This design comes from an exercise in tuning for small area on the open sky130 flow, not from production work.
RTL that was checked went through simulation tests only; none was proved equivalent to the original.
Some runs may be left out. An edit can pass the tests and still lose a function that they never use.
Function not checked in runs 9 and 12 to 14: the RTL went through the layout flow alone.

Fig. 1: run 1, cells coloured by class
Bar = 50 µm.
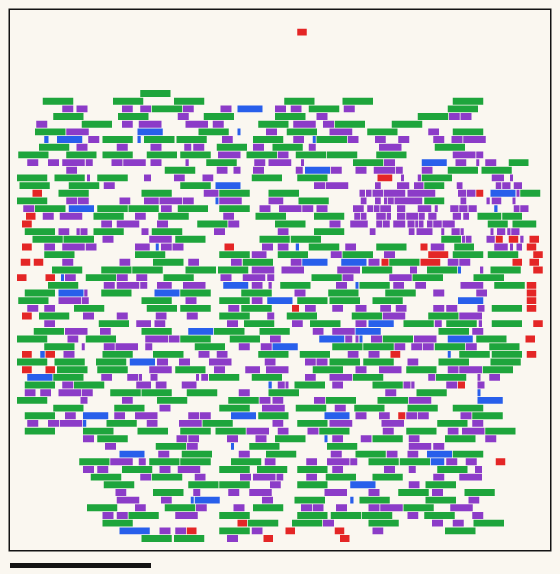
Fig. 2: run 1, close-up of the layout
Bar = 10 µm. Window x 33 to 63, y 33 to 63 µm. Cells in grey, sequential cells in the stronger grey; small squares are vias.
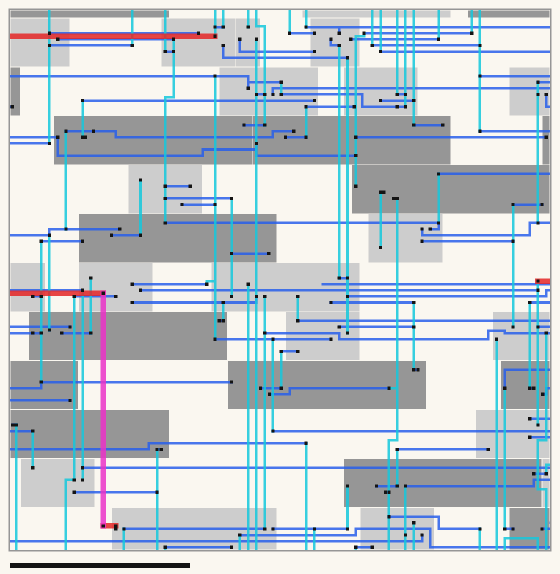
Fig. 3: run 1, the worst timing path
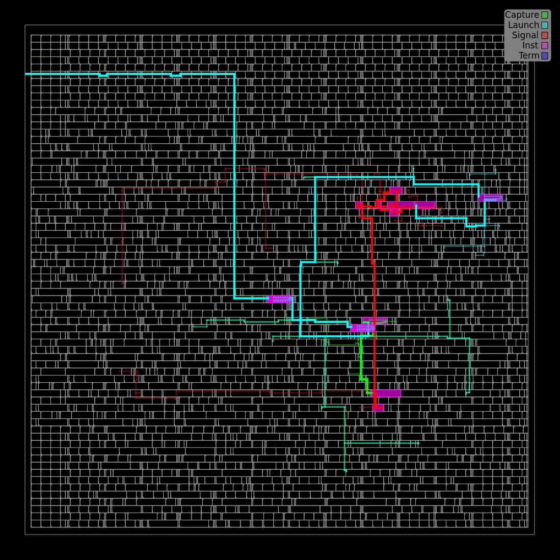
==> flow/design.v <==
module fifo#(parameter DEPTH = 16,
             parameter WIDTH = 16)(
  	input logic clk,
  	input logic rst,
  	input logic push_i,
    input logic [WIDTH-1:0] push_data_i,
  	input logic pop_i,
    output logic [WIDTH-1:0] pop_data_i,
    output logic fifo_full,
    output logic fifo_empty);
  localparam addr_bits = $clog2(DEPTH);
  localparam PUSH_ONLY = 2'b10;
  localparam POP_ONLY = 2'b01;
  localparam PUSH_AND_POP = 2'b11;
  logic [DEPTH-1:0][WIDTH-1:0] mem_queue;
  logic [addr_bits:0] rd_ptr, wr_ptr, nxt_rd_ptr, nxt_wr_ptr;
  logic [addr_bits:0] max_index_ptr, min_index_ptr;
  assign max_index_ptr = {1'b1,{addr_bits{1'b0}}};
  assign min_index_ptr = {addr_bits+1{1'b0}};
  assign fifo_full = (rd_ptr[addr_bits] != wr_ptr[addr_bits] ) && (rd_ptr[addr_bits-1:0] == wr_ptr[addr_bits-1:0] );
  assign fifo_empty = (rd_ptr == wr_ptr);
  assign nxt_rd_ptr = rd_ptr + {{addr_bits{1'b0}},1'b1};
  assign nxt_wr_ptr = wr_ptr + {{addr_bits{1'b0}},1'b1};
  always@(posedge clk) begin
    if (rst) begin
      rd_ptr <= {addr_bits+1{1'b0}};
      wr_ptr <= {addr_bits+1{1'b0}};
    end
    else begin
      case({push_i,pop_i})
        PUSH_ONLY: begin
          mem_queue[wr_ptr[addr_bits-1:0]] <= push_data_i;          
		  wr_ptr <= nxt_wr_ptr;
        end
        POP_ONLY: begin 
          pop_data_i <= mem_queue[rd_ptr[addr_bits-1:0]];
          rd_ptr <= nxt_rd_ptr;
        end
        PUSH_AND_POP: begin
          mem_queue[wr_ptr[addr_bits-1:0]] <= push_data_i;
          pop_data_i <= mem_queue[rd_ptr[addr_bits-1:0]];
          wr_ptr <= nxt_wr_ptr;
          rd_ptr <= nxt_rd_ptr;
        end
      endcase
    end
  end
endmodule
==> flow/run.sh <==
#!/bin/bash
# synth_recipe.tcl (not shown) runs the flow's synth.tcl, then flattens the netlist and writes it again
# the make line also repeats each setting of config.mk as NAME=value (left out here)
make -C /OpenROAD-flow-scripts/flow DESIGN_CONFIG=/design/flow/config.mk WORK_HOME=/design/flow/orfs CLKGATE_MAP_FILE= SYNTH_SCRIPT=/design/flow/synth_recipe.tcl finish
==> flow/config.mk <==
export PLATFORM = sky130hd
export DESIGN_NAME = fifo
export DESIGN_NICKNAME = fifo
export VERILOG_FILES = /design/flow/design.v
export SDC_FILE = /design/flow/constraint.sdc
export NUM_CORES = 4
export LEC_CHECK = 0
export CAP_MARGIN = 20
export CORE_MARGIN = 2
export CORE_UTILIZATION = 40
export SLEW_MARGIN = 20
==> flow/constraint.sdc <==
create_clock -name core_clock -period 5.0 [get_ports {clk}]
set_input_delay 1.0000 -clock core_clock [delete_from_list [all_inputs] [get_ports {clk}]]
set_output_delay 1.0000 -clock core_clock [all_outputs]
set_load 0.01 [all_outputs]
==> flow_metrics.py, run 1 <==
metrics = {
    "sta": {
        "fin_hold_ws_ps": 542,
        "finalCritPeriodShare_pct": 67.2,
        "rsz0062_at_grt": "no",
    },
    "clock_tree": {
        "cts_made_buffers": 30,
        "cts.sinks": 282,
    },
    "hold_path": {
        "hp-start": "wr_ptr[4]",
        "hold_depth": 2,
        "hold_class": "reg2reg",
    },
    "finish": {
        "area_dominant_class": "flip-flops and latches",
        "final-seq-area_mm2": 0.00838,
        "layout-drive-gt1-share_pct": 47.2,
        "clk_share_pct": 5.75,
        "inverters_excl_clock": 4,
        "seq-cell-share_pct": 53.5,
        "buffers": 47,
    },
    "yosys": {
        "netlist_area_mm2": 0.0141,
        "synth_edf_count": 272,
        "synthAdderAreaFrac_pct": 0.356,
        "ys_async_sr_fraction_pct": 0,
        "synthXorXnorAreaFrac_pct": 0.926,
        "synthTopCellsByArea": "edfxtp_1 58%, mux2_2 20%, mux4_2 10%, a22oi_1 1.7%, dfxtp_1 1.4%",
        "synth_compound_area_share_pct": 2.19,
        "ys_warn_count": 1,
        "synthSimpleGateAreaFrac_pct": 2.99,
    },
    "drt": {
        "route.detailed.drc": 0,
        "postRouteAntennaNets": 0,
        "routed_wl_um": 31100,
        "drtIter0Drc": 616,
        "dr.max_layer_used": "met4",
    },
    "die": {
        "tap-cell-count": 455,
        "die_w_um": 191,
    },
    "setup_path": {
        "rrSetupSlack_ps": 1640,
        "reg2reg_to": "mem_queue[98]",
        "cpLargestDelayFamily": "simple AND/OR/NAND/NOR gates",
        "end_kind": "flip-flop",
        "crit_slowest_cell": "and2_1",
        "worstReg2RegStart": "wr_ptr[0]",
    },
    "run_status": {
        "status": "timing/DRC/antenna clean",
    },
    "place": {
        "io_buffer_count": 37,
    },
    "global_routing": {
        "grt_pass1_vias": 7269,
        "use_met3_pct": 2.66,
        "grtUsageTotal_pct": 17.3,
        "grt_max_degree": 107,
    },
    "job": {
        "cap_violations": 0,
    },
}
## Picture notes: Fig. 1
legend:
  other buffers and delay cells:
    colour: red
    cells: 47
  all other logic:
    colour: purple
    cells: 447
  clock drivers and dummy loads:
    colour: blue
    cells: 54
  flip-flops:
    colour: green
    cells: 282
Core ar.: 0.0345 mm²
Std-Cell Rows: 68
final instance area: 0.0157 mm²

## Picture notes: Fig. 2
legend:
  met3:
    colour: red
  met2:
    colour: cyan
  met1:
    colour: blue
  met4:
    colour: magenta
cells with their middle in the window: 23
netlist names of flops here include: mem_queue (8)
sequential cells in the window: 8
most frequent: mux2_2 (10), edfxtp_1 (8)

## Picture notes: Fig. 3
Final Core Density: 45.3%
crit path time final: 3360 ps
final non-filler cell total: 1285
slack of the critical path: 1640 ps
Final TNS setup: 0 ps

==> inputs of run 2 (changes only) <==
==> flow/design.v (replaced) <==
module fifo#(parameter DEPTH = 16,
             parameter WIDTH = 16)(
    input logic clk,
    input logic rst,
    input logic push_i,
    input logic [WIDTH-1:0] push_data_i,
    input logic pop_i,
    output logic [WIDTH-1:0] pop_data_i,
    output logic fifo_full,
    output logic fifo_empty);
  localparam AW = $clog2(DEPTH);
  logic [DEPTH-1:0][WIDTH-1:0] mem_queue;
  logic [AW:0] rd_ptr, wr_ptr;
  logic low_eq;
  assign low_eq     = (rd_ptr[AW-1:0] == wr_ptr[AW-1:0]);
  assign fifo_full  = low_eq & (rd_ptr[AW] ^ wr_ptr[AW]);
  assign fifo_empty = low_eq & ~(rd_ptr[AW] ^ wr_ptr[AW]);
  logic push, pop;
  assign push = push_i & ~rst;
  assign pop  = pop_i & ~rst;
  always_ff @(posedge clk) begin
    if (rst) begin
      rd_ptr <= '0;
      wr_ptr <= '0;
    end else begin
      if (push_i) wr_ptr <= wr_ptr + 1'b1;
      if (pop_i)  rd_ptr <= rd_ptr + 1'b1;
    end
  end
  logic [DEPTH-1:0] wsel, we, keep;
  always_comb begin
    for (int w = 0; w < DEPTH; w++) begin
      wsel[w] = (wr_ptr[AW-1:0] == w[AW-1:0]);
      we[w]   = wsel[w] & push;
      keep[w] = ~wsel[w] | (fifo_full & ~push);
    end
  end
  always_ff @(posedge clk) begin
    for (int w = 0; w < DEPTH; w++)
      mem_queue[w] <= (mem_queue[w] & {WIDTH{keep[w]}}) |
                      (push_data_i & {WIDTH{we[w]}});
  end
  logic [DEPTH-1:0] rsel;
  logic [WIDTH-1:0] rdata;
  always_comb begin
    rdata = pop_data_i & {WIDTH{~pop}};
    for (int w = 0; w < DEPTH; w++) begin
      rsel[w] = (rd_ptr[AW-1:0] == w[AW-1:0]) & pop;
      rdata   = rdata | (mem_queue[w] & {WIDTH{rsel[w]}});
    end
  end
  always_ff @(posedge clk)
    pop_data_i <= rdata;
endmodule
--- a/flow/config.mk
+++ b/flow/config.mk
@@ -5,6 +5,7 @@
 export SDC_FILE = /design/flow/constraint.sdc
 export NUM_CORES = 4
 export LEC_CHECK = 0
+export ABC_AREA = 1
 export CAP_MARGIN = 20
 export CORE_MARGIN = 2
 export CORE_UTILIZATION = 40
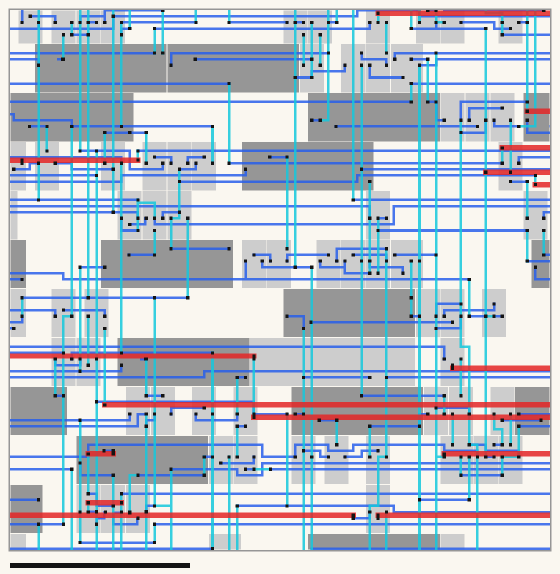
Fig. 4. Close-up of the layout (run 2).
Bar = 10 µm. Window x 29 to 59, y 29 to 59 µm. Cells in grey, sequential cells in the stronger grey; small squares are vias.
legend:
  met2:
    colour: cyan
  met3:
    colour: red
  met1:
    colour: blue
sequential cells in the window: 10
cells with their middle in the window: 74
netlist names of flops here include: mem_queue (10)
most frequent: nand2_1 (56), dfxtp_1 (10), nor2_1 (4)

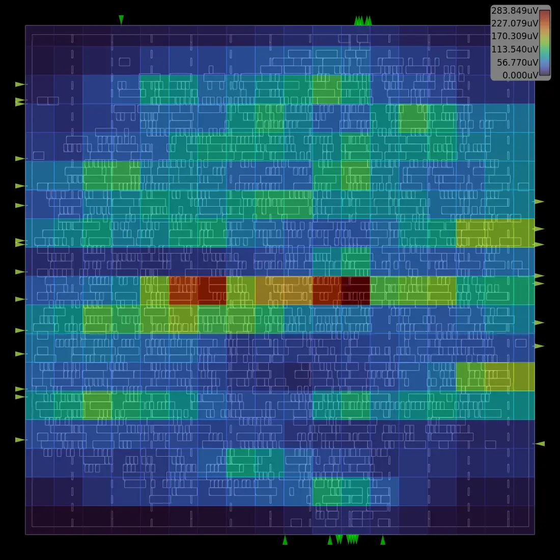
Fig. 5. Static IR drop (run 2).

==> flow_metrics.py, run 2 <==
metrics = {
    "global_routing": {
        "grtUsageTotal_pct": 23.3,
        "grt_pass1_vias": 9446,
        "use_met3_pct": 3.87,
        "grt_max_degree": 46,
    },
    "finish": {
        "clk_share_pct": 7.57,
        "buffers": 51,
        "design_area_mm2": 0.0135,
        "seq-cell-share_pct": 41.7,
        "instances_no_fill": 2181,
        "final-seq-area_mm2": 0.00565,
        "layout-drive-gt1-share_pct": 5.64,
        "area_dominant_class": "multi-input gates",
        "inverters_excl_clock": 42,
    },
    "hold_path": {
        "hold_depth": 2,
        "hp-start": "mem_queue[124]",
        "min_to": "mem_queue[124]",
        "hold_class": "reg2reg",
    },
    "drt": {
        "dr.max_layer_used": "met4",
        "routed_wl_um": 36300,
        "postRouteAntennaNets": 0,
        "route.detailed.drc": 0,
    },
    "die": {
        "die_w_um": 177,
        "io_pins": 38,
        "core_mm2": 0.0296,
        "tap-cell-count": 390,
        "std_cell_rows": 63,
    },
    "yosys": {
        "synthAdderAreaFrac_pct": 0.834,
        "ys_warn_count": 1,
        "synth_compound_area_share_pct": 0.584,
        "synth_edf_count": 0,
        "synthSimpleGateAreaFrac_pct": 45.9,
        "netlist_area_mm2": 0.0120,
        "ys_async_sr_fraction_pct": 0,
    },
    "clock_tree": {
        "cts_made_buffers": 30,
        "cts.sinks": 282,
    },
    "sta": {
        "fin_ws_ps": 1720,
        "fin_hold_ws_ps": 443,
        "rsz0062_at_grt": "no",
        "finalSetupTns_ps": 0,
        "fin_crit_ps": 3280,
    },
    "setup_path": {
        "cpLargestDelayFamily": "simple AND/OR/NAND/NOR gates",
        "worstReg2RegStart": "rd_ptr[3]",
        "end_kind": "flip-flop",
        "crit_path_start": "rst",
        "critPathRequiredTime_ps": 5490,
        "rrSetupSlack_ps": 2530,
        "crit_slowest_cell": "clkdlybuf4s50_1",
        "reg2reg_to": "pop_data_i[14]",
    },
    "run_status": {
        "status": "timing/DRC/antenna clean",
    },
}
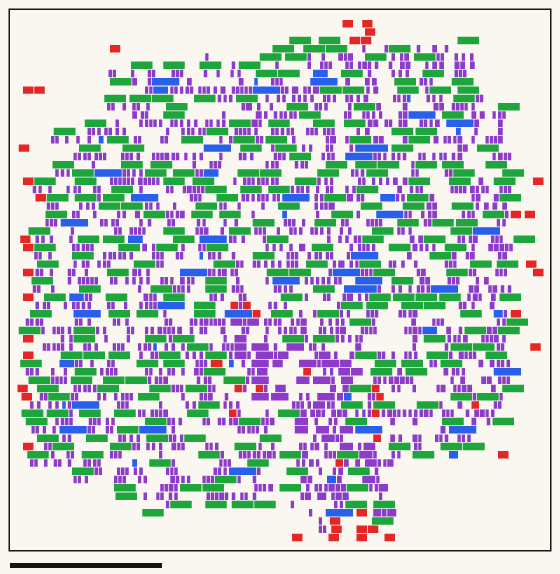
Fig. 6. Cells coloured by class (run 2).
Bar = 50 µm.
legend:
  flip-flops:
    colour: green
    cells: 282
  other buffers and delay cells:
    colour: red
    cells: 51
  clock drivers and dummy loads:
    colour: blue
    cells: 55
  all other logic:
    colour: purple
    cells: 1403

==> inputs of run 3 (changes only) <==
--- a/flow/config.mk
+++ b/flow/config.mk
@@ -5,8 +5,8 @@
 export SDC_FILE = /design/flow/constraint.sdc
 export NUM_CORES = 4
 export LEC_CHECK = 0
-export ABC_AREA = 1
 export CAP_MARGIN = 20
 export CORE_MARGIN = 2
 export CORE_UTILIZATION = 40
+export CTS_BUF_LIST = sky130_fd_sc_hd__clkbuf_4
 export SLEW_MARGIN = 20
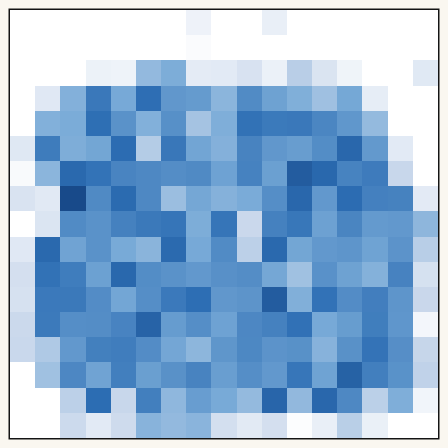
Fig. 7. Local utilization (run 3).
The die is cut into 17 by 17 equal tiles; white is low, dark blue is high, 0 to 100% covered.
tiles over 75% full: 6.9%
fullest tile: 89%
nearly empty tiles: 18%
emptiest ninth of the die: north-east
mean over tiles: 42%
Final Core Density: 45.8%
Starting Density: 40.4%

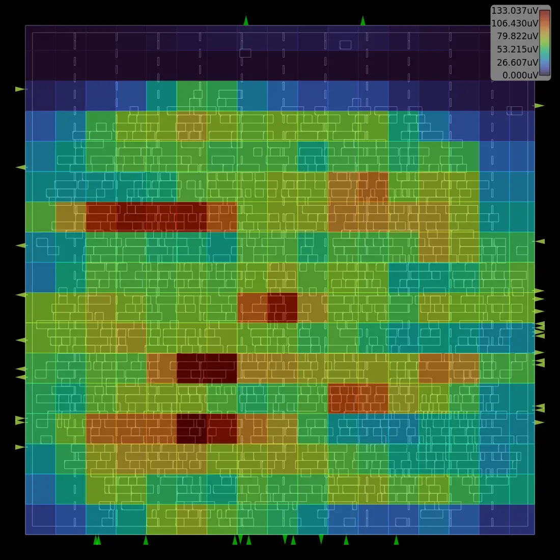
Fig. 8. Static IR drop (run 3).

==> flow_metrics.py, run 3 <==
metrics = {
    "yosys": {
        "synthAdderAreaFrac_pct": 0.927,
        "synthXorXnorAreaFrac_pct": 1.05,
        "ys_async_sr_fraction_pct": 0,
        "synthSimpleGateAreaFrac_pct": 6.29,
        "ys_warn_count": 1,
        "synth_compound_area_share_pct": 33.6,
    },
    "sta": {
        "fin_crit_ps": 3700,
        "finalCritPeriodShare_pct": 74.0,
    },
    "global_routing": {
        "use_met3_pct": 6.63,
    },
    "setup_path": {
        "crit_path_start": "rd_ptr[2]",
        "end_kind": "primary output",
        "rrSetupSlack_ps": 2070,
        "cpLargestDelayFamily": "buffers and inverters",
        "critPathRequiredTime_ps": 4000,
    },
    "die": {
        "die_w_um": 168,
        "io_pins": 38,
    },
    "finish": {
        "seq-cell-share_pct": 46.1,
        "final-seq-area_mm2": 0.00565,
        "layout-drive-gt1-share_pct": 18.0,
    },
    "drt": {
        "postRouteAntennaNets": 0,
        "route.detailed.drc": 0,
    },
    "clock_tree": {
        "cts_made_buffers": 72,
    },
    "run_status": {
        "status": "timing/DRC/antenna clean",
    },
    "hold_path": {
        "hp-start": "mem_queue[169]",
    },
    "place": {
        "io_buffer_count": 37,
    },
}
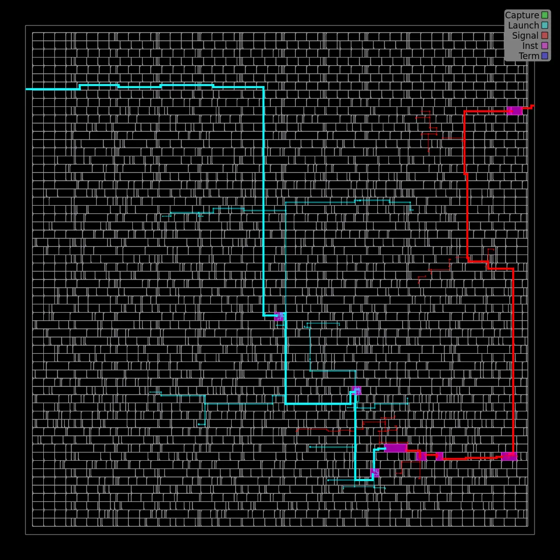
Fig. 9. The worst timing path (run 3).
final non-filler cell total: 1366
slack of the critical path: 1300 ps

==> inputs of run 4 (changes only) <==
--- a/flow/config.mk
+++ b/flow/config.mk
@@ -7,6 +7,8 @@
 export LEC_CHECK = 0
 export CAP_MARGIN = 20
 export CORE_MARGIN = 2
-export CORE_UTILIZATION = 40
-export CTS_BUF_LIST = sky130_fd_sc_hd__clkbuf_4
+export CORE_UTILIZATION = 65
+export CTS_BUF_LIST = sky130_fd_sc_hd__clkbuf_16
+export CTS_CLUSTER_DIAMETER = 60
+export CTS_CLUSTER_SIZE = 30
 export SLEW_MARGIN = 20
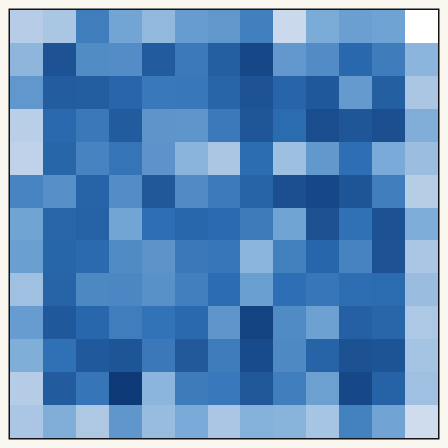
Fig. 10. Local utilization (run 4).
The die is cut into 13 by 13 equal tiles; white is low, dark blue is high, 0 to 100% covered.
nearly empty tiles: 0.60%
fullest tile: 96%
tiles over 75% full: 36%
Final Core Density: 71.0%
Starting Density: 65.8%
Core ar.: 0.0164 mm²

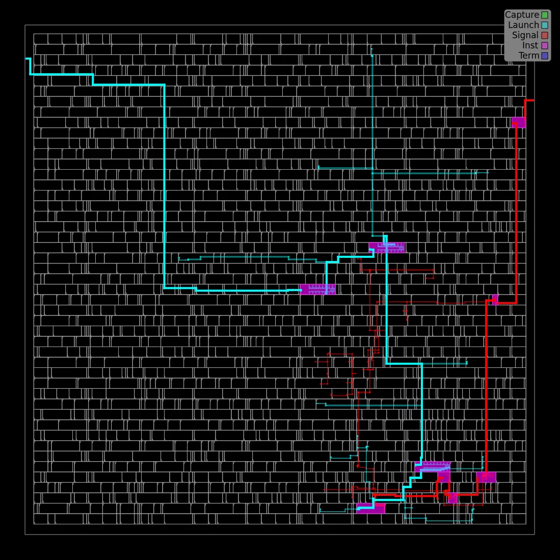
Fig. 11. The worst timing path (run 4).
crit path time final: 3660 ps
slack of the critical path: 1340 ps
final non-filler cell total: 1143

==> flow_metrics.py, run 4 <==
metrics = {
    "yosys": {
        "ys_async_sr_fraction_pct": 0,
        "synthAdderAreaFrac_pct": 0.927,
        "synth_compound_area_share_pct": 33.6,
        "synthTopCellsByArea": "dfxtp_1 52%, o2bb2ai_1 20%, a22oi_1 4.0%, a222oi_1 2.3%, o2bb2ai_2 1.9%",
        "synth_edf_count": 0,
        "synthSimpleGateAreaFrac_pct": 6.29,
    },
    "die": {
        "tap-cell-count": 220,
        "io_pins": 38,
        "std_cell_rows": 47,
    },
    "hold_path": {
        "hold_depth": 1,
        "min_to": "mem_queue[59]",
    },
    "run_status": {
        "status": "timing/DRC/antenna clean",
    },
    "place": {
        "io_buffer_count": 37,
    },
    "global_routing": {
        "use_met3_pct": 13.9,
    },
    "sta": {
        "finalCritPeriodShare_pct": 73.3,
    },
    "finish": {
        "area_dominant_class": "flip-flops and latches",
        "layout-drive-gt1-share_pct": 9.21,
    },
    "drt": {
        "routed_wl_um": 38400,
    },
    "setup_path": {
        "worstReg2RegStart": "wr_ptr[2]",
        "rrSetupSlack_ps": 2090,
    },
    "job": {
        "cap_violations": 0,
    },
    "clock_tree": {
        "cts_made_buffers": 17,
    },
}
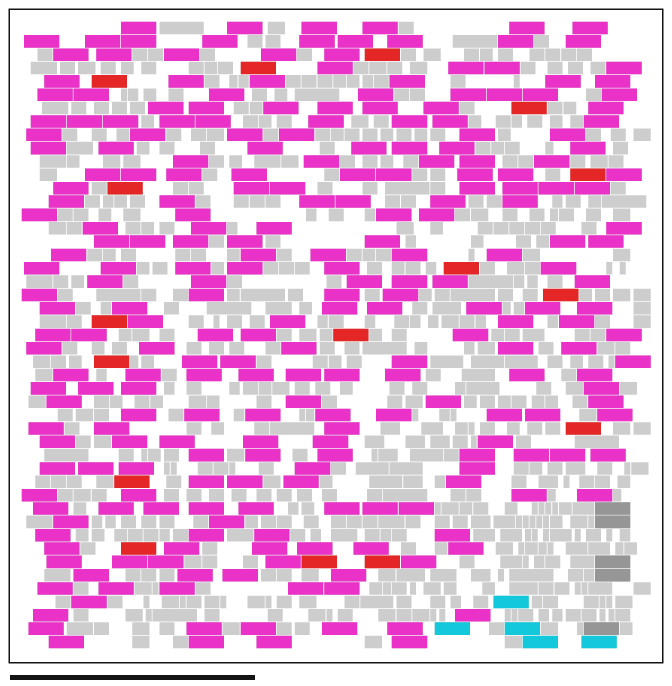
Fig. 12. Sequential cells coloured by netlist name (run 4).
Bar = 50 µm. Other sequential cells in the stronger grey, the rest of the logic in the fainter grey.
legend:
  mem_queue:
    colour: magenta
    flops: 256
    where: spread over the die
  rd_ptr:
    colour: cyan
    flops: 5
    where: south-east
  pop_data_i:
    colour: red
    flops: 16
    where: spread over the die
not coloured: 5
fraction of area in registers: 48.5%

==> inputs of run 5 (changes only) <==
--- a/flow/config.mk
+++ b/flow/config.mk
@@ -8,7 +8,7 @@
 export CAP_MARGIN = 20
 export CORE_MARGIN = 2
 export CORE_UTILIZATION = 65
-export CTS_BUF_LIST = sky130_fd_sc_hd__clkbuf_16
-export CTS_CLUSTER_DIAMETER = 60
-export CTS_CLUSTER_SIZE = 30
+export CTS_BUF_LIST = sky130_fd_sc_hd__clkbuf_8
+export CTS_CLUSTER_DIAMETER = 50
+export CTS_CLUSTER_SIZE = 16
 export SLEW_MARGIN = 20
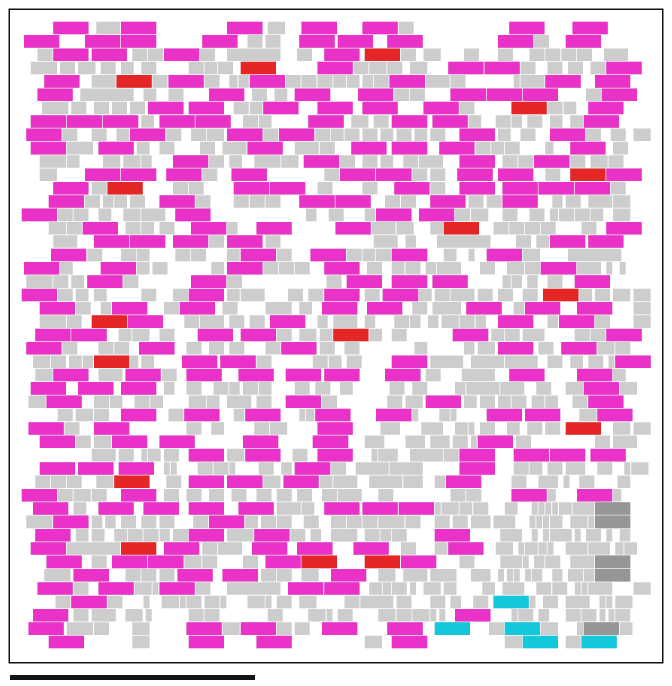
Fig. 13. Sequential cells coloured by netlist name (run 5).
Bar = 50 µm. Other sequential cells in the stronger grey, the rest of the logic in the fainter grey.
legend:
  mem_queue:
    colour: magenta
    flops: 256
    where: spread over the die
  pop_data_i:
    colour: red
    flops: 16
    where: spread over the die
  rd_ptr:
    colour: cyan
    flops: 5
    where: south-east
not coloured: 5

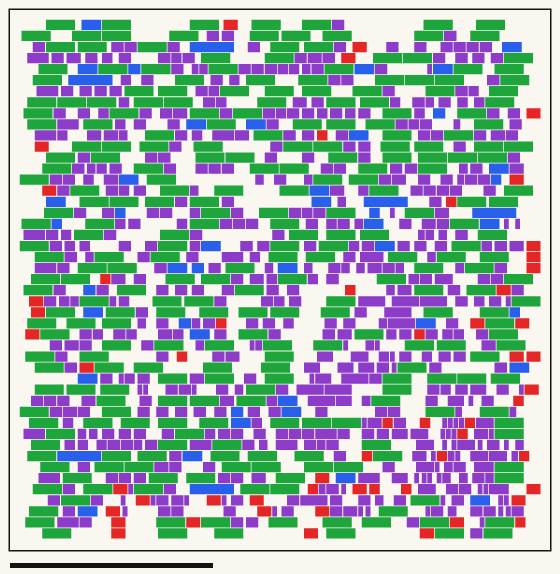
Fig. 14. Cells coloured by class (run 5).
Bar = 50 µm.
legend:
  flip-flops:
    colour: green
    cells: 282
  other buffers and delay cells:
    colour: red
    cells: 56
  all other logic:
    colour: purple
    cells: 557
  clock drivers and dummy loads:
    colour: blue
    cells: 48

==> flow_metrics.py, run 5 <==
metrics = {
    "sta": {
        "finalCritPeriodShare_pct": 74.9,
        "fin_crit_ps": 3750,
        "fin_hold_ws_ps": 467,
        "finalSetupTns_ps": 0,
        "fin_ws_ps": 1250,
    },
    "drt": {
        "route.detailed.drc": 0,
        "drtIter0Drc": 1391,
        "postRouteAntennaNets": 0,
        "dr.max_layer_used": "met4",
    },
    "setup_path": {
        "crit_path_start": "rd_ptr[2]",
        "critPathRequiredTime_ps": 4000,
        "crit_slowest_cell": "dfxtp_1",
        "end_kind": "primary output",
        "rrSetupSlack_ps": 2150,
        "cpLargestDelayFamily": "buffers and inverters",
        "reg2reg_to": "pop_data_i[15]",
    },
    "global_routing": {
        "grtUsageTotal_pct": 43.1,
        "use_met3_pct": 13.9,
        "grt_pass1_vias": 9001,
    },
    "yosys": {
        "synthAdderAreaFrac_pct": 0.927,
        "synth_compound_area_share_pct": 33.6,
        "ys_async_sr_fraction_pct": 0,
        "synthSimpleGateAreaFrac_pct": 6.29,
        "synth_common_cells": "282 x dfxtp_1, 245 x o2bb2ai_1, 58 x a22oi_1",
        "ys_warn_count": 1,
        "synthXorXnorAreaFrac_pct": 1.05,
    },
    "die": {
        "core_mm2": 0.0164,
        "die_w_um": 133,
        "std_cell_rows": 47,
        "tap-cell-count": 220,
        "start_util_pct": 65.8,
        "io_pins": 38,
    },
    "finish": {
        "final-seq-area_mm2": 0.00565,
        "clk_share_pct": 5.90,
        "design_area_mm2": 0.0118,
        "seq-cell-share_pct": 47.8,
        "layout-drive-gt1-share_pct": 11.3,
        "buffers": 56,
    },
    "hold_path": {
        "hp-start": "mem_queue[35]",
        "min_to": "mem_queue[35]",
        "hold_depth": 1,
        "hold_class": "reg2reg",
    },
    "run_status": {
        "status": "timing/DRC/antenna clean",
    },
    "job": {
        "cap_violations": 0,
    },
    "place": {
        "io_buffer_count": 37,
    },
    "clock_tree": {
        "cts.sinks": 282,
    },
}
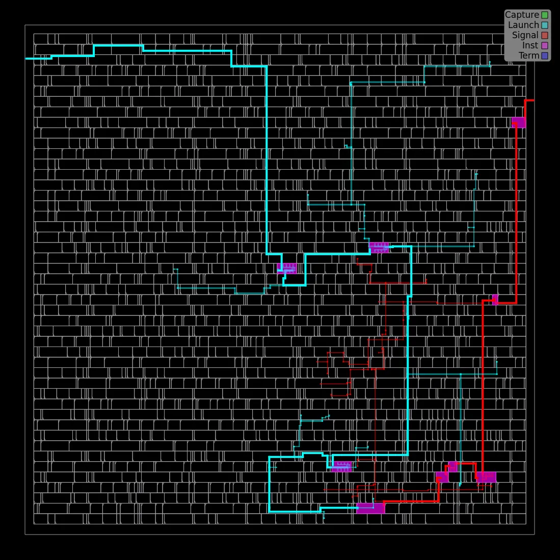
Fig. 15. The worst timing path (run 5).
Final Core Density: 72.0%
final non-filler cell total: 1163

==> inputs of run 6 (changes only) <==
==> flow/flow/run.sh (new file) <==
#!/bin/bash
set -e
export BUFFER_PORTS_ARGS="-buffer_cell sky130_fd_sc_hd__buf_1"
export RECOVER_POWER=100
export CTS_ARGS="-sink_clustering_enable -repair_clock_nets -dont_use_dummy_load -buf_list sky130_fd_sc_hd__clkbuf_8 -sink_clustering_size 16 -sink_clustering_max_diameter 50"
bash standard.sh > standard.log 2>&1
==> flow/standard.sh (new file) <==
#!/bin/bash
# synth_recipe.tcl (not shown) runs the flow's synth.tcl, then flattens the netlist and writes it again
# the make line also repeats each setting of config.mk as NAME=value (left out here)
make -C /OpenROAD-flow-scripts/flow DESIGN_CONFIG=/design/flow/config.mk WORK_HOME=/design/flow/orfs CLKGATE_MAP_FILE= SYNTH_SCRIPT=/design/flow/synth_recipe.tcl "${@:-finish}"
--- a/flow/config.mk
+++ b/flow/config.mk
@@ -8,7 +8,4 @@
 export CAP_MARGIN = 20
 export CORE_MARGIN = 2
 export CORE_UTILIZATION = 65
-export CTS_BUF_LIST = sky130_fd_sc_hd__clkbuf_8
-export CTS_CLUSTER_DIAMETER = 50
-export CTS_CLUSTER_SIZE = 16
 export SLEW_MARGIN = 20
removed: flow/run.sh
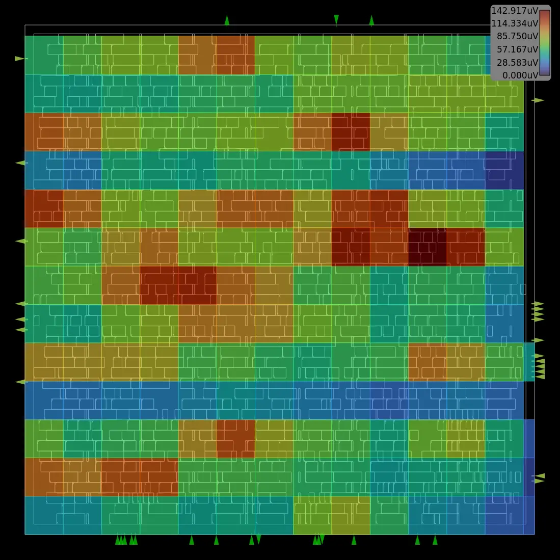
Fig. 16. Static IR drop (run 6).

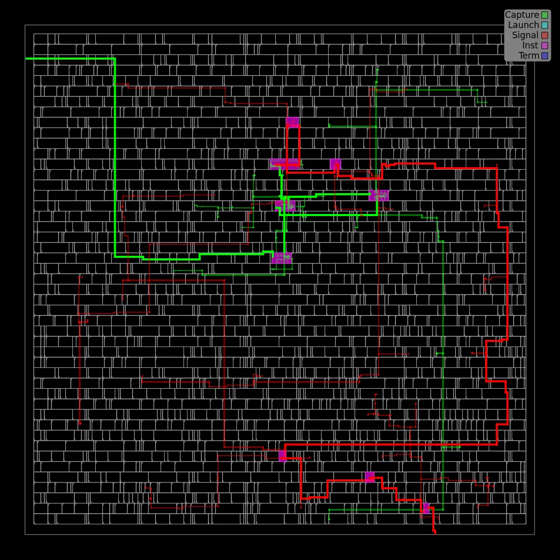
Fig. 17. The worst timing path (run 6).
final non-filler cell total: 1133
slack of the critical path: 800 ps

==> flow_metrics.py, run 6 <==
metrics = {
    "yosys": {
        "ys_async_sr_fraction_pct": 0,
        "synth_edf_count": 0,
        "synth_compound_area_share_pct": 33.6,
        "synthAdderAreaFrac_pct": 0.927,
        "netlist_area_mm2": 0.0108,
    },
    "die": {
        "io_pins": 38,
        "tap-cell-count": 220,
    },
    "finish": {
        "final_util_pct": 67.3,
        "clk_share_pct": 2.87,
        "layout-drive-gt1-share_pct": 6.35,
        "buffers": 51,
        "area_dominant_class": "flip-flops and latches",
        "design_area_mm2": 0.0110,
    },
    "clock_tree": {
        "cts_made_buffers": 23,
    },
    "run_status": {
        "failed_checks": "max-capacitance violations, max-slew violations",
        "status": "complete, but fails checks",
    },
    "global_routing": {
        "use_met3_pct": 10.8,
        "grtUsageTotal_pct": 41.8,
        "grt_max_degree": 24,
    },
    "drt": {
        "postRouteAntennaNets": 0,
    },
    "hold_path": {
        "hp-start": "mem_queue[216]",
        "hold_class": "reg2reg",
    },
    "job": {
        "cap_violations": 8,
    },
    "setup_path": {
        "critPathRequiredTime_ps": 5460,
        "crit_slowest_cell": "o21bai_1",
        "reg2reg_to": "mem_queue[0]",
    },
    "sta": {
        "finalSetupTns_ps": 0,
        "drv_slew": 135,
        "fin_crit_ps": 4200,
    },
}
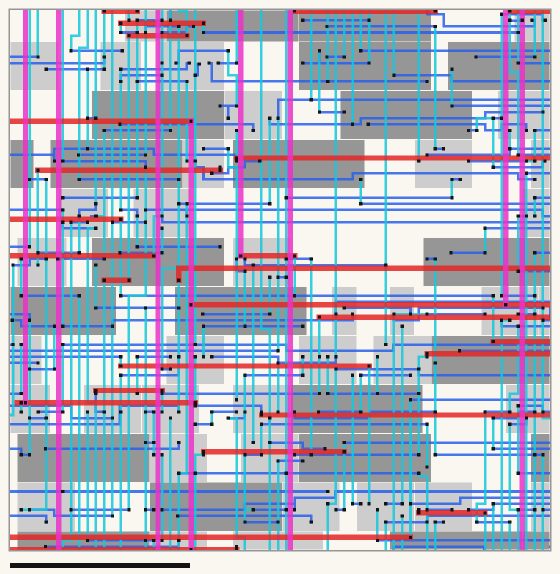
Fig. 18. Close-up of the layout (run 6).
Bar = 10 µm. Window x 18 to 48, y 18 to 48 µm. Cells in grey, sequential cells in the stronger grey; small squares are vias.
legend:
  met1:
    colour: blue
  met3:
    colour: red
  met2:
    colour: cyan
  met4:
    colour: magenta
most frequent: dfxtp_1 (17), o2bb2ai_1 (11), a22o_1 (5)
sequential cells in the window: 17
cells with their middle in the window: 48
netlist names of flops here include: mem_queue (14), pop_data_i (3)

==> inputs of run 7 (changes only) <==
==> flow/flow/run.sh (replaced) <==
#!/bin/bash
set -e
export BUFFER_PORTS_ARGS="-buffer_cell sky130_fd_sc_hd__buf_1"
export CTS_ARGS="-sink_clustering_enable -repair_clock_nets -dont_use_dummy_load -buf_list sky130_fd_sc_hd__clkbuf_8 -sink_clustering_size 16 -sink_clustering_max_diameter 50"
bash standard.sh > standard.log 2>&1
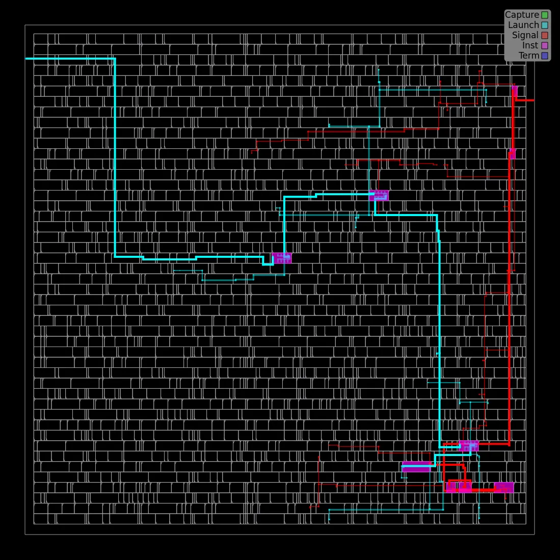
Fig. 19. The worst timing path (run 7).
crit path time final: 3390 ps
Final Core Density: 68.0%
slack of the critical path: 1610 ps

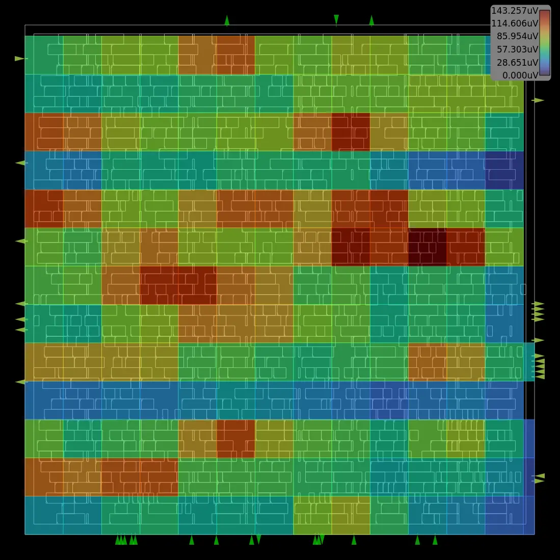
Fig. 20. Static IR drop (run 7).

==> flow_metrics.py, run 7 <==
metrics = {
    "sta": {
        "fin_hold_ws_ps": 468,
        "finalCritPeriodShare_pct": 67.8,
        "finalSetupTns_ps": 0,
        "rsz0062_at_grt": "no",
    },
    "finish": {
        "layout-drive-gt1-share_pct": 8.43,
        "area_dominant_class": "flip-flops and latches",
        "buffers": 51,
        "inverters_excl_clock": 7,
        "n_antenna_cell": 0,
        "clk_share_pct": 2.84,
        "instances_no_fill": 1133,
    },
    "setup_path": {
        "crit_slowest_cell": "dfxtp_1",
        "end_kind": "primary output",
        "rrSetupSlack_ps": 1970,
        "reg2reg_to": "pop_data_i[7]",
        "worstReg2RegStart": "rd_ptr[3]",
        "cpLargestDelayFamily": "flip-flops",
        "crit_path_start": "rd_ptr[3]",
    },
    "yosys": {
        "netlist_area_mm2": 0.0108,
        "synth_compound_area_share_pct": 33.6,
        "synthAdderAreaFrac_pct": 0.927,
        "synth_common_cells": "282 x dfxtp_1, 245 x o2bb2ai_1, 58 x a22oi_1",
        "synth_edf_count": 0,
        "ys_async_sr_fraction_pct": 0,
        "synthXorXnorAreaFrac_pct": 1.05,
    },
    "place": {
        "io_buffer_count": 37,
    },
    "die": {
        "std_cell_rows": 47,
        "io_pins": 38,
        "core_mm2": 0.0164,
        "start_util_pct": 65.8,
        "die_w_um": 133,
    },
    "drt": {
        "drtIter0Drc": 1324,
        "postRouteAntennaNets": 0,
        "routed_wl_um": 37400,
        "route.detailed.drc": 0,
    },
    "global_routing": {
        "grt_pass1_vias": 8576,
        "grt_max_degree": 24,
        "grtUsageTotal_pct": 41.8,
    },
    "hold_path": {
        "hold_class": "reg2reg",
        "hp-start": "mem_queue[70]",
        "min_to": "mem_queue[70]",
        "hold_depth": 1,
    },
    "run_status": {
        "status": "timing/DRC/antenna clean",
    },
    "clock_tree": {
        "cts_made_buffers": 23,
        "cts_setup_buffers": 0,
        "cts.sinks": 282,
    },
}
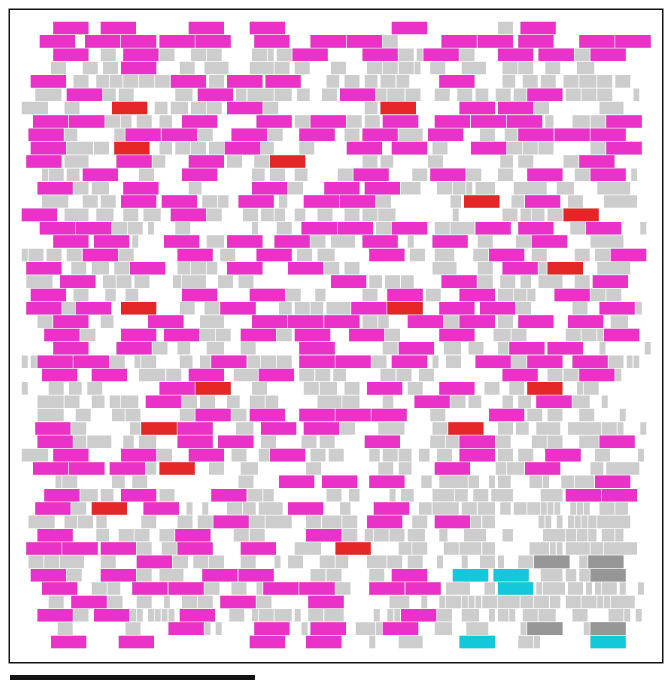
Fig. 21. Sequential cells coloured by netlist name (run 7).
Bar = 50 µm. Other sequential cells in the stronger grey, the rest of the logic in the fainter grey.
legend:
  pop_data_i:
    colour: red
    flops: 16
  mem_queue:
    colour: magenta
    flops: 256
    where: spread over the die
  rd_ptr:
    colour: cyan
    flops: 5
    where: south-east
not coloured: 5
fraction of area in registers: 50.6%
register area: 0.00565 mm²

==> inputs of run 8 (changes only) <==
==> flow/flow/run.sh (replaced) <==
#!/bin/bash
set -e
here=$(pwd)
export BUFFER_PORTS_ARGS="-buffer_cell sky130_fd_sc_hd__buf_1"
export PRE_RESIZE_TCL="$here/flow/downsize.tcl"
export CTS_ARGS="-sink_clustering_enable -repair_clock_nets -dont_use_dummy_load -buf_list sky130_fd_sc_hd__clkbuf_8 -sink_clustering_size 16 -sink_clustering_max_diameter 50"
bash standard.sh > standard.log 2>&1
==> flow/flow/downsize.tcl (new file) <==
# Before placement repair: set every combinational cell to its smallest
# drive strength. repair_design (run right after this by ORFS) and the
# later timing repair size up only what slew, capacitance or timing need.
set db [ord::get_db]
set n 0
foreach inst [[ord::get_db_block] getInsts] {
  set m [$inst getMaster]
  set name [$m getName]
  if {[$m getType] ne "CORE"} { continue }
  if {![regexp {^(sky130_fd_sc_hd__[a-z0-9]+)_([0-9]+)$} $name -> base size]} { continue }
  if {$size <= 1} { continue }
  if {[regexp {^sky130_fd_sc_hd__(df|edf|sdf|dl|clk)} $name]} { continue }
  set small [$db findMaster ${base}_1]
  if {$small eq "NULL" || $small eq ""} { continue }
  if {[$small getWidth] >= [$m getWidth]} { continue }
  $inst swapMaster $small
  incr n
}
puts "downsize.tcl: $n cells set to drive strength 1"
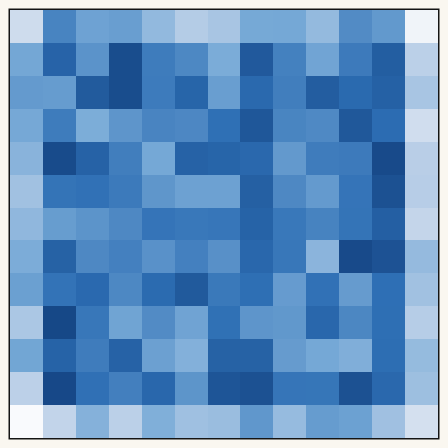
Fig. 22. Local utilization (run 8).
The die is cut into 13 by 13 equal tiles; white is low, dark blue is high, 0 to 100% covered.
tiles over 75% full: 26%
mean over tiles: 62%
fullest tile: 91%
densest ninth of the die: centre
Final Core Density: 68.1%

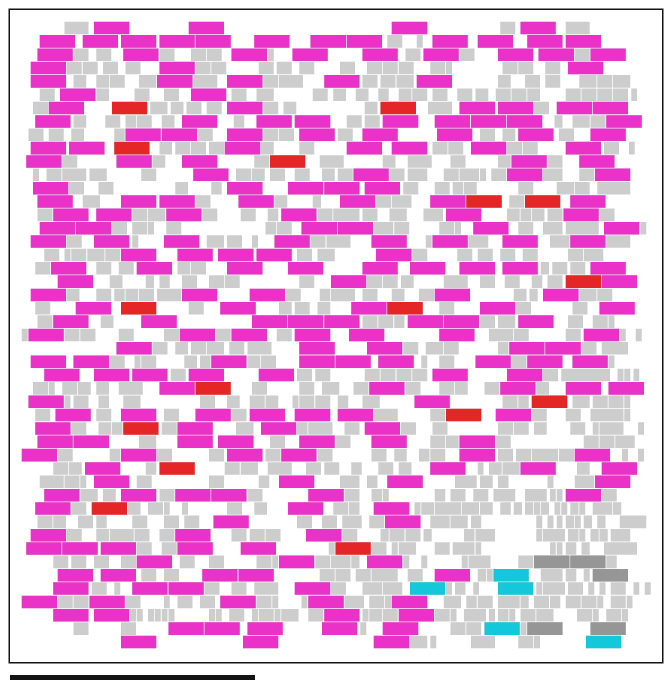
Fig. 23. Sequential cells coloured by netlist name (run 8).
Bar = 50 µm. Other sequential cells in the stronger grey, the rest of the logic in the fainter grey.
legend:
  rd_ptr:
    colour: cyan
    flops: 5
    where: south-east
  pop_data_i:
    colour: red
    flops: 16
  mem_queue:
    colour: magenta
    flops: 256
    where: spread over the die
not coloured: 5
fraction of area in registers: 50.5%

==> flow_metrics.py, run 8 <==
metrics = {
    "clock_tree": {
        "cts.sinks": 282,
        "cts_setup_buffers": 0,
    },
    "hold_path": {
        "hp-start": "mem_queue[228]",
        "hold_depth": 1,
    },
    "sta": {
        "finalSetupTns_ps": 0,
        "finalCritPeriodShare_pct": 75.5,
        "rsz0062_at_grt": "no",
    },
    "yosys": {
        "synth_compound_area_share_pct": 33.6,
        "ys_warn_count": 1,
        "synthSimpleGateAreaFrac_pct": 6.29,
        "synth_edf_count": 0,
    },
    "setup_path": {
        "worstReg2RegStart": "rd_ptr[3]",
        "crit_slowest_cell": "dfxtp_1",
        "rrSetupSlack_ps": 1230,
        "end_kind": "flip-flop",
        "crit_path_start": "rd_ptr[3]",
        "reg2reg_to": "pop_data_i[7]",
    },
    "finish": {
        "design_area_mm2": 0.0112,
        "layout-drive-gt1-share_pct": 7.55,
    },
    "drt": {
        "dr.max_layer_used": "met4",
    },
    "run_status": {
        "status": "timing/DRC/antenna clean",
    },
    "global_routing": {
        "grt_pass1_vias": 8562,
        "grtUsageTotal_pct": 41.5,
    },
    "place": {
        "io_buffer_count": 37,
    },
}
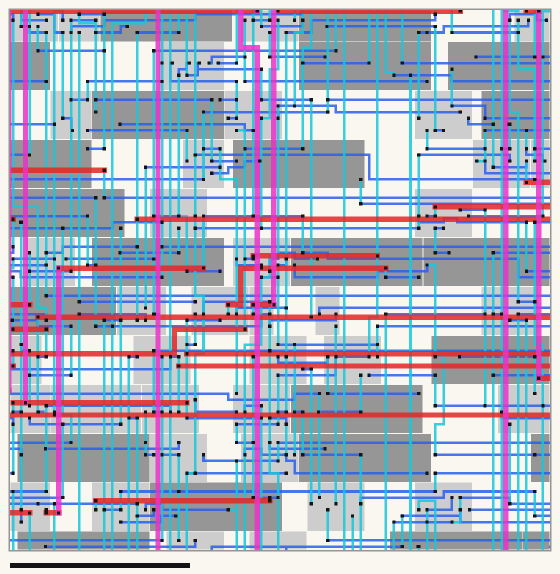
Fig. 24. Close-up of the layout (run 8).
Bar = 10 µm. Window x 18 to 48, y 18 to 48 µm. Cells in grey, sequential cells in the stronger grey; small squares are vias.
legend:
  met2:
    colour: cyan
  met1:
    colour: blue
  met4:
    colour: magenta
  met3:
    colour: red
sequential cells in the window: 18
netlist names of flops here include: mem_queue (15), pop_data_i (3)
most frequent: dfxtp_1 (18), o2bb2ai_1 (14)
cells with their middle in the window: 52

==> inputs of run 9 (changes only) <==
==> flow/design.v (replaced) <==
module fifo#(parameter DEPTH = 16,
             parameter WIDTH = 16)(
    input logic clk,
    input logic rst,
    input logic push_i,
    input logic [WIDTH-1:0] push_data_i,
    input logic pop_i,
    output logic [WIDTH-1:0] pop_data_i,
    output logic fifo_full,
    output logic fifo_empty);
  logic [15:0][WIDTH-1:0] mem_queue;
  logic [4:0] rd_ptr, wr_ptr;
  logic low_eq;
  assign low_eq     = (rd_ptr[3:0] == wr_ptr[3:0]);
  assign fifo_full  = low_eq & (rd_ptr[4] ^ wr_ptr[4]);
  assign fifo_empty = low_eq & ~(rd_ptr[4] ^ wr_ptr[4]);
  logic push, pop, hold_full;
  assign push = push_i & ~rst;
  assign pop  = pop_i & ~rst;
  assign hold_full = fifo_full & ~push;
  always_ff @(posedge clk) begin
    if (rst) begin
      rd_ptr <= '0;
      wr_ptr <= '0;
    end else begin
      if (push_i) wr_ptr <= wr_ptr + 1'b1;
      if (pop_i)  rd_ptr <= rd_ptr + 1'b1;
    end
  end
  logic [3:0] wa, wb, ra, rb, wa_we, wa_clr, ra_rd;
  always_comb begin
    for (int j = 0; j < 4; j++) begin
      wa[j] = (wr_ptr[1:0] == j[1:0]);
      wb[j] = (wr_ptr[3:2] == j[1:0]);
      ra[j] = (rd_ptr[1:0] == j[1:0]);
      rb[j] = (rd_ptr[3:2] == j[1:0]);
      wa_we[j]  = wa[j] & push;
      wa_clr[j] = wa[j] & ~hold_full;
      ra_rd[j]  = ra[j] & pop;
    end
  end
  logic [15:0] we, keep, rsel;
  always_comb begin
    for (int w = 0; w < 16; w++) begin
      we[w]   = wa_we[w % 4] & wb[w / 4];
      keep[w] = ~(wa_clr[w % 4] & wb[w / 4]);
      rsel[w] = ra_rd[w % 4] & rb[w / 4];
    end
  end
  always_ff @(posedge clk) begin
    for (int w = 0; w < 16; w++)
      mem_queue[w] <= (mem_queue[w] & {WIDTH{keep[w]}}) |
                      (push_data_i & {WIDTH{we[w]}});
  end
  logic [WIDTH-1:0] rdata;
  always_comb begin
    rdata = pop_data_i & {WIDTH{~pop}};
    for (int w = 0; w < 16; w++)
      rdata = rdata | (mem_queue[w] & {WIDTH{rsel[w]}});
  end
  always_ff @(posedge clk)
    pop_data_i <= rdata;
endmodule
==> flow/flow/run.sh (replaced) <==
#!/bin/bash
set -e
export BUFFER_PORTS_ARGS="-buffer_cell sky130_fd_sc_hd__buf_1"
export RECOVER_POWER=100
export CTS_ARGS="-sink_clustering_enable -repair_clock_nets -dont_use_dummy_load -buf_list sky130_fd_sc_hd__clkbuf_8 -sink_clustering_size 16 -sink_clustering_max_diameter 50"
bash standard.sh > standard.log 2>&1
removed: flow/flow/downsize.tcl
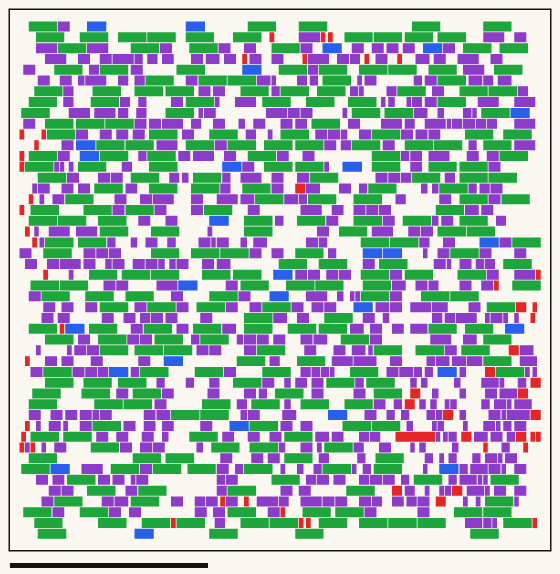
Fig. 25. Cells coloured by class (run 9).
Bar = 50 µm.
legend:
  other buffers and delay cells:
    colour: red
    cells: 54
  flip-flops:
    colour: green
    cells: 282
  cells driving clock nets:
    colour: blue
    cells: 28
  all other logic:
    colour: purple
    cells: 592
final instance area: 0.0114 mm²
Core ar.: 0.0172 mm²

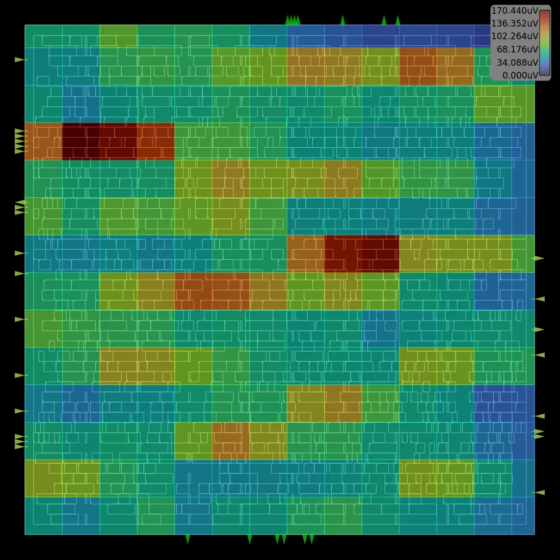
Fig. 26. Static IR drop (run 9).

==> flow_metrics.py, run 9 <==
metrics = {
    "run_status": {
        "status": "complete, but fails checks",
        "failed_checks": "max-capacitance violations, max-slew violations",
    },
    "yosys": {
        "synthSimpleGateAreaFrac_pct": 8.06,
        "synth_edf_count": 0,
        "ys_warn_count": 1,
        "ys_async_sr_fraction_pct": 0,
        "synthTopCellsByArea": "dfxtp_1 50%, o2bb2ai_1 14%, o2bb2ai_2 9.3%, a22oi_1 3.4%, a221oi_1 2.1%",
    },
    "drt": {
        "dr.max_layer_used": "met4",
        "postRouteAntennaNets": 0,
        "drtIter0Drc": 1206,
    },
    "die": {
        "std_cell_rows": 48,
        "tap-cell-count": 225,
    },
    "finish": {
        "final-seq-area_mm2": 0.00565,
        "layout-drive-gt1-share_pct": 9.94,
        "area_dominant_class": "flip-flops and latches",
        "inverters_excl_clock": 5,
    },
    "sta": {
        "fin_hold_ws_ps": 467,
        "fin_crit_ps": 3850,
        "drv_slew": 34,
        "finalSetupTns_ps": 0,
        "finalCritPeriodShare_pct": 77.0,
    },
    "hold_path": {
        "min_to": "mem_queue[71]",
    },
    "clock_tree": {
        "cts_setup_buffers": 0,
        "cts.sinks": 282,
    },
    "setup_path": {
        "worstReg2RegStart": "rd_ptr[2]",
        "reg2reg_to": "pop_data_i[2]",
    },
    "global_routing": {
        "grt_max_degree": 34,
        "grtUsageTotal_pct": 43.0,
    },
    "job": {
        "cap_violations": 2,
    },
}
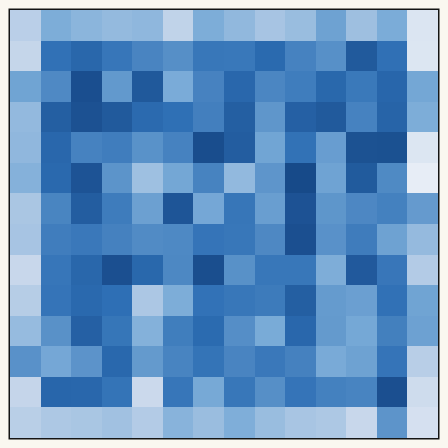
Fig. 27. Local utilization (run 9).
The die is cut into 14 by 14 equal tiles; white is low, dark blue is high, 0 to 100% covered.
tiles over 75% full: 22%
mean over tiles: 60%
fullest tile: 90%
Final Core Density: 66.6%
Starting Density: 66.0%

==> run 10: a larger rewrite; changed files in full <==
==> flow/design.v <==
module fifo#(parameter DEPTH = 16,
             parameter WIDTH = 16)(
    input logic clk,
    input logic rst,
    input logic push_i,
    input logic [WIDTH-1:0] push_data_i,
    input logic pop_i,
    output logic [WIDTH-1:0] pop_data_i,
    output logic fifo_full,
    output logic fifo_empty);
  logic [15:0][WIDTH-1:0] mem_queue, mem_next;
  logic [4:0] rd_ptr, wr_ptr, rd_next, wr_next;
  logic [15:0] we, keep, rsel;
  logic hold_out;
  logic [WIDTH-1:0] rdata;
  fifo_ctrl u_ctrl (
    .rst(rst), .push_i(push_i), .pop_i(pop_i),
    .rd_ptr(rd_ptr), .wr_ptr(wr_ptr),
    .rd_next(rd_next), .wr_next(wr_next),
    .we(we), .keep(keep), .rsel(rsel), .hold_out(hold_out),
    .fifo_full(fifo_full), .fifo_empty(fifo_empty));
  for (genvar w = 0; w < 16; w++) begin : g_word
    for (genvar b = 0; b < WIDTH; b++) begin : g_bit
      fifo_store_bit u_bit (
        .q(mem_queue[w][b]), .keep(keep[w]), .d(push_data_i[b]), .we(we[w]),
        .n(mem_next[w][b]));
    end
  end
  for (genvar b = 0; b < WIDTH; b++) begin : g_rd
    logic [15:0] col;
    for (genvar w = 0; w < 16; w++) begin : g_col
      assign col[w] = mem_queue[w][b];
    end
    fifo_read_bit u_rd (
      .m(col), .sel(rsel), .q(pop_data_i[b]), .hold(hold_out), .n(rdata[b]));
  end
  always_ff @(posedge clk) begin
    rd_ptr <= rd_next;
    wr_ptr <= wr_next;
    mem_queue <= mem_next;
    pop_data_i <= rdata;
  end
endmodule
module fifo_store_bit (
    input logic q, keep, d, we,
    output logic n);
  assign n = (q & keep) | (d & we);
endmodule
module fifo_read_bit (
    input logic [15:0] m,
    input logic [15:0] sel,
    input logic q, hold,
    output logic n);
  logic [5:0] t;
  for (genvar k = 0; k < 5; k++) begin : g_aoi
    fifo_aoi222 u_aoi (
      .a1(m[3*k]), .a2(sel[3*k]), .b1(m[3*k+1]), .b2(sel[3*k+1]),
      .c1(m[3*k+2]), .c2(sel[3*k+2]), .y(t[k]));
  end
  fifo_aoi22 u_aoi5 (.a1(m[15]), .a2(sel[15]), .b1(q), .b2(hold), .y(t[5]));
  assign n = ~(t[0] & t[1] & t[2]) | ~(t[3] & t[4] & t[5]);
endmodule
module fifo_aoi222 (
    input logic a1, a2, b1, b2, c1, c2,
    output logic y);
  assign y = ~((a1 & a2) | (b1 & b2) | (c1 & c2));
endmodule
module fifo_aoi22 (
    input logic a1, a2, b1, b2,
    output logic y);
  assign y = ~((a1 & a2) | (b1 & b2));
endmodule
module fifo_ctrl (
    input logic rst, push_i, pop_i,
    input logic [4:0] rd_ptr, wr_ptr,
    output logic [4:0] rd_next, wr_next,
    output logic [15:0] we, keep, rsel,
    output logic hold_out,
    output logic fifo_full, fifo_empty);
  logic low_eq, push, pop, hold_full;
  assign low_eq     = (rd_ptr[3:0] == wr_ptr[3:0]);
  assign fifo_full  = low_eq & (rd_ptr[4] ^ wr_ptr[4]);
  assign fifo_empty = low_eq & ~(rd_ptr[4] ^ wr_ptr[4]);
  assign push = push_i & ~rst;
  assign pop  = pop_i & ~rst;
  assign hold_full = fifo_full & ~push;
  assign hold_out = ~pop;
  fifo_count u_wr (.rst(rst), .inc(push_i), .p(wr_ptr), .n(wr_next));
  fifo_count u_rd (.rst(rst), .inc(pop_i), .p(rd_ptr), .n(rd_next));
  logic [3:0] w_lo_we_n, w_hi_n, w_lo_clr, w_hi, r_lo_n, r_hi_n;
  always_comb begin
    for (int j = 0; j < 4; j++) begin
      w_lo_we_n[j] = ~((wr_ptr[1:0] == j[1:0]) & push);
      w_hi_n[j]    = ~(wr_ptr[3:2] == j[1:0]);
      w_lo_clr[j]  = (wr_ptr[1:0] == j[1:0]) & ~hold_full;
      w_hi[j]      = (wr_ptr[3:2] == j[1:0]);
      r_lo_n[j]    = ~((rd_ptr[1:0] == j[1:0]) & pop);
      r_hi_n[j]    = ~(rd_ptr[3:2] == j[1:0]);
    end
  end
  for (genvar w = 0; w < 16; w++) begin : g_sel
    fifo_nor2 u_we (.a(w_lo_we_n[w % 4]), .b(w_hi_n[w / 4]), .y(we[w]));
    fifo_nand2 u_keep (.a(w_lo_clr[w % 4]), .b(w_hi[w / 4]), .y(keep[w]));
    fifo_nor2 u_rs (.a(r_lo_n[w % 4]), .b(r_hi_n[w / 4]), .y(rsel[w]));
  end
endmodule
module fifo_count (
    input logic rst, inc,
    input logic [4:0] p,
    output logic [4:0] n);
  assign n = rst ? 5'd0 : p + {4'd0, inc};
endmodule
module fifo_nor2 (
    input logic a, b,
    output logic y);
  assign y = ~(a | b);
endmodule
module fifo_nand2 (
    input logic a, b,
    output logic y);
  assign y = ~(a & b);
endmodule
==> flow/flow/run.sh <==
#!/bin/bash
set -e
here=$(pwd)
export BUFFER_PORTS_ARGS="-buffer_cell sky130_fd_sc_hd__buf_1"
export PRE_RESIZE_TCL="$here/flow/downsize.tcl"
export CTS_ARGS="-sink_clustering_enable -repair_clock_nets -dont_use_dummy_load -buf_list sky130_fd_sc_hd__clkbuf_16 -sink_clustering_size 30 -sink_clustering_max_diameter 60"
bash standard.sh > standard.log 2>&1
==> flow/flow/downsize.tcl <==
# Before placement repair: set every combinational cell to its smallest
# drive strength. repair_design (run right after this by ORFS) and the
# later timing repair size up only what slew, capacitance or timing need.
set db [ord::get_db]
set n 0
foreach inst [[ord::get_db_block] getInsts] {
  set m [$inst getMaster]
  set name [$m getName]
  if {[$m getType] ne "CORE"} { continue }
  if {![regexp {^(sky130_fd_sc_hd__[a-z0-9]+)_([0-9]+)$} $name -> base size]} { continue }
  if {$size <= 1} { continue }
  if {[regexp {^sky130_fd_sc_hd__(df|edf|sdf|dl|clk)} $name]} { continue }
  set small [$db findMaster ${base}_1]
  if {$small eq "NULL" || $small eq ""} { continue }
  if {[$small getWidth] >= [$m getWidth]} { continue }
  $inst swapMaster $small
  incr n
}
puts "downsize.tcl: $n cells set to drive strength 1"
==> flow/config.mk <==
export PLATFORM = sky130hd
export DESIGN_NAME = fifo
export DESIGN_NICKNAME = fifo
export VERILOG_FILES = /design/flow/design.v
export SDC_FILE = /design/flow/constraint.sdc
export NUM_CORES = 4
export LEC_CHECK = 0
export CAP_MARGIN = 20
export CORE_MARGIN = 2
export CORE_UTILIZATION = 65
export SLEW_MARGIN = 20
export SYNTH_HIERARCHICAL = 1
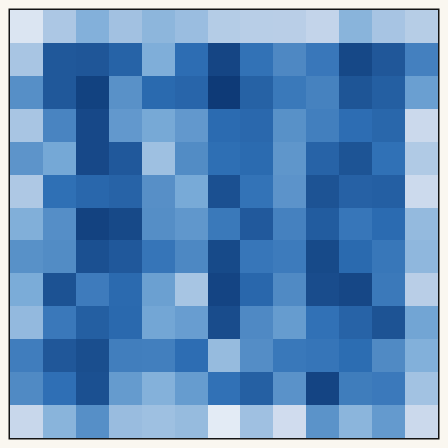
Fig. 28. Local utilization (run 10).
The die is cut into 13 by 13 equal tiles; white is low, dark blue is high, 0 to 100% covered.
mean over tiles: 64%
tiles over 75% full: 35%
fullest tile: 96%
Final Core Density: 71.6%
Core ar.: 0.0146 mm²

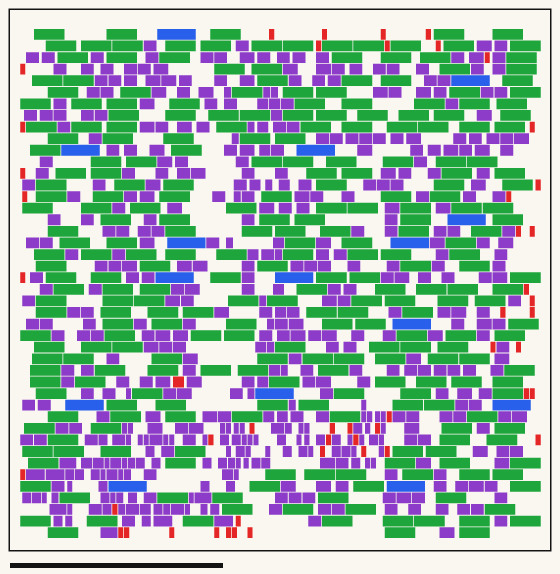
Fig. 29. Cells coloured by class (run 10).
Bar = 50 µm.
legend:
  cells driving clock nets:
    colour: blue
    cells: 15
  flip-flops:
    colour: green
    cells: 282
  other buffers and delay cells:
    colour: red
    cells: 49
  all other logic:
    colour: purple
    cells: 501
fraction of area in registers: 53.8%
Std-Cell Rows: 44
final instance area: 0.0105 mm²

==> flow_metrics.py, run 10 <==
metrics = {
    "global_routing": {
        "grtUsageTotal_pct": 35.1,
        "use_met3_pct": 10.2,
        "grt_max_degree": 31,
    },
    "clock_tree": {
        "cts_made_buffers": 15,
        "cts.sinks": 282,
        "cts_setup_buffers": 0,
    },
    "setup_path": {
        "crit_path_start": "rst",
        "worstReg2RegStart": "wr_ptr[3]",
        "cpLargestDelayFamily": "simple AND/OR/NAND/NOR gates",
        "crit_slowest_cell": "nor2_1",
    },
    "die": {
        "start_util_pct": 66.9,
        "io_pins": 38,
        "tap-cell-count": 184,
    },
    "sta": {
        "rsz0062_at_grt": "no",
        "finalSetupTns_ps": 0,
        "fin_ws_ps": 1560,
        "fin_hold_ws_ps": 493,
        "drv_slew": 0,
    },
    "yosys": {
        "synthSimpleGateAreaFrac_pct": 6.74,
        "synthAdderAreaFrac_pct": 0.511,
        "synthTopCellsByArea": "dfxtp_1 58%, a22o_1 23%, a222oi_1 8.2%, a22oi_2 2.0%, nor2_1 1.6%",
        "ys_warn_count": 8,
    },
    "run_status": {
        "status": "timing/DRC/antenna clean",
    },
    "drt": {
        "postRouteAntennaNets": 0,
        "routed_wl_um": 28600,
        "route.detailed.drc": 0,
        "drtIter0Drc": 1185,
    },
    "finish": {
        "area_dominant_class": "flip-flops and latches",
        "n_antenna_cell": 0,
        "final-seq-area_mm2": 0.00565,
        "clk_share_pct": 3.58,
    },
    "place": {
        "io_buffer_count": 37,
    },
    "hold_path": {
        "min_to": "mem_queue[154]",
        "hold_class": "reg2reg",
        "hp-start": "mem_queue[154]",
    },
}
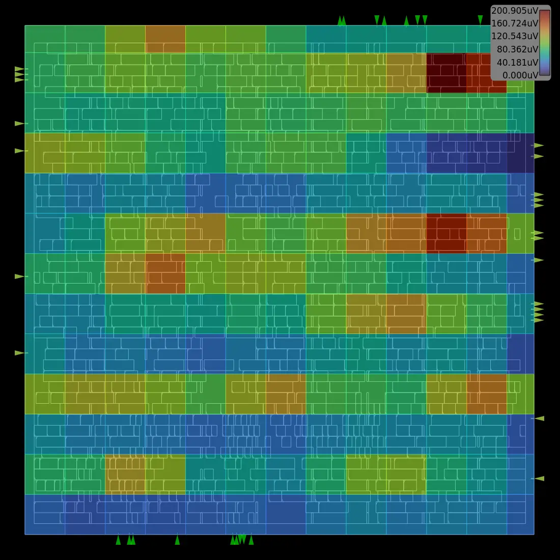
Fig. 30. Static IR drop (run 10).

==> inputs of run 11 (changes only) <==
==> flow/flow/run.sh (replaced) <==
#!/bin/bash
set -e
here=$(pwd)
export BUFFER_PORTS_ARGS="-buffer_cell sky130_fd_sc_hd__buf_1"
export PRE_RESIZE_TCL="$here/flow/downsize.tcl"
export CTS_ARGS="-sink_clustering_enable -repair_clock_nets -dont_use_dummy_load -buf_list sky130_fd_sc_hd__clkbuf_8 -sink_clustering_size 16 -sink_clustering_max_diameter 50"
bash standard.sh > standard.log 2>&1
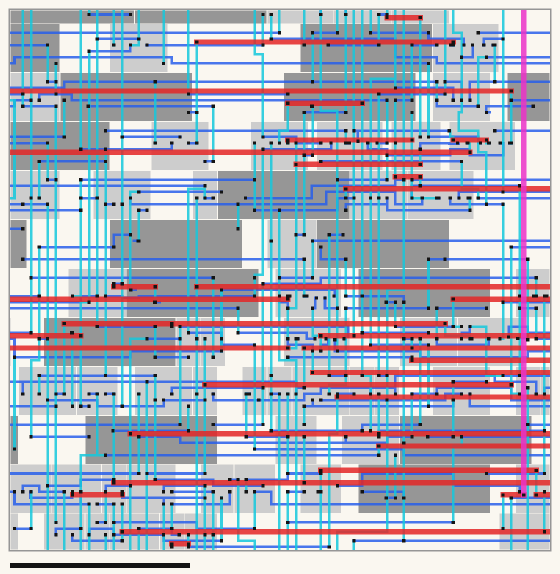
Fig. 31. Close-up of the layout (run 11).
Bar = 10 µm. Window x 17 to 47, y 17 to 47 µm. Cells in grey, sequential cells in the stronger grey; small squares are vias.
legend:
  met1:
    colour: blue
  met3:
    colour: red
  met4:
    colour: magenta
  met2:
    colour: cyan
cells with their middle in the window: 63
netlist names of flops here include: mem_queue (13)
most frequent: a22o_1 (15), dfxtp_1 (13), nand2_1 (9)
sequential cells in the window: 13

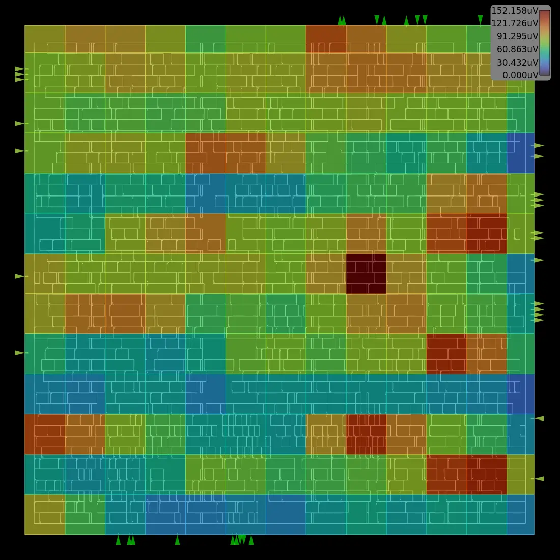
Fig. 32. Static IR drop (run 11).

==> flow_metrics.py, run 11 <==
metrics = {
    "run_status": {
        "status": "timing/DRC/antenna clean",
    },
    "drt": {
        "postRouteAntennaNets": 0,
        "route.detailed.drc": 0,
    },
    "finish": {
        "clk_share_pct": 3.03,
        "layout-drive-gt1-share_pct": 5.02,
        "n_antenna_cell": 0,
        "inverters_excl_clock": 5,
    },
    "yosys": {
        "synthAdderAreaFrac_pct": 0.511,
        "netlist_area_mm2": 0.00980,
        "synthXorXnorAreaFrac_pct": 0.779,
        "synth_edf_count": 0,
        "ys_warn_count": 8,
        "synthSimpleGateAreaFrac_pct": 6.74,
    },
    "sta": {
        "rsz0062_at_grt": "no",
        "fin_hold_ws_ps": 492,
        "fin_ws_ps": 1600,
        "finalCritPeriodShare_pct": 68.0,
        "drv_slew": 0,
    },
    "setup_path": {
        "crit_path_start": "rst",
        "crit_slowest_cell": "a222oi_1",
        "end_kind": "flip-flop",
    },
    "clock_tree": {
        "cts.sinks": 282,
        "cts_setup_buffers": 0,
    },
    "hold_path": {
        "hold_class": "reg2reg",
        "hp-start": "mem_queue[71]",
        "min_to": "mem_queue[71]",
    },
    "die": {
        "start_util_pct": 66.9,
        "io_pins": 38,
        "die_w_um": 127,
        "core_mm2": 0.0146,
    },
    "global_routing": {
        "use_met3_pct": 9.19,
        "grt_pass1_vias": 7305,
        "grtUsageTotal_pct": 34.8,
    },
}
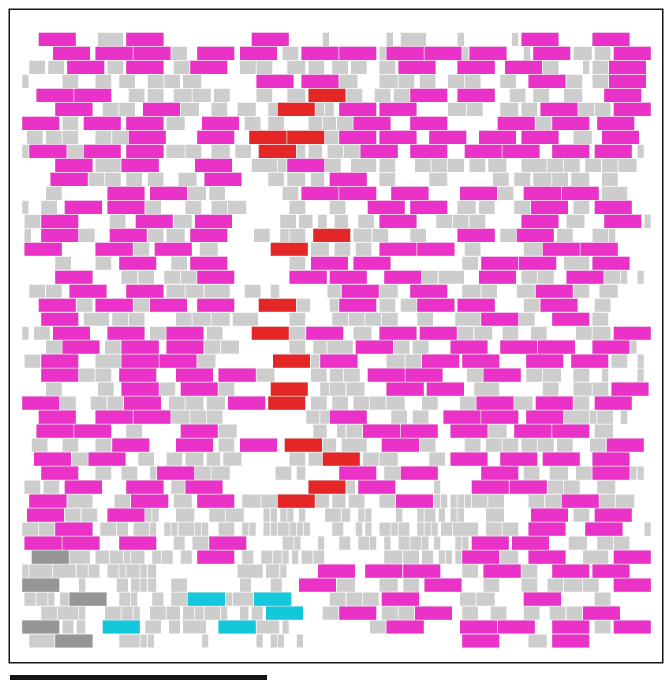
Fig. 33. Sequential cells coloured by netlist name (run 11).
Bar = 50 µm. Other sequential cells in the stronger grey, the rest of the logic in the fainter grey.
legend:
  rd_ptr:
    colour: cyan
    flops: 5
  pop_data_i:
    colour: red
    flops: 16
  mem_queue:
    colour: magenta
    flops: 256
    where: spread over the die
not coloured: 5
Final Core Density: 71.3%
fraction of area in registers: 54.1%

==> inputs of run 12 (changes only) <==
--- a/flow/design.v
+++ b/flow/design.v
@@ -77,30 +77,27 @@
     output logic [15:0] we, keep, rsel,
     output logic hold_out,
     output logic fifo_full, fifo_empty);
-  logic low_eq, push, pop, hold_full;
+  logic low_eq, push, pop;
   assign low_eq     = (rd_ptr[3:0] == wr_ptr[3:0]);
   assign fifo_full  = low_eq & (rd_ptr[4] ^ wr_ptr[4]);
   assign fifo_empty = low_eq & ~(rd_ptr[4] ^ wr_ptr[4]);
   assign push = push_i & ~rst;
   assign pop  = pop_i & ~rst;
-  assign hold_full = fifo_full & ~push;
   assign hold_out = ~pop;
   fifo_count u_wr (.rst(rst), .inc(push_i), .p(wr_ptr), .n(wr_next));
   fifo_count u_rd (.rst(rst), .inc(pop_i), .p(rd_ptr), .n(rd_next));
-  logic [3:0] w_lo_we_n, w_hi_n, w_lo_clr, w_hi, r_lo_n, r_hi_n;
+  logic [3:0] w_lo_we_n, w_hi_n, r_lo_n, r_hi_n;
   always_comb begin
     for (int j = 0; j < 4; j++) begin
       w_lo_we_n[j] = ~((wr_ptr[1:0] == j[1:0]) & push);
       w_hi_n[j]    = ~(wr_ptr[3:2] == j[1:0]);
-      w_lo_clr[j]  = (wr_ptr[1:0] == j[1:0]) & ~hold_full;
-      w_hi[j]      = (wr_ptr[3:2] == j[1:0]);
       r_lo_n[j]    = ~((rd_ptr[1:0] == j[1:0]) & pop);
       r_hi_n[j]    = ~(rd_ptr[3:2] == j[1:0]);
     end
   end
   for (genvar w = 0; w < 16; w++) begin : g_sel
     fifo_nor2 u_we (.a(w_lo_we_n[w % 4]), .b(w_hi_n[w / 4]), .y(we[w]));
-    fifo_nand2 u_keep (.a(w_lo_clr[w % 4]), .b(w_hi[w / 4]), .y(keep[w]));
+    fifo_inv u_keep (.a(we[w]), .y(keep[w]));
     fifo_nor2 u_rs (.a(r_lo_n[w % 4]), .b(r_hi_n[w / 4]), .y(rsel[w]));
   end
 endmodule
@@ -115,8 +112,8 @@
     output logic y);
   assign y = ~(a | b);
 endmodule
-module fifo_nand2 (
-    input logic a, b,
+module fifo_inv (
+    input logic a,
     output logic y);
-  assign y = ~(a & b);
+  assign y = ~a;
 endmodule
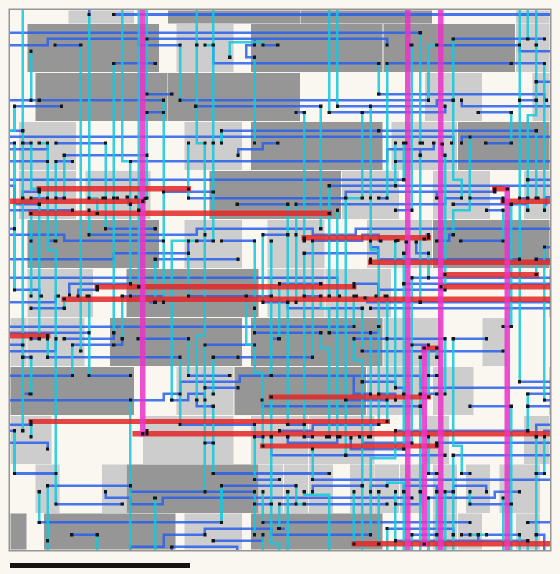
Fig. 34. Close-up of the layout (run 12).
Bar = 10 µm. Window x 17 to 47, y 17 to 47 µm. Cells in grey, sequential cells in the stronger grey; small squares are vias.
legend:
  met4:
    colour: magenta
  met1:
    colour: blue
  met3:
    colour: red
  met2:
    colour: cyan
cells with their middle in the window: 61
most frequent: dfxtp_1 (18), a22o_1 (16), nor2_1 (8)
netlist names of flops here include: mem_queue (15), wr_ptr (2)
sequential cells in the window: 18

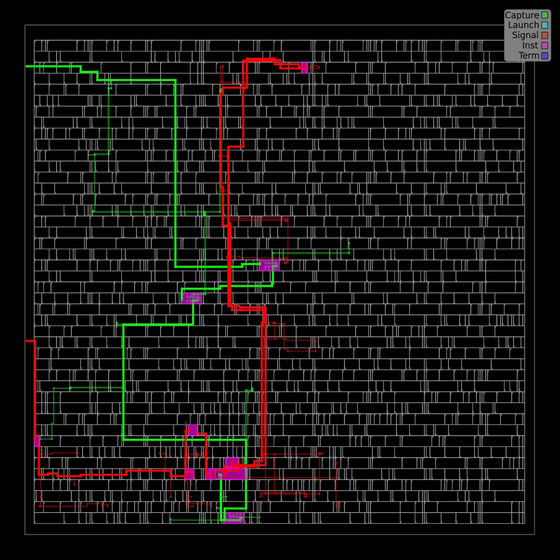
Fig. 35. The worst timing path (run 12).
slack of the critical path: 1540 ps
crit path time final: 3460 ps
Final Core Density: 71.7%

==> flow_metrics.py, run 12 <==
metrics = {
    "run_status": {
        "status": "timing/DRC/antenna clean",
    },
    "finish": {
        "seq-cell-share_pct": 54.2,
        "instances_no_fill": 1039,
        "clk_share_pct": 3.30,
        "n_antenna_cell": 0,
        "buffers": 59,
        "design_area_mm2": 0.0104,
    },
    "clock_tree": {
        "cts_setup_buffers": 0,
        "cts.sinks": 282,
        "cts_made_buffers": 25,
    },
    "yosys": {
        "synth_edf_count": 0,
        "synth_common_cells": "282 x dfxtp_1, 256 x a22o_1, 80 x a222oi_1",
        "netlist_area_mm2": 0.00970,
        "synthTopCellsByArea": "dfxtp_1 58%, a22o_1 23%, a222oi_1 8.3%, a22oi_2 2.1%, nor2_1 1.6%",
        "ys_async_sr_fraction_pct": 0,
        "synthXorXnorAreaFrac_pct": 0.632,
        "synthSimpleGateAreaFrac_pct": 5.97,
        "synth_compound_area_share_pct": 33.4,
    },
    "die": {
        "core_mm2": 0.0145,
        "tap-cell-count": 184,
        "std_cell_rows": 44,
        "die_w_um": 126,
    },
    "place": {
        "io_buffer_count": 37,
    },
    "global_routing": {
        "use_met3_pct": 5.95,
        "grtUsageTotal_pct": 34.2,
        "grt_pass1_vias": 7393,
    },
    "setup_path": {
        "rrSetupSlack_ps": 2180,
        "end_kind": "flip-flop",
        "cpLargestDelayFamily": "buffers and inverters",
        "worstReg2RegStart": "wr_ptr[0]",
    },
    "drt": {
        "routed_wl_um": 27800,
    },
    "sta": {
        "fin_hold_ws_ps": 491,
        "finalSetupTns_ps": 0,
        "drv_slew": 0,
    },
    "hold_path": {
        "hold_depth": 1,
        "hold_class": "reg2reg",
        "hp-start": "mem_queue[18]",
    },
    "job": {
        "cap_violations": 0,
    },
}
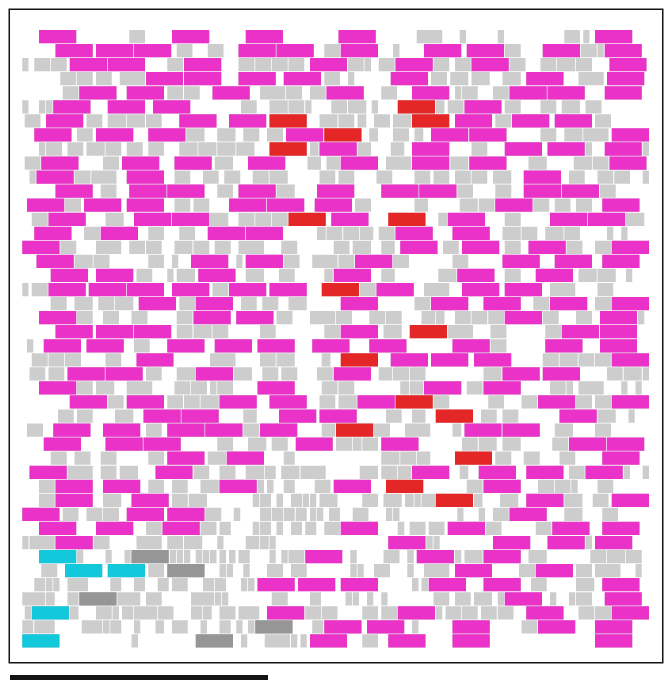
Fig. 36. Sequential cells coloured by netlist name (run 12).
Bar = 50 µm. Other sequential cells in the stronger grey, the rest of the logic in the fainter grey.
legend:
  rd_ptr:
    colour: cyan
    flops: 5
    where: south-west
  mem_queue:
    colour: magenta
    flops: 256
    where: spread over the die
  pop_data_i:
    colour: red
    flops: 16
not coloured: 5

==> inputs of run 13 (changes only) <==
==> flow/flow/run.sh (replaced) <==
#!/bin/bash
set -e
here=$(pwd)
export BUFFER_PORTS_ARGS="-buffer_cell sky130_fd_sc_hd__buf_1"
export PRE_RESIZE_TCL="$here/flow/downsize.tcl"
export CTS_ARGS="-sink_clustering_enable -repair_clock_nets -dont_use_dummy_load -buf_list sky130_fd_sc_hd__clkbuf_8 -sink_clustering_size 20 -sink_clustering_max_diameter 60"
bash standard.sh > standard.log 2>&1
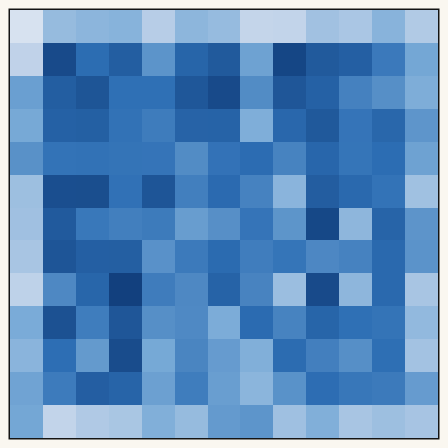
Fig. 37. Local utilization (run 13).
The die is cut into 13 by 13 equal tiles; white is low, dark blue is high, 0 to 100% covered.
mean over tiles: 63%
fullest tile: 94%
tiles over 75% full: 31%

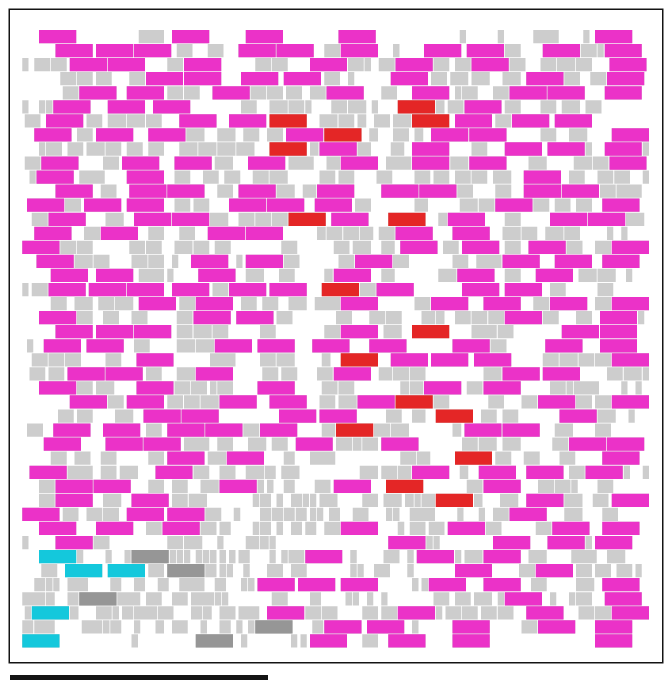
Fig. 38. Sequential cells coloured by netlist name (run 13).
Bar = 50 µm. Other sequential cells in the stronger grey, the rest of the logic in the fainter grey.
legend:
  mem_queue:
    colour: magenta
    flops: 256
    where: spread over the die
  rd_ptr:
    colour: cyan
    flops: 5
    where: south-west
  pop_data_i:
    colour: red
    flops: 16
not coloured: 5
fraction of area in registers: 54.7%
Final Core Density: 71.0%

==> flow_metrics.py, run 13 <==
metrics = {
    "run_status": {
        "status": "timing/DRC/antenna clean",
    },
    "finish": {
        "layout-drive-gt1-share_pct": 3.54,
        "buffers": 58,
        "instances_no_fill": 1032,
        "n_antenna_cell": 1,
        "clk_share_pct": 2.40,
        "inverters_excl_clock": 17,
        "area_dominant_class": "flip-flops and latches",
    },
    "sta": {
        "drv_slew": 0,
    },
    "clock_tree": {
        "cts_setup_buffers": 0,
        "cts_made_buffers": 18,
    },
    "drt": {
        "dr.max_layer_used": "met4",
        "route.detailed.drc": 0,
        "postRouteAntennaNets": 0,
        "drtIter0Drc": 1258,
        "routed_wl_um": 27600,
    },
    "setup_path": {
        "cpLargestDelayFamily": "buffers and inverters",
        "crit_path_start": "rst",
        "rrSetupSlack_ps": 2200,
        "reg2reg_to": "mem_queue[128]",
        "crit_slowest_cell": "buf_1",
    },
    "yosys": {
        "synthSimpleGateAreaFrac_pct": 5.97,
        "synthTopCellsByArea": "dfxtp_1 58%, a22o_1 23%, a222oi_1 8.3%, a22oi_2 2.1%, nor2_1 1.6%",
        "ys_async_sr_fraction_pct": 0,
        "synth_compound_area_share_pct": 33.4,
    },
    "die": {
        "io_pins": 38,
        "die_w_um": 126,
    },
    "job": {
        "cap_violations": 0,
    },
    "hold_path": {
        "min_to": "mem_queue[57]",
        "hold_class": "reg2reg",
    },
    "place": {
        "io_buffer_count": 37,
    },
    "global_routing": {
        "grt_max_degree": 21,
        "grtUsageTotal_pct": 33.9,
    },
}
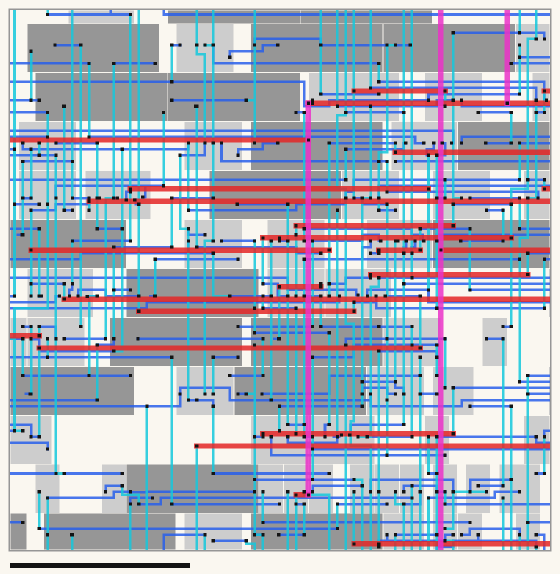
Fig. 39. Close-up of the layout (run 13).
Bar = 10 µm. Window x 17 to 47, y 17 to 47 µm. Cells in grey, sequential cells in the stronger grey; small squares are vias.
legend:
  met3:
    colour: red
  met1:
    colour: blue
  met2:
    colour: cyan
  met4:
    colour: magenta
sequential cells in the window: 18
most frequent: dfxtp_1 (18), a22o_1 (16), nor2_1 (8)
cells with their middle in the window: 62
netlist names of flops here include: mem_queue (15), wr_ptr (2)

==> inputs of run 14 (changes only) <==
==> flow/design.v (replaced) <==
module fifo#(parameter DEPTH = 16,
             parameter WIDTH = 16)(
    input logic clk,
    input logic rst,
    input logic push_i,
    input logic [WIDTH-1:0] push_data_i,
    input logic pop_i,
    output logic [WIDTH-1:0] pop_data_i,
    output logic fifo_full,
    output logic fifo_empty);
  logic [15:0][WIDTH-1:0] mem_queue, mem_next, mem_prev;
  logic [4:0] cnt, cnt_next;
  logic shift, hold;
  logic [15:0] rsel;
  logic hold_out;
  logic [WIDTH-1:0] rdata;
  fifo_ctrl u_ctrl (
    .rst(rst), .push_i(push_i), .pop_i(pop_i),
    .cnt(cnt), .cnt_next(cnt_next),
    .shift(shift), .hold(hold), .rsel(rsel), .hold_out(hold_out),
    .fifo_full(fifo_full), .fifo_empty(fifo_empty));
  assign mem_prev[0] = push_data_i;
  for (genvar w = 1; w < 16; w++) begin : g_prev
    assign mem_prev[w] = mem_queue[w-1];
  end
  for (genvar w = 0; w < 16; w++) begin : g_word
    fifo_store_word #(.WIDTH(WIDTH)) u_word (
      .q(mem_queue[w]), .keep(hold), .d(mem_prev[w]), .we(shift),
      .n(mem_next[w]));
  end
  for (genvar b = 0; b < WIDTH; b++) begin : g_rd
    logic [15:0] col;
    for (genvar w = 0; w < 16; w++) begin : g_col
      assign col[w] = mem_queue[w][b];
    end
    fifo_read_bit u_rd (
      .m(col), .sel(rsel), .q(pop_data_i[b]), .hold(hold_out), .n(rdata[b]));
  end
  always_ff @(posedge clk) begin
    cnt <= cnt_next;
    mem_queue <= mem_next;
    pop_data_i <= rdata;
  end
endmodule
module fifo_store_word #(parameter WIDTH = 16) (
    input logic [WIDTH-1:0] q, d,
    input logic keep, we,
    output logic [WIDTH-1:0] n);
  assign n = (q & {WIDTH{keep}}) | (d & {WIDTH{we}});
endmodule
module fifo_read_bit (
    input logic [15:0] m,
    input logic [15:0] sel,
    input logic q, hold,
    output logic n);
  logic [5:0] t;
  for (genvar k = 0; k < 5; k++) begin : g_aoi
    fifo_aoi222 u_aoi (
      .a1(m[3*k]), .a2(sel[3*k]), .b1(m[3*k+1]), .b2(sel[3*k+1]),
      .c1(m[3*k+2]), .c2(sel[3*k+2]), .y(t[k]));
  end
  fifo_aoi22 u_aoi5 (.a1(m[15]), .a2(sel[15]), .b1(q), .b2(hold), .y(t[5]));
  assign n = ~(t[0] & t[1] & t[2]) | ~(t[3] & t[4] & t[5]);
endmodule
module fifo_aoi222 (
    input logic a1, a2, b1, b2, c1, c2,
    output logic y);
  assign y = ~((a1 & a2) | (b1 & b2) | (c1 & c2));
endmodule
module fifo_aoi22 (
    input logic a1, a2, b1, b2,
    output logic y);
  assign y = ~((a1 & a2) | (b1 & b2));
endmodule
module fifo_ctrl (
    input logic rst, push_i, pop_i,
    input logic [4:0] cnt,
    output logic [4:0] cnt_next,
    output logic shift, hold,
    output logic [15:0] rsel,
    output logic hold_out,
    output logic fifo_full, fifo_empty);
  logic push, pop;
  assign push = push_i & ~rst;
  assign pop  = pop_i & ~rst;
  assign fifo_full  = cnt[4];
  assign fifo_empty = (cnt == 5'd0);
  assign shift    = push;
  assign hold     = ~push;
  assign hold_out = ~pop;
  always_comb begin
    if (rst)
      cnt_next = 5'd0;
    else if (push_i & ~pop_i)
      cnt_next = cnt + 5'd1;
    else if (pop_i & ~push_i)
      cnt_next = cnt - 5'd1;
    else
      cnt_next = cnt;
  end
  logic [3:0] lo_n, hi_n;
  for (genvar j = 0; j < 4; j++) begin : g_pre
    assign lo_n[j] = ~((cnt[1:0] == j) & pop);
    assign hi_n[j] = ~(cnt[3:2] == j);
  end
  for (genvar w = 0; w < 16; w++) begin : g_sel
    localparam logic [3:0] C = 4'(w + 1);
    fifo_nor2 u_rs (.a(lo_n[C[1:0]]), .b(hi_n[C[3:2]]), .y(rsel[w]));
  end
endmodule
module fifo_nor2 (
    input logic a, b,
    output logic y);
  assign y = ~(a | b);
endmodule
==> flow/flow/run.sh (replaced) <==
#!/bin/bash
set -e
here=$(pwd)
export BUFFER_PORTS_ARGS="-buffer_cell sky130_fd_sc_hd__buf_1"
export PRE_RESIZE_TCL="$here/flow/downsize.tcl"
export CTS_ARGS="-sink_clustering_enable -repair_clock_nets -dont_use_dummy_load -buf_list sky130_fd_sc_hd__clkbuf_8 -sink_clustering_size 16 -sink_clustering_max_diameter 50"
bash standard.sh > standard.log 2>&1
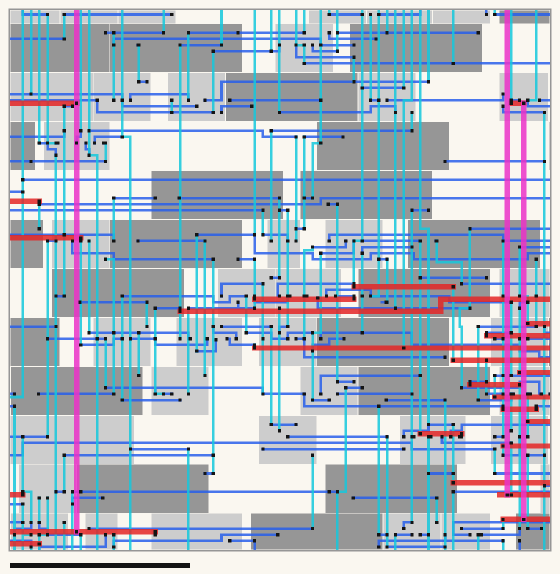
Fig. 40. Close-up of the layout (run 14).
Bar = 10 µm. Window x 17 to 47, y 17 to 47 µm. Cells in grey, sequential cells in the stronger grey; small squares are vias.
legend:
  met4:
    colour: magenta
  met1:
    colour: blue
  met2:
    colour: cyan
  met3:
    colour: red
sequential cells in the window: 17
most frequent: dfxtp_1 (17), a22o_1 (16), a222oi_1 (5)
netlist names of flops here include: mem_queue (15), pop_data_i (2)
cells with their middle in the window: 47

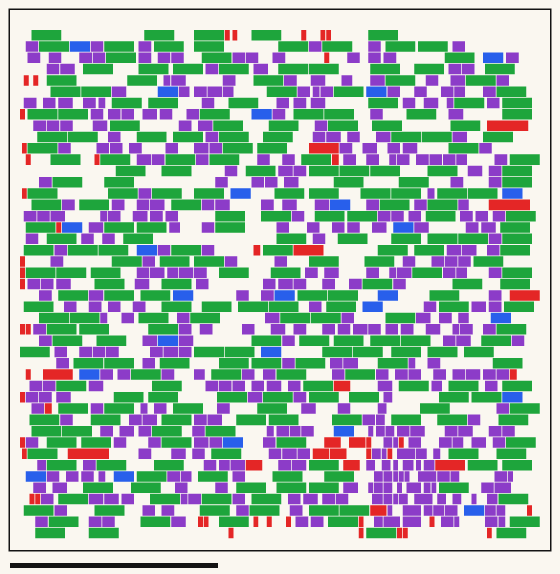
Fig. 41. Cells coloured by class (run 14).
Bar = 50 µm.
legend:
  cells driving clock nets:
    colour: blue
    cells: 25
  flip-flops:
    colour: green
    cells: 277
  other buffers and delay cells:
    colour: red
    cells: 62
  all other logic:
    colour: purple
    cells: 444

==> flow_metrics.py, run 14 <==
metrics = {
    "run_status": {
        "status": "timing/DRC/antenna clean",
    },
    "die": {
        "start_util_pct": 67.2,
        "std_cell_rows": 45,
        "io_pins": 38,
    },
    "drt": {
        "drtIter0Drc": 1016,
        "dr.max_layer_used": "met4",
        "route.detailed.drc": 0,
        "postRouteAntennaNets": 0,
    },
    "global_routing": {
        "grt_max_degree": 84,
        "grtUsageTotal_pct": 26.8,
    },
    "clock_tree": {
        "cts_setup_buffers": 0,
        "cts_made_buffers": 25,
        "cts.sinks": 277,
    },
    "finish": {
        "inverters_excl_clock": 5,
        "design_area_mm2": 0.0104,
        "n_antenna_cell": 0,
        "clk_share_pct": 3.31,
    },
    "yosys": {
        "synth_common_cells": "277 x dfxtp_1, 160 x a22o_1, 96 x a22o_2",
        "synthSimpleGateAreaFrac_pct": 4.14,
        "ys_async_sr_fraction_pct": 0,
        "synth_edf_count": 0,
        "synth_compound_area_share_pct": 33.1,
    },
    "setup_path": {
        "crit_path_start": "push_i",
    },
    "sta": {
        "fin_crit_ps": 3110,
        "rsz0062_at_grt": "no",
    },
    "hold_path": {
        "hold_depth": 1,
    },
}
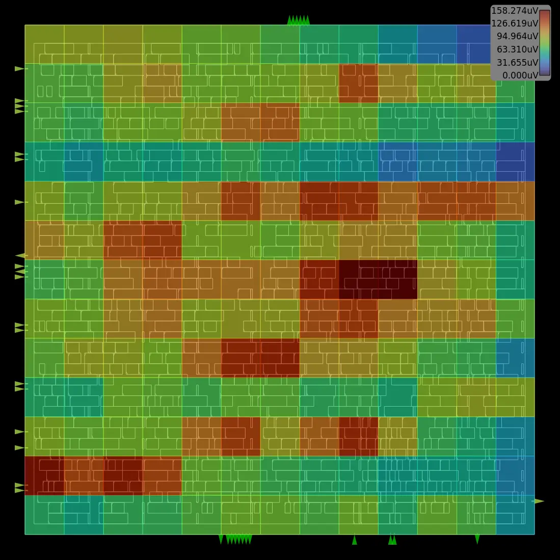
Fig. 42. Static IR drop (run 14).

==> inputs of run 15 (changes only) <==
--- a/flow/design.v
+++ b/flow/design.v
@@ -10,14 +10,14 @@
     output logic fifo_empty);
   logic [15:0][WIDTH-1:0] mem_queue, mem_next, mem_prev;
   logic [4:0] cnt, cnt_next;
-  logic shift, hold;
+  logic push_n;
   logic [15:0] rsel;
   logic hold_out;
   logic [WIDTH-1:0] rdata;
   fifo_ctrl u_ctrl (
     .rst(rst), .push_i(push_i), .pop_i(pop_i),
     .cnt(cnt), .cnt_next(cnt_next),
-    .shift(shift), .hold(hold), .rsel(rsel), .hold_out(hold_out),
+    .push_n(push_n), .rsel(rsel), .hold_out(hold_out),
     .fifo_full(fifo_full), .fifo_empty(fifo_empty));
   assign mem_prev[0] = push_data_i;
   for (genvar w = 1; w < 16; w++) begin : g_prev
@@ -25,7 +25,7 @@
   end
   for (genvar w = 0; w < 16; w++) begin : g_word
     fifo_store_word #(.WIDTH(WIDTH)) u_word (
-      .q(mem_queue[w]), .keep(hold), .d(mem_prev[w]), .we(shift),
+      .q(mem_queue[w]), .push_n(push_n), .d(mem_prev[w]),
       .n(mem_next[w]));
   end
   for (genvar b = 0; b < WIDTH; b++) begin : g_rd
@@ -44,9 +44,17 @@
 endmodule
 module fifo_store_word #(parameter WIDTH = 16) (
     input logic [WIDTH-1:0] q, d,
-    input logic keep, we,
+    input logic push_n,
     output logic [WIDTH-1:0] n);
+  logic keep, we;
+  fifo_inv u_we (.a(push_n), .y(we));
+  fifo_inv u_keep (.a(we), .y(keep));
   assign n = (q & {WIDTH{keep}}) | (d & {WIDTH{we}});
+endmodule
+module fifo_inv (
+    input logic a,
+    output logic y);
+  assign y = ~a;
 endmodule
 module fifo_read_bit (
     input logic [15:0] m,
@@ -76,7 +84,7 @@
     input logic rst, push_i, pop_i,
     input logic [4:0] cnt,
     output logic [4:0] cnt_next,
-    output logic shift, hold,
+    output logic push_n,
     output logic [15:0] rsel,
     output logic hold_out,
     output logic fifo_full, fifo_empty);
@@ -85,8 +93,7 @@
   assign pop  = pop_i & ~rst;
   assign fifo_full  = cnt[4];
   assign fifo_empty = (cnt == 5'd0);
-  assign shift    = push;
-  assign hold     = ~push;
+  assign push_n   = ~push_i;
   assign hold_out = ~pop;
   always_comb begin
     if (rst)
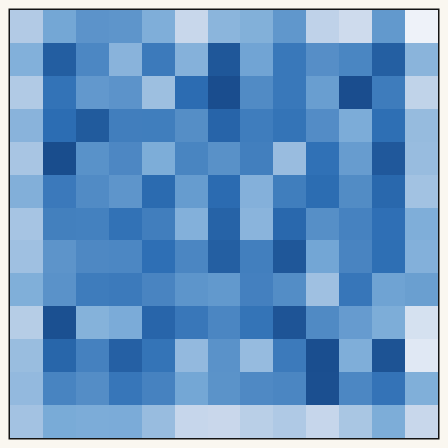
Fig. 43. Local utilization (run 15).
The die is cut into 13 by 13 equal tiles; white is low, dark blue is high, 0 to 100% covered.
fullest tile: 88%
mean over tiles: 58%
tiles over 75% full: 16%
Final Core Density: 64.8%
Core ar.: 0.0158 mm²
Starting Density: 66.0%

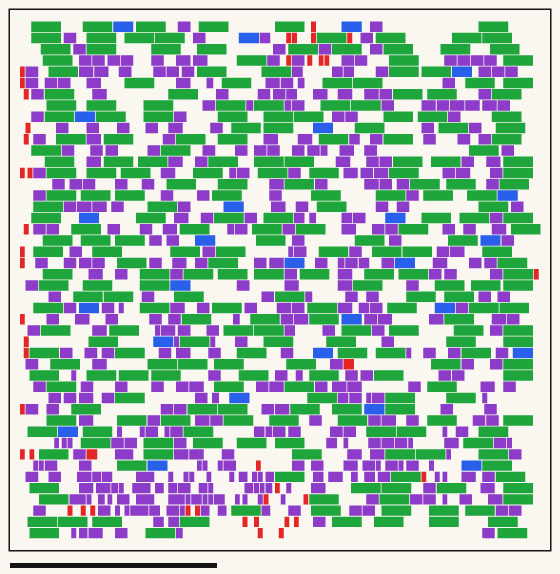
Fig. 44. Cells coloured by class (run 15).
Bar = 50 µm.
legend:
  flip-flops:
    colour: green
    cells: 277
  cells driving clock nets:
    colour: blue
    cells: 26
  all other logic:
    colour: purple
    cells: 474
  other buffers and delay cells:
    colour: red
    cells: 44

==> flow_metrics.py, run 15 <==
metrics = {
    "hold_path": {
        "min_to": "mem_queue[51]",
        "hold_class": "reg2reg",
        "hold_depth": 1,
    },
    "die": {
        "die_w_um": 131,
        "tap-cell-count": 216,
        "std_cell_rows": 46,
        "io_pins": 38,
    },
    "global_routing": {
        "grtUsageTotal_pct": 29.0,
        "use_met3_pct": 5.42,
        "grt_pass1_vias": 6833,
        "grt_max_degree": 19,
    },
    "setup_path": {
        "reg2reg_to": "pop_data_i[6]",
        "crit_path_start": "pop_i",
        "end_kind": "flip-flop",
        "crit_slowest_cell": "buf_1",
        "rrSetupSlack_ps": 2440,
        "worstReg2RegStart": "cnt[0]",
        "critPathRequiredTime_ps": 5470,
    },
    "drt": {
        "postRouteAntennaNets": 0,
        "route.detailed.drc": 0,
        "routed_wl_um": 25100,
        "dr.max_layer_used": "met4",
        "drtIter0Drc": 946,
    },
    "yosys": {
        "synth_common_cells": "277 x dfxtp_1, 160 x a22o_1, 96 x a22o_2",
        "synthXorXnorAreaFrac_pct": 0.168,
        "netlist_area_mm2": 0.0104,
        "ys_async_sr_fraction_pct": 0,
        "synth_compound_area_share_pct": 32.7,
        "synth.distinct_cells": 32,
        "ys_warn_count": 8,
        "synthSimpleGateAreaFrac_pct": 3.97,
        "synthAdderAreaFrac_pct": 0.709,
        "synthTopCellsByArea": "dfxtp_1 53%, a22o_1 13%, a22o_2 9.2%, a222oi_1 7.7%, buf_6 5.2%",
    },
    "sta": {
        "fin_hold_ws_ps": 484,
        "finalSetupTns_ps": 0,
        "rsz0062_at_grt": "no",
        "finalCritPeriodShare_pct": 57.8,
    },
    "finish": {
        "seq-cell-share_pct": 54.3,
        "design_area_mm2": 0.0102,
        "area_dominant_class": "flip-flops and latches",
        "n_antenna_cell": 0,
        "inverters_excl_clock": 36,
        "layout-drive-gt1-share_pct": 4.14,
        "clk_share_pct": 3.50,
    },
    "clock_tree": {
        "cts_setup_buffers": 0,
        "cts_made_buffers": 26,
        "cts_hold_repair.buffers": 0,
    },
    "job": {
        "cap_violations": 0,
    },
    "run_status": {
        "status": "timing/DRC/antenna clean",
    },
}
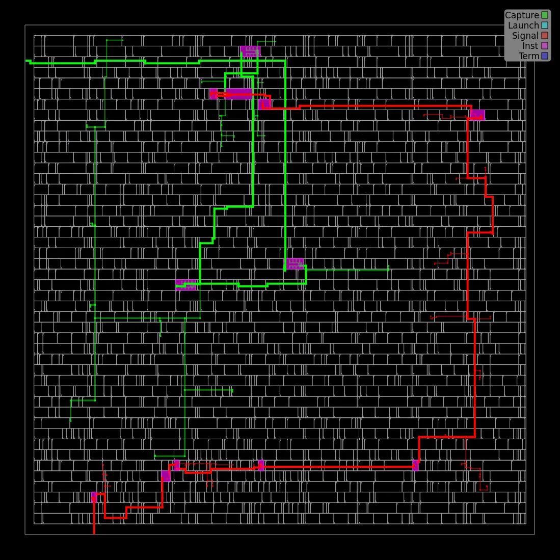
Fig. 45. The worst timing path (run 15).
slack of the critical path: 2110 ps
crit path time final: 2890 ps

==> inputs of run 16 (changes only) <==
==> flow/flow/run.sh (replaced) <==
#!/bin/bash
set -e
here=$(pwd)
export BUFFER_PORTS_ARGS="-buffer_cell sky130_fd_sc_hd__buf_1"
export PRE_RESIZE_TCL="$here/flow/downsize.tcl"
export CTS_ARGS="-sink_clustering_enable -repair_clock_nets -dont_use_dummy_load -buf_list sky130_fd_sc_hd__clkbuf_8 -sink_clustering_size 18 -sink_clustering_max_diameter 45"
bash standard.sh > standard.log 2>&1
--- a/flow/config.mk
+++ b/flow/config.mk
@@ -7,6 +7,6 @@
 export LEC_CHECK = 0
 export CAP_MARGIN = 20
 export CORE_MARGIN = 2
-export CORE_UTILIZATION = 65
+export CORE_UTILIZATION = 75
 export SLEW_MARGIN = 20
 export SYNTH_HIERARCHICAL = 1
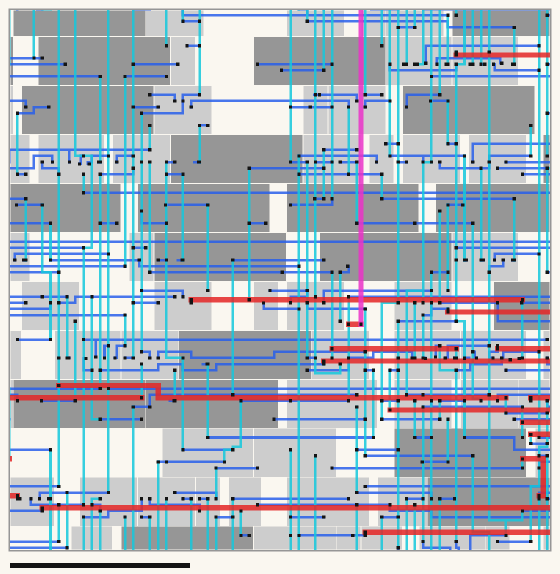
Fig. 46. Close-up of the layout (run 16).
Bar = 10 µm. Window x 15 to 45, y 15 to 45 µm. Cells in grey, sequential cells in the stronger grey; small squares are vias.
legend:
  met3:
    colour: red
  met4:
    colour: magenta
  met1:
    colour: blue
  met2:
    colour: cyan
sequential cells in the window: 18
cells with their middle in the window: 60
most frequent: dfxtp_1 (18), a22o_1 (17), a222oi_1 (8)
netlist names of flops here include: mem_queue (17), cnt (1)

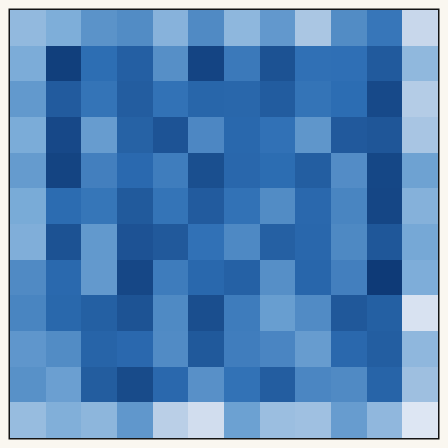
Fig. 47. Local utilization (run 16).
The die is cut into 12 by 12 equal tiles; white is low, dark blue is high, 0 to 100% covered.
fullest tile: 96%
mean over tiles: 67%
tiles over 75% full: 41%
Starting Density: 75.9%
Core ar.: 0.0137 mm²
Final Core Density: 73.9%

==> flow_metrics.py, run 16 <==
metrics = {
    "finish": {
        "final-seq-area_mm2": 0.00555,
        "layout-drive-gt1-share_pct": 4.04,
        "design_area_mm2": 0.0101,
        "clk_share_pct": 3.39,
        "n_antenna_cell": 0,
        "seq-cell-share_pct": 54.7,
        "inverters_excl_clock": 36,
    },
    "yosys": {
        "synthSimpleGateAreaFrac_pct": 3.97,
        "synth_edf_count": 0,
        "netlist_area_mm2": 0.0104,
    },
    "job": {
        "cap_violations": 0,
    },
    "sta": {
        "finalSetupTns_ps": 0,
        "finalCritPeriodShare_pct": 56.9,
        "drv_slew": 0,
    },
    "die": {
        "io_pins": 38,
    },
    "drt": {
        "routed_wl_um": 24600,
        "dr.max_layer_used": "met4",
    },
    "hold_path": {
        "hp-start": "mem_queue[68]",
    },
    "setup_path": {
        "rrSetupSlack_ps": 2400,
        "reg2reg_to": "pop_data_i[5]",
    },
    "run_status": {
        "status": "timing/DRC/antenna clean",
    },
    "place": {
        "io_buffer_count": 37,
    },
}
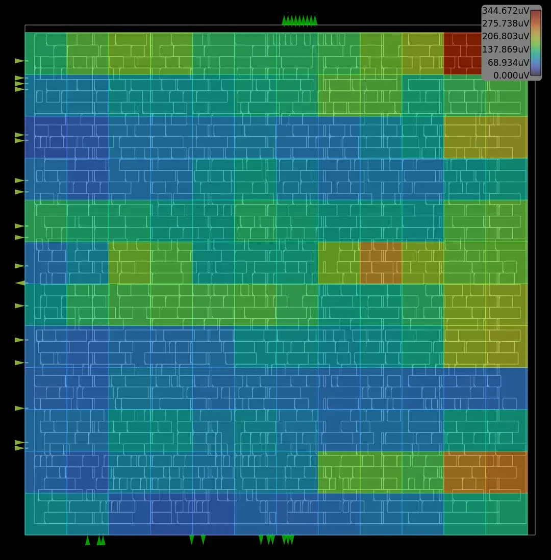
Fig. 48. Static IR drop (run 16).

==> inputs of run 17 (changes only) <==
==> flow/design.v (replaced) <==
module fifo#(parameter DEPTH = 16,
             parameter WIDTH = 16)(
    input logic clk,
    input logic rst,
    input logic push_i,
    input logic [WIDTH-1:0] push_data_i,
    input logic pop_i,
    output logic [WIDTH-1:0] pop_data_i,
    output logic fifo_full,
    output logic fifo_empty);
  logic [15:0][WIDTH-1:0] mem_queue, mem_next;
  logic [WIDTH-1:0] din, rdata;
  logic [4:0] cnt, cnt_next;
  logic phase;
  logic [15:0] h, s, l;
  logic pop, pop_n;
  fifo_ctrl u_ctrl (
    .rst(rst), .push_i(push_i), .pop_i(pop_i),
    .cnt(cnt), .cnt_next(cnt_next),
    .h(h), .s(s), .l(l), .pop(pop), .pop_n(pop_n),
    .fifo_full(fifo_full), .fifo_empty(fifo_empty));
  fifo_xor_word #(.WIDTH(WIDTH)) u_din (
    .a(push_data_i), .b(phase), .y(din));
  for (genvar w = 0; w < 15; w++) begin : g_word
    fifo_store_word #(.WIDTH(WIDTH)) u_word (
      .q(mem_queue[w]), .up(mem_queue[w+1]), .d(din),
      .h(h[w]), .s(s[w]), .l(l[w]), .n(mem_next[w]));
  end
  fifo_store_top #(.WIDTH(WIDTH)) u_word15 (
    .q(mem_queue[15]), .d(din), .h(h[15]), .l(l[15]), .n(mem_next[15]));
  fifo_out_word #(.WIDTH(WIDTH)) u_out (
    .m(mem_queue[0]), .phase(phase), .q(pop_data_i), .pop(pop),
    .pop_n(pop_n), .n(rdata));
  always_ff @(posedge clk) begin
    phase <= ~(phase | rst);
    cnt <= cnt_next;
    mem_queue <= mem_next;
    pop_data_i <= rdata;
  end
endmodule
module fifo_store_word #(parameter WIDTH = 16) (
    input logic [WIDTH-1:0] q, up, d,
    input logic h, s, l,
    output logic [WIDTH-1:0] n);
  assign n = ~((q & {WIDTH{h}}) | (up & {WIDTH{s}}) | (d & {WIDTH{l}}));
endmodule
module fifo_store_top #(parameter WIDTH = 16) (
    input logic [WIDTH-1:0] q, d,
    input logic h, l,
    output logic [WIDTH-1:0] n);
  assign n = ~((q & {WIDTH{h}}) | (d & {WIDTH{l}}));
endmodule
module fifo_xor_word #(parameter WIDTH = 16) (
    input logic [WIDTH-1:0] a,
    input logic b,
    output logic [WIDTH-1:0] y);
  assign y = a ^ {WIDTH{b}};
endmodule
module fifo_out_word #(parameter WIDTH = 16) (
    input logic [WIDTH-1:0] m, q,
    input logic phase, pop, pop_n,
    output logic [WIDTH-1:0] n);
  assign n = ((m ^ {WIDTH{phase}}) & {WIDTH{pop}}) | (q & {WIDTH{pop_n}});
endmodule
module fifo_ctrl (
    input logic rst, push_i, pop_i,
    input logic [4:0] cnt,
    output logic [4:0] cnt_next,
    output logic [15:0] h, s, l,
    output logic pop, pop_n,
    output logic fifo_full, fifo_empty);
  logic push;
  assign push  = push_i & ~rst;
  assign pop   = pop_i & ~rst;
  assign pop_n = ~pop;
  assign fifo_full  = cnt[4];
  assign fifo_empty = (cnt == 5'd0);
  always_comb begin
    if (rst)
      cnt_next = 5'd0;
    else if (push_i & ~pop_i)
      cnt_next = cnt + 5'd1;
    else if (pop_i & ~push_i)
      cnt_next = cnt - 5'd1;
    else
      cnt_next = cnt;
  end
  logic [3:0] pa, pb, hi;
  for (genvar j = 0; j < 4; j++) begin : g_pre
    assign pa[j] = (cnt[1:0] == j) & push & ~pop;
    assign pb[j] = (cnt[1:0] == j) & push & pop;
    assign hi[j] = (cnt[3:2] == j);
  end
  for (genvar w = 0; w < 16; w++) begin : g_sel
    localparam int N = w + 1;
    logic pbs, his;
    if (w == 15) begin : g_last
      assign pbs = push & pop;
      assign his = cnt[4];
    end else begin : g_mid
      assign pbs = pb[N % 4];
      assign his = hi[N / 4];
    end
    fifo_wsel u_sel (
      .pa(pa[w % 4]), .ha(hi[w / 4]), .pb(pbs), .hb(his),
      .pop(pop), .pop_n(pop_n), .h(h[w]), .s(s[w]), .l(l[w]));
  end
endmodule
module fifo_wsel (
    input logic pa, ha, pb, hb, pop, pop_n,
    output logic h, s, l);
  fifo_ao22 u_l (.a1(pa), .a2(ha), .b1(pb), .b2(hb), .y(l));
  fifo_nor2 u_s (.a(pop_n), .b(l), .y(s));
  fifo_nor2 u_h (.a(pop), .b(l), .y(h));
endmodule
module fifo_ao22 (
    input logic a1, a2, b1, b2,
    output logic y);
  assign y = (a1 & a2) | (b1 & b2);
endmodule
module fifo_nor2 (
    input logic a, b,
    output logic y);
  assign y = ~(a | b);
endmodule
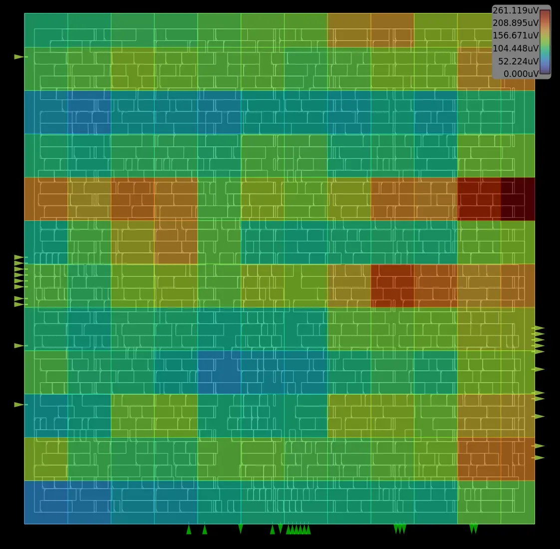
Fig. 49. Static IR drop (run 17).

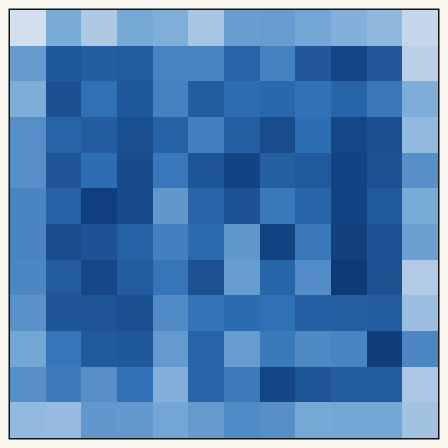
Fig. 50. Local utilization (run 17).
The die is cut into 12 by 12 equal tiles; white is low, dark blue is high, 0 to 100% covered.
mean over tiles: 70%
tiles over 75% full: 48%
fullest tile: 96%
Starting Density: 77.0%
Core ar.: 0.0126 mm²
Final Core Density: 78.5%

==> flow_metrics.py, run 17 <==
metrics = {
    "run_status": {
        "status": "timing/DRC/antenna clean",
    },
    "hold_path": {
        "hp-start": "mem_queue[64]",
        "min_to": "mem_queue[48]",
    },
    "finish": {
        "n_antenna_cell": 0,
        "layout-drive-gt1-share_pct": 4.86,
        "final-seq-area_mm2": 0.00557,
        "clk_share_pct": 3.33,
        "buffers": 60,
        "area_dominant_class": "flip-flops and latches",
        "design_area_mm2": 0.00991,
        "inverters_excl_clock": 5,
        "instances_no_fill": 934,
    },
    "setup_path": {
        "slowest_delay_ps": 600,
        "critPathRequiredTime_ps": 5300,
        "rrSetupSlack_ps": 2070,
        "worstReg2RegStart": "cnt[0]",
        "crit_slowest_cell": "buf_2",
        "crit_path_start": "rst",
        "reg2reg_to": "mem_queue[90]",
    },
    "sta": {
        "finalSetupTns_ps": 0,
        "fin_hold_ws_ps": 424,
        "rsz0062_at_grt": "no",
        "fin_ws_ps": 920,
        "drv_slew": 0,
    },
    "drt": {
        "postRouteAntennaNets": 0,
        "route.detailed.drc": 0,
        "dr.max_layer_used": "met4",
        "routed_wl_um": 24600,
    },
    "die": {
        "io_pins": 38,
        "die_w_um": 118,
        "tap-cell-count": 172,
        "std_cell_rows": 41,
    },
    "yosys": {
        "ys_warn_count": 8,
        "netlist_area_mm2": 0.00972,
    },
    "clock_tree": {
        "cts_setup_buffers": 0,
        "cts_hold_repair.buffers": 0,
        "cts_made_buffers": 24,
    },
    "place": {
        "io_buffer_count": 37,
    },
    "global_routing": {
        "grt_pass1_vias": 7291,
        "use_met3_pct": 6.40,
        "grt_use_met2_pct": 58.0,
        "grtUsageTotal_pct": 34.1,
    },
    "job": {
        "cap_violations": 0,
    },
}
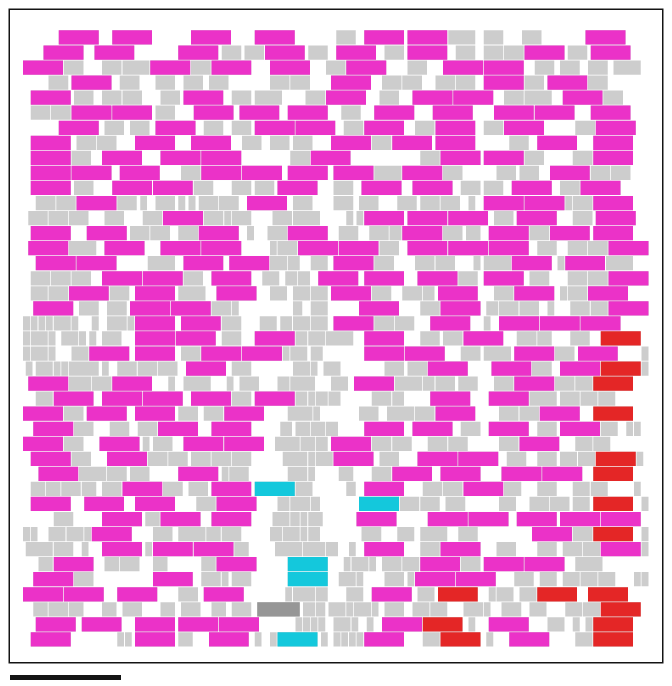
Fig. 51. Sequential cells coloured by netlist name (run 17).
Bar = 20 µm. Other sequential cells in the stronger grey, the rest of the logic in the fainter grey.
legend:
  cnt:
    colour: cyan
    flops: 5
    where: south
  mem_queue:
    colour: magenta
    flops: 256
    where: spread over the die
  pop_data_i:
    colour: red
    flops: 16
    where: south-east
not coloured: 1


## Gallery

Cells coloured by class.
shot_01.png
Bar = 20 µm.
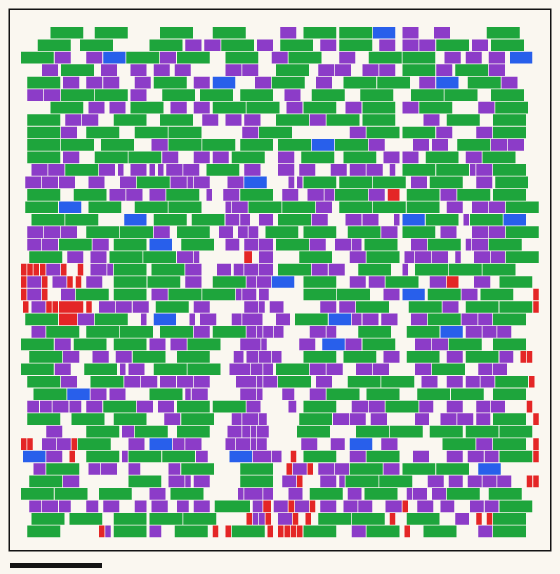
shot_02.png
Bar = 50 µm.
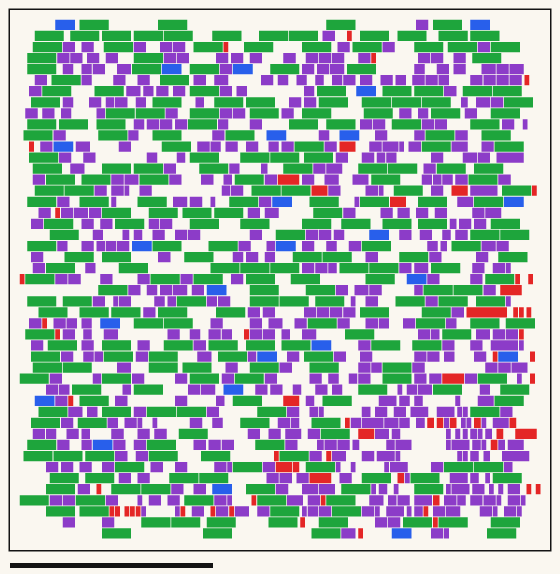
shot_03.png
Bar = 50 µm.
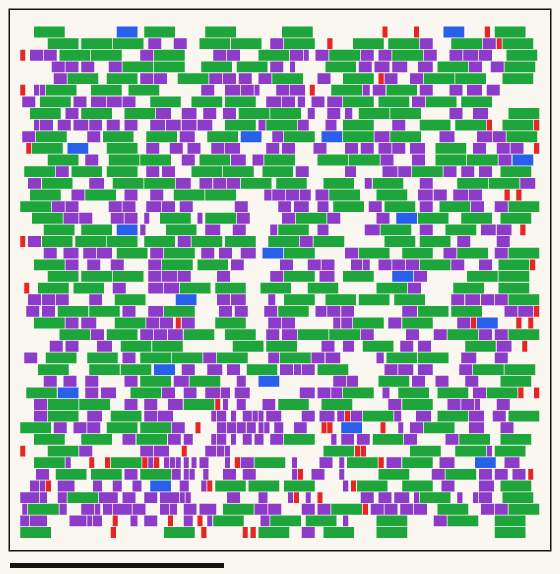
shot_04.png
Bar = 50 µm.
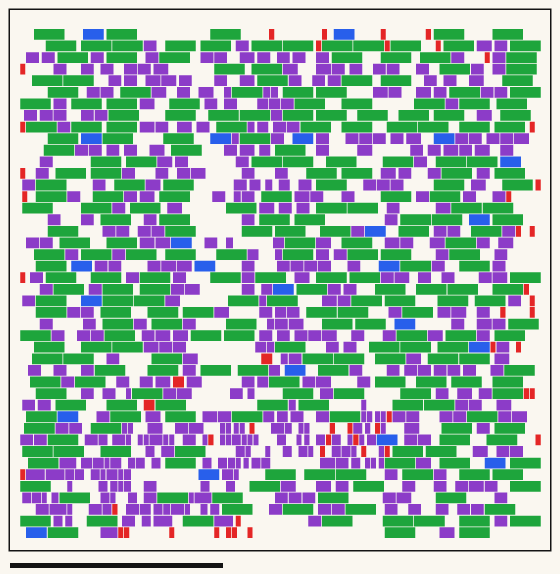
shot_05.png
Bar = 20 µm.
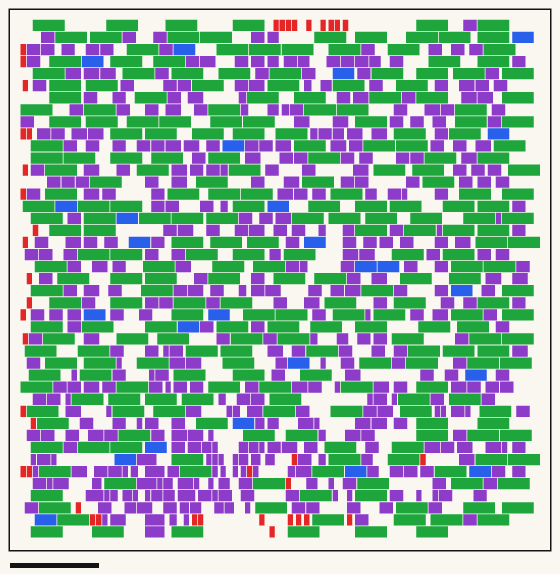
shot_06.png
Bar = 50 µm.
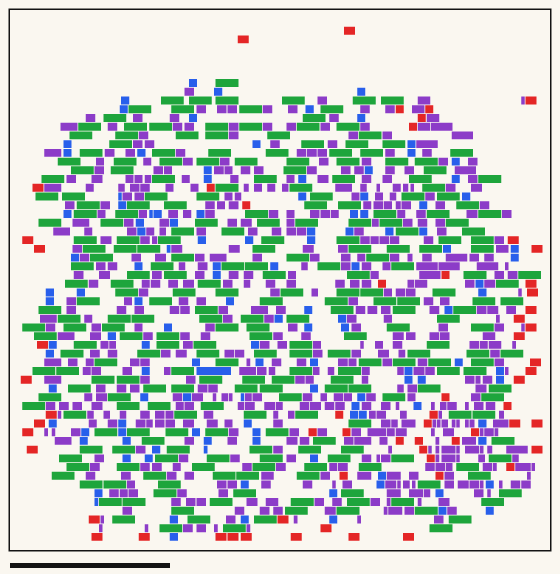
shot_05.png is run 16.
shot_02.png is run 8.
shot_03.png is run 13.
shot_06.png is run 3.
shot_04.png is run 11.
shot_01.png is run 17.
The one with the most cells is shot_06.png.
The one with the lowest utilization is shot_06.png.


==> layout pictures side by side <==
Cells coloured by class.
Bar = 50 µm.
image #1
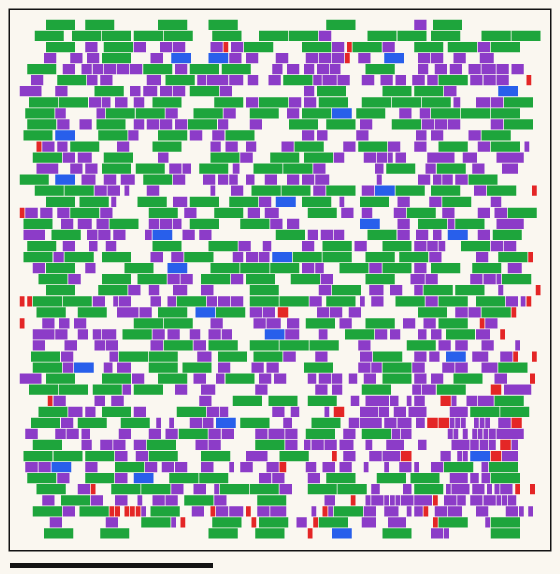
image #2
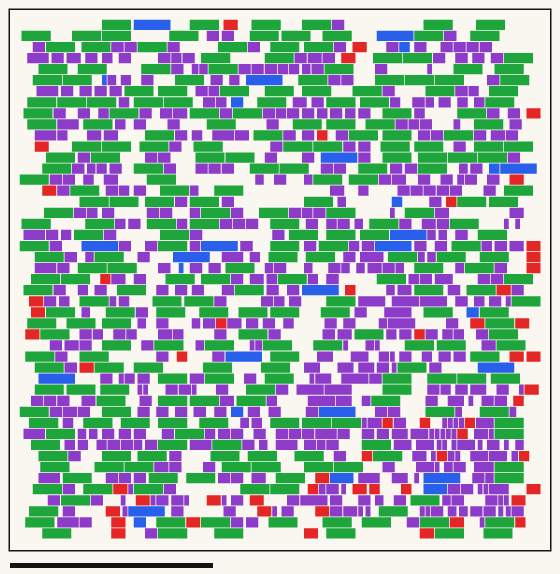
image #3
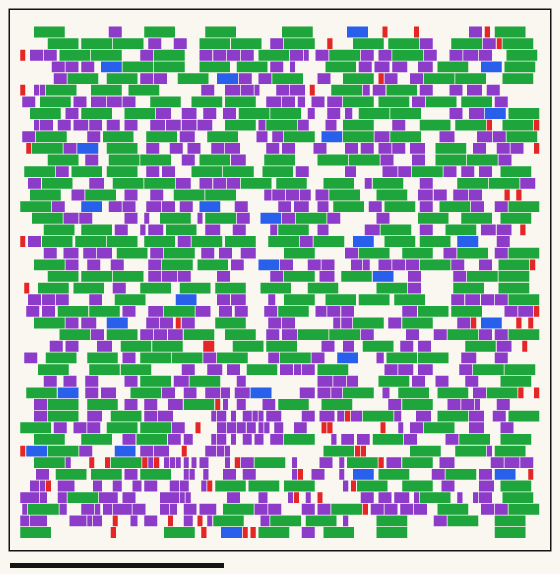
image #3: run 12
image #2: run 4
image #1: run 6

Key to image #1:
legend:
  other buffers and delay cells:
    colour: red
    cells: 51
  cells driving clock nets:
    colour: blue
    cells: 23
  all other logic:
    colour: purple
    cells: 557
  flip-flops:
    colour: green
    cells: 282

-- what the ideal ports hide --
No port has a modelled driver above. Below, the same layouts with a new extraction and two added sets of constraints.
Step 1: set_driving_cell puts a clkbuf_16 on clk and a buf_2 on each other input, an assumption about the parent block.
Step 2 also shifts input and output timing later by t, the mid clock arrival at the registers, as if the neighbouring blocks saw the same clock.
Slacks: no drivers / after step 1 / after step 2; pairs: no drivers / after step 1.
run	t, ns	slack for setup (ns)	slew at the worst register clock pin (ns)
run 1	0.595	1.640 / 1.602 / 1.640	0.06 / 0.06
run 2	0.595	1.720 / 1.695 / 1.149	0.07 / 0.07
run 3	0.734	1.300 / 1.258 / 1.091	0.08 / 0.08
run 4	0.552	1.336 / 1.288 / 0.883	0.10 / 0.10
run 5	0.634	1.253 / 1.211 / 0.917	0.10 / 0.10
run 6	0.588	0.800 / 0.812 / 0.224	0.10 / 0.10
run 7	0.587	1.610 / 1.568 / 1.401	0.10 / 0.10
run 8	0.603	1.225 / 1.225 / 1.158	0.10 / 0.10
run 9	0.607	1.150 / 1.170 / 0.563	0.10 / 0.10
run 10	0.523	1.565 / 1.586 / 1.063	0.11 / 0.11
run 11	0.564	1.599 / 1.614 / 1.050	0.10 / 0.10
run 12	0.568	1.540 / 1.549 / 0.981	0.10 / 0.10
run 13	0.564	1.579 / 1.589 / 1.025	0.12 / 0.12
run 14	0.567	1.888 / 1.907 / 1.340	0.10 / 0.10
run 15	0.592	2.110 / 2.125 / 1.533	0.10 / 0.10
run 16	0.565	2.156 / 2.168 / 1.604	0.10 / 0.10
run 17	0.568	0.920 / 0.935 / 0.368	0.10 / 0.10
For run 9, which loses most, drivers alone change the setup slack by +0.020 ns; drivers and shift together by -0.587 ns.
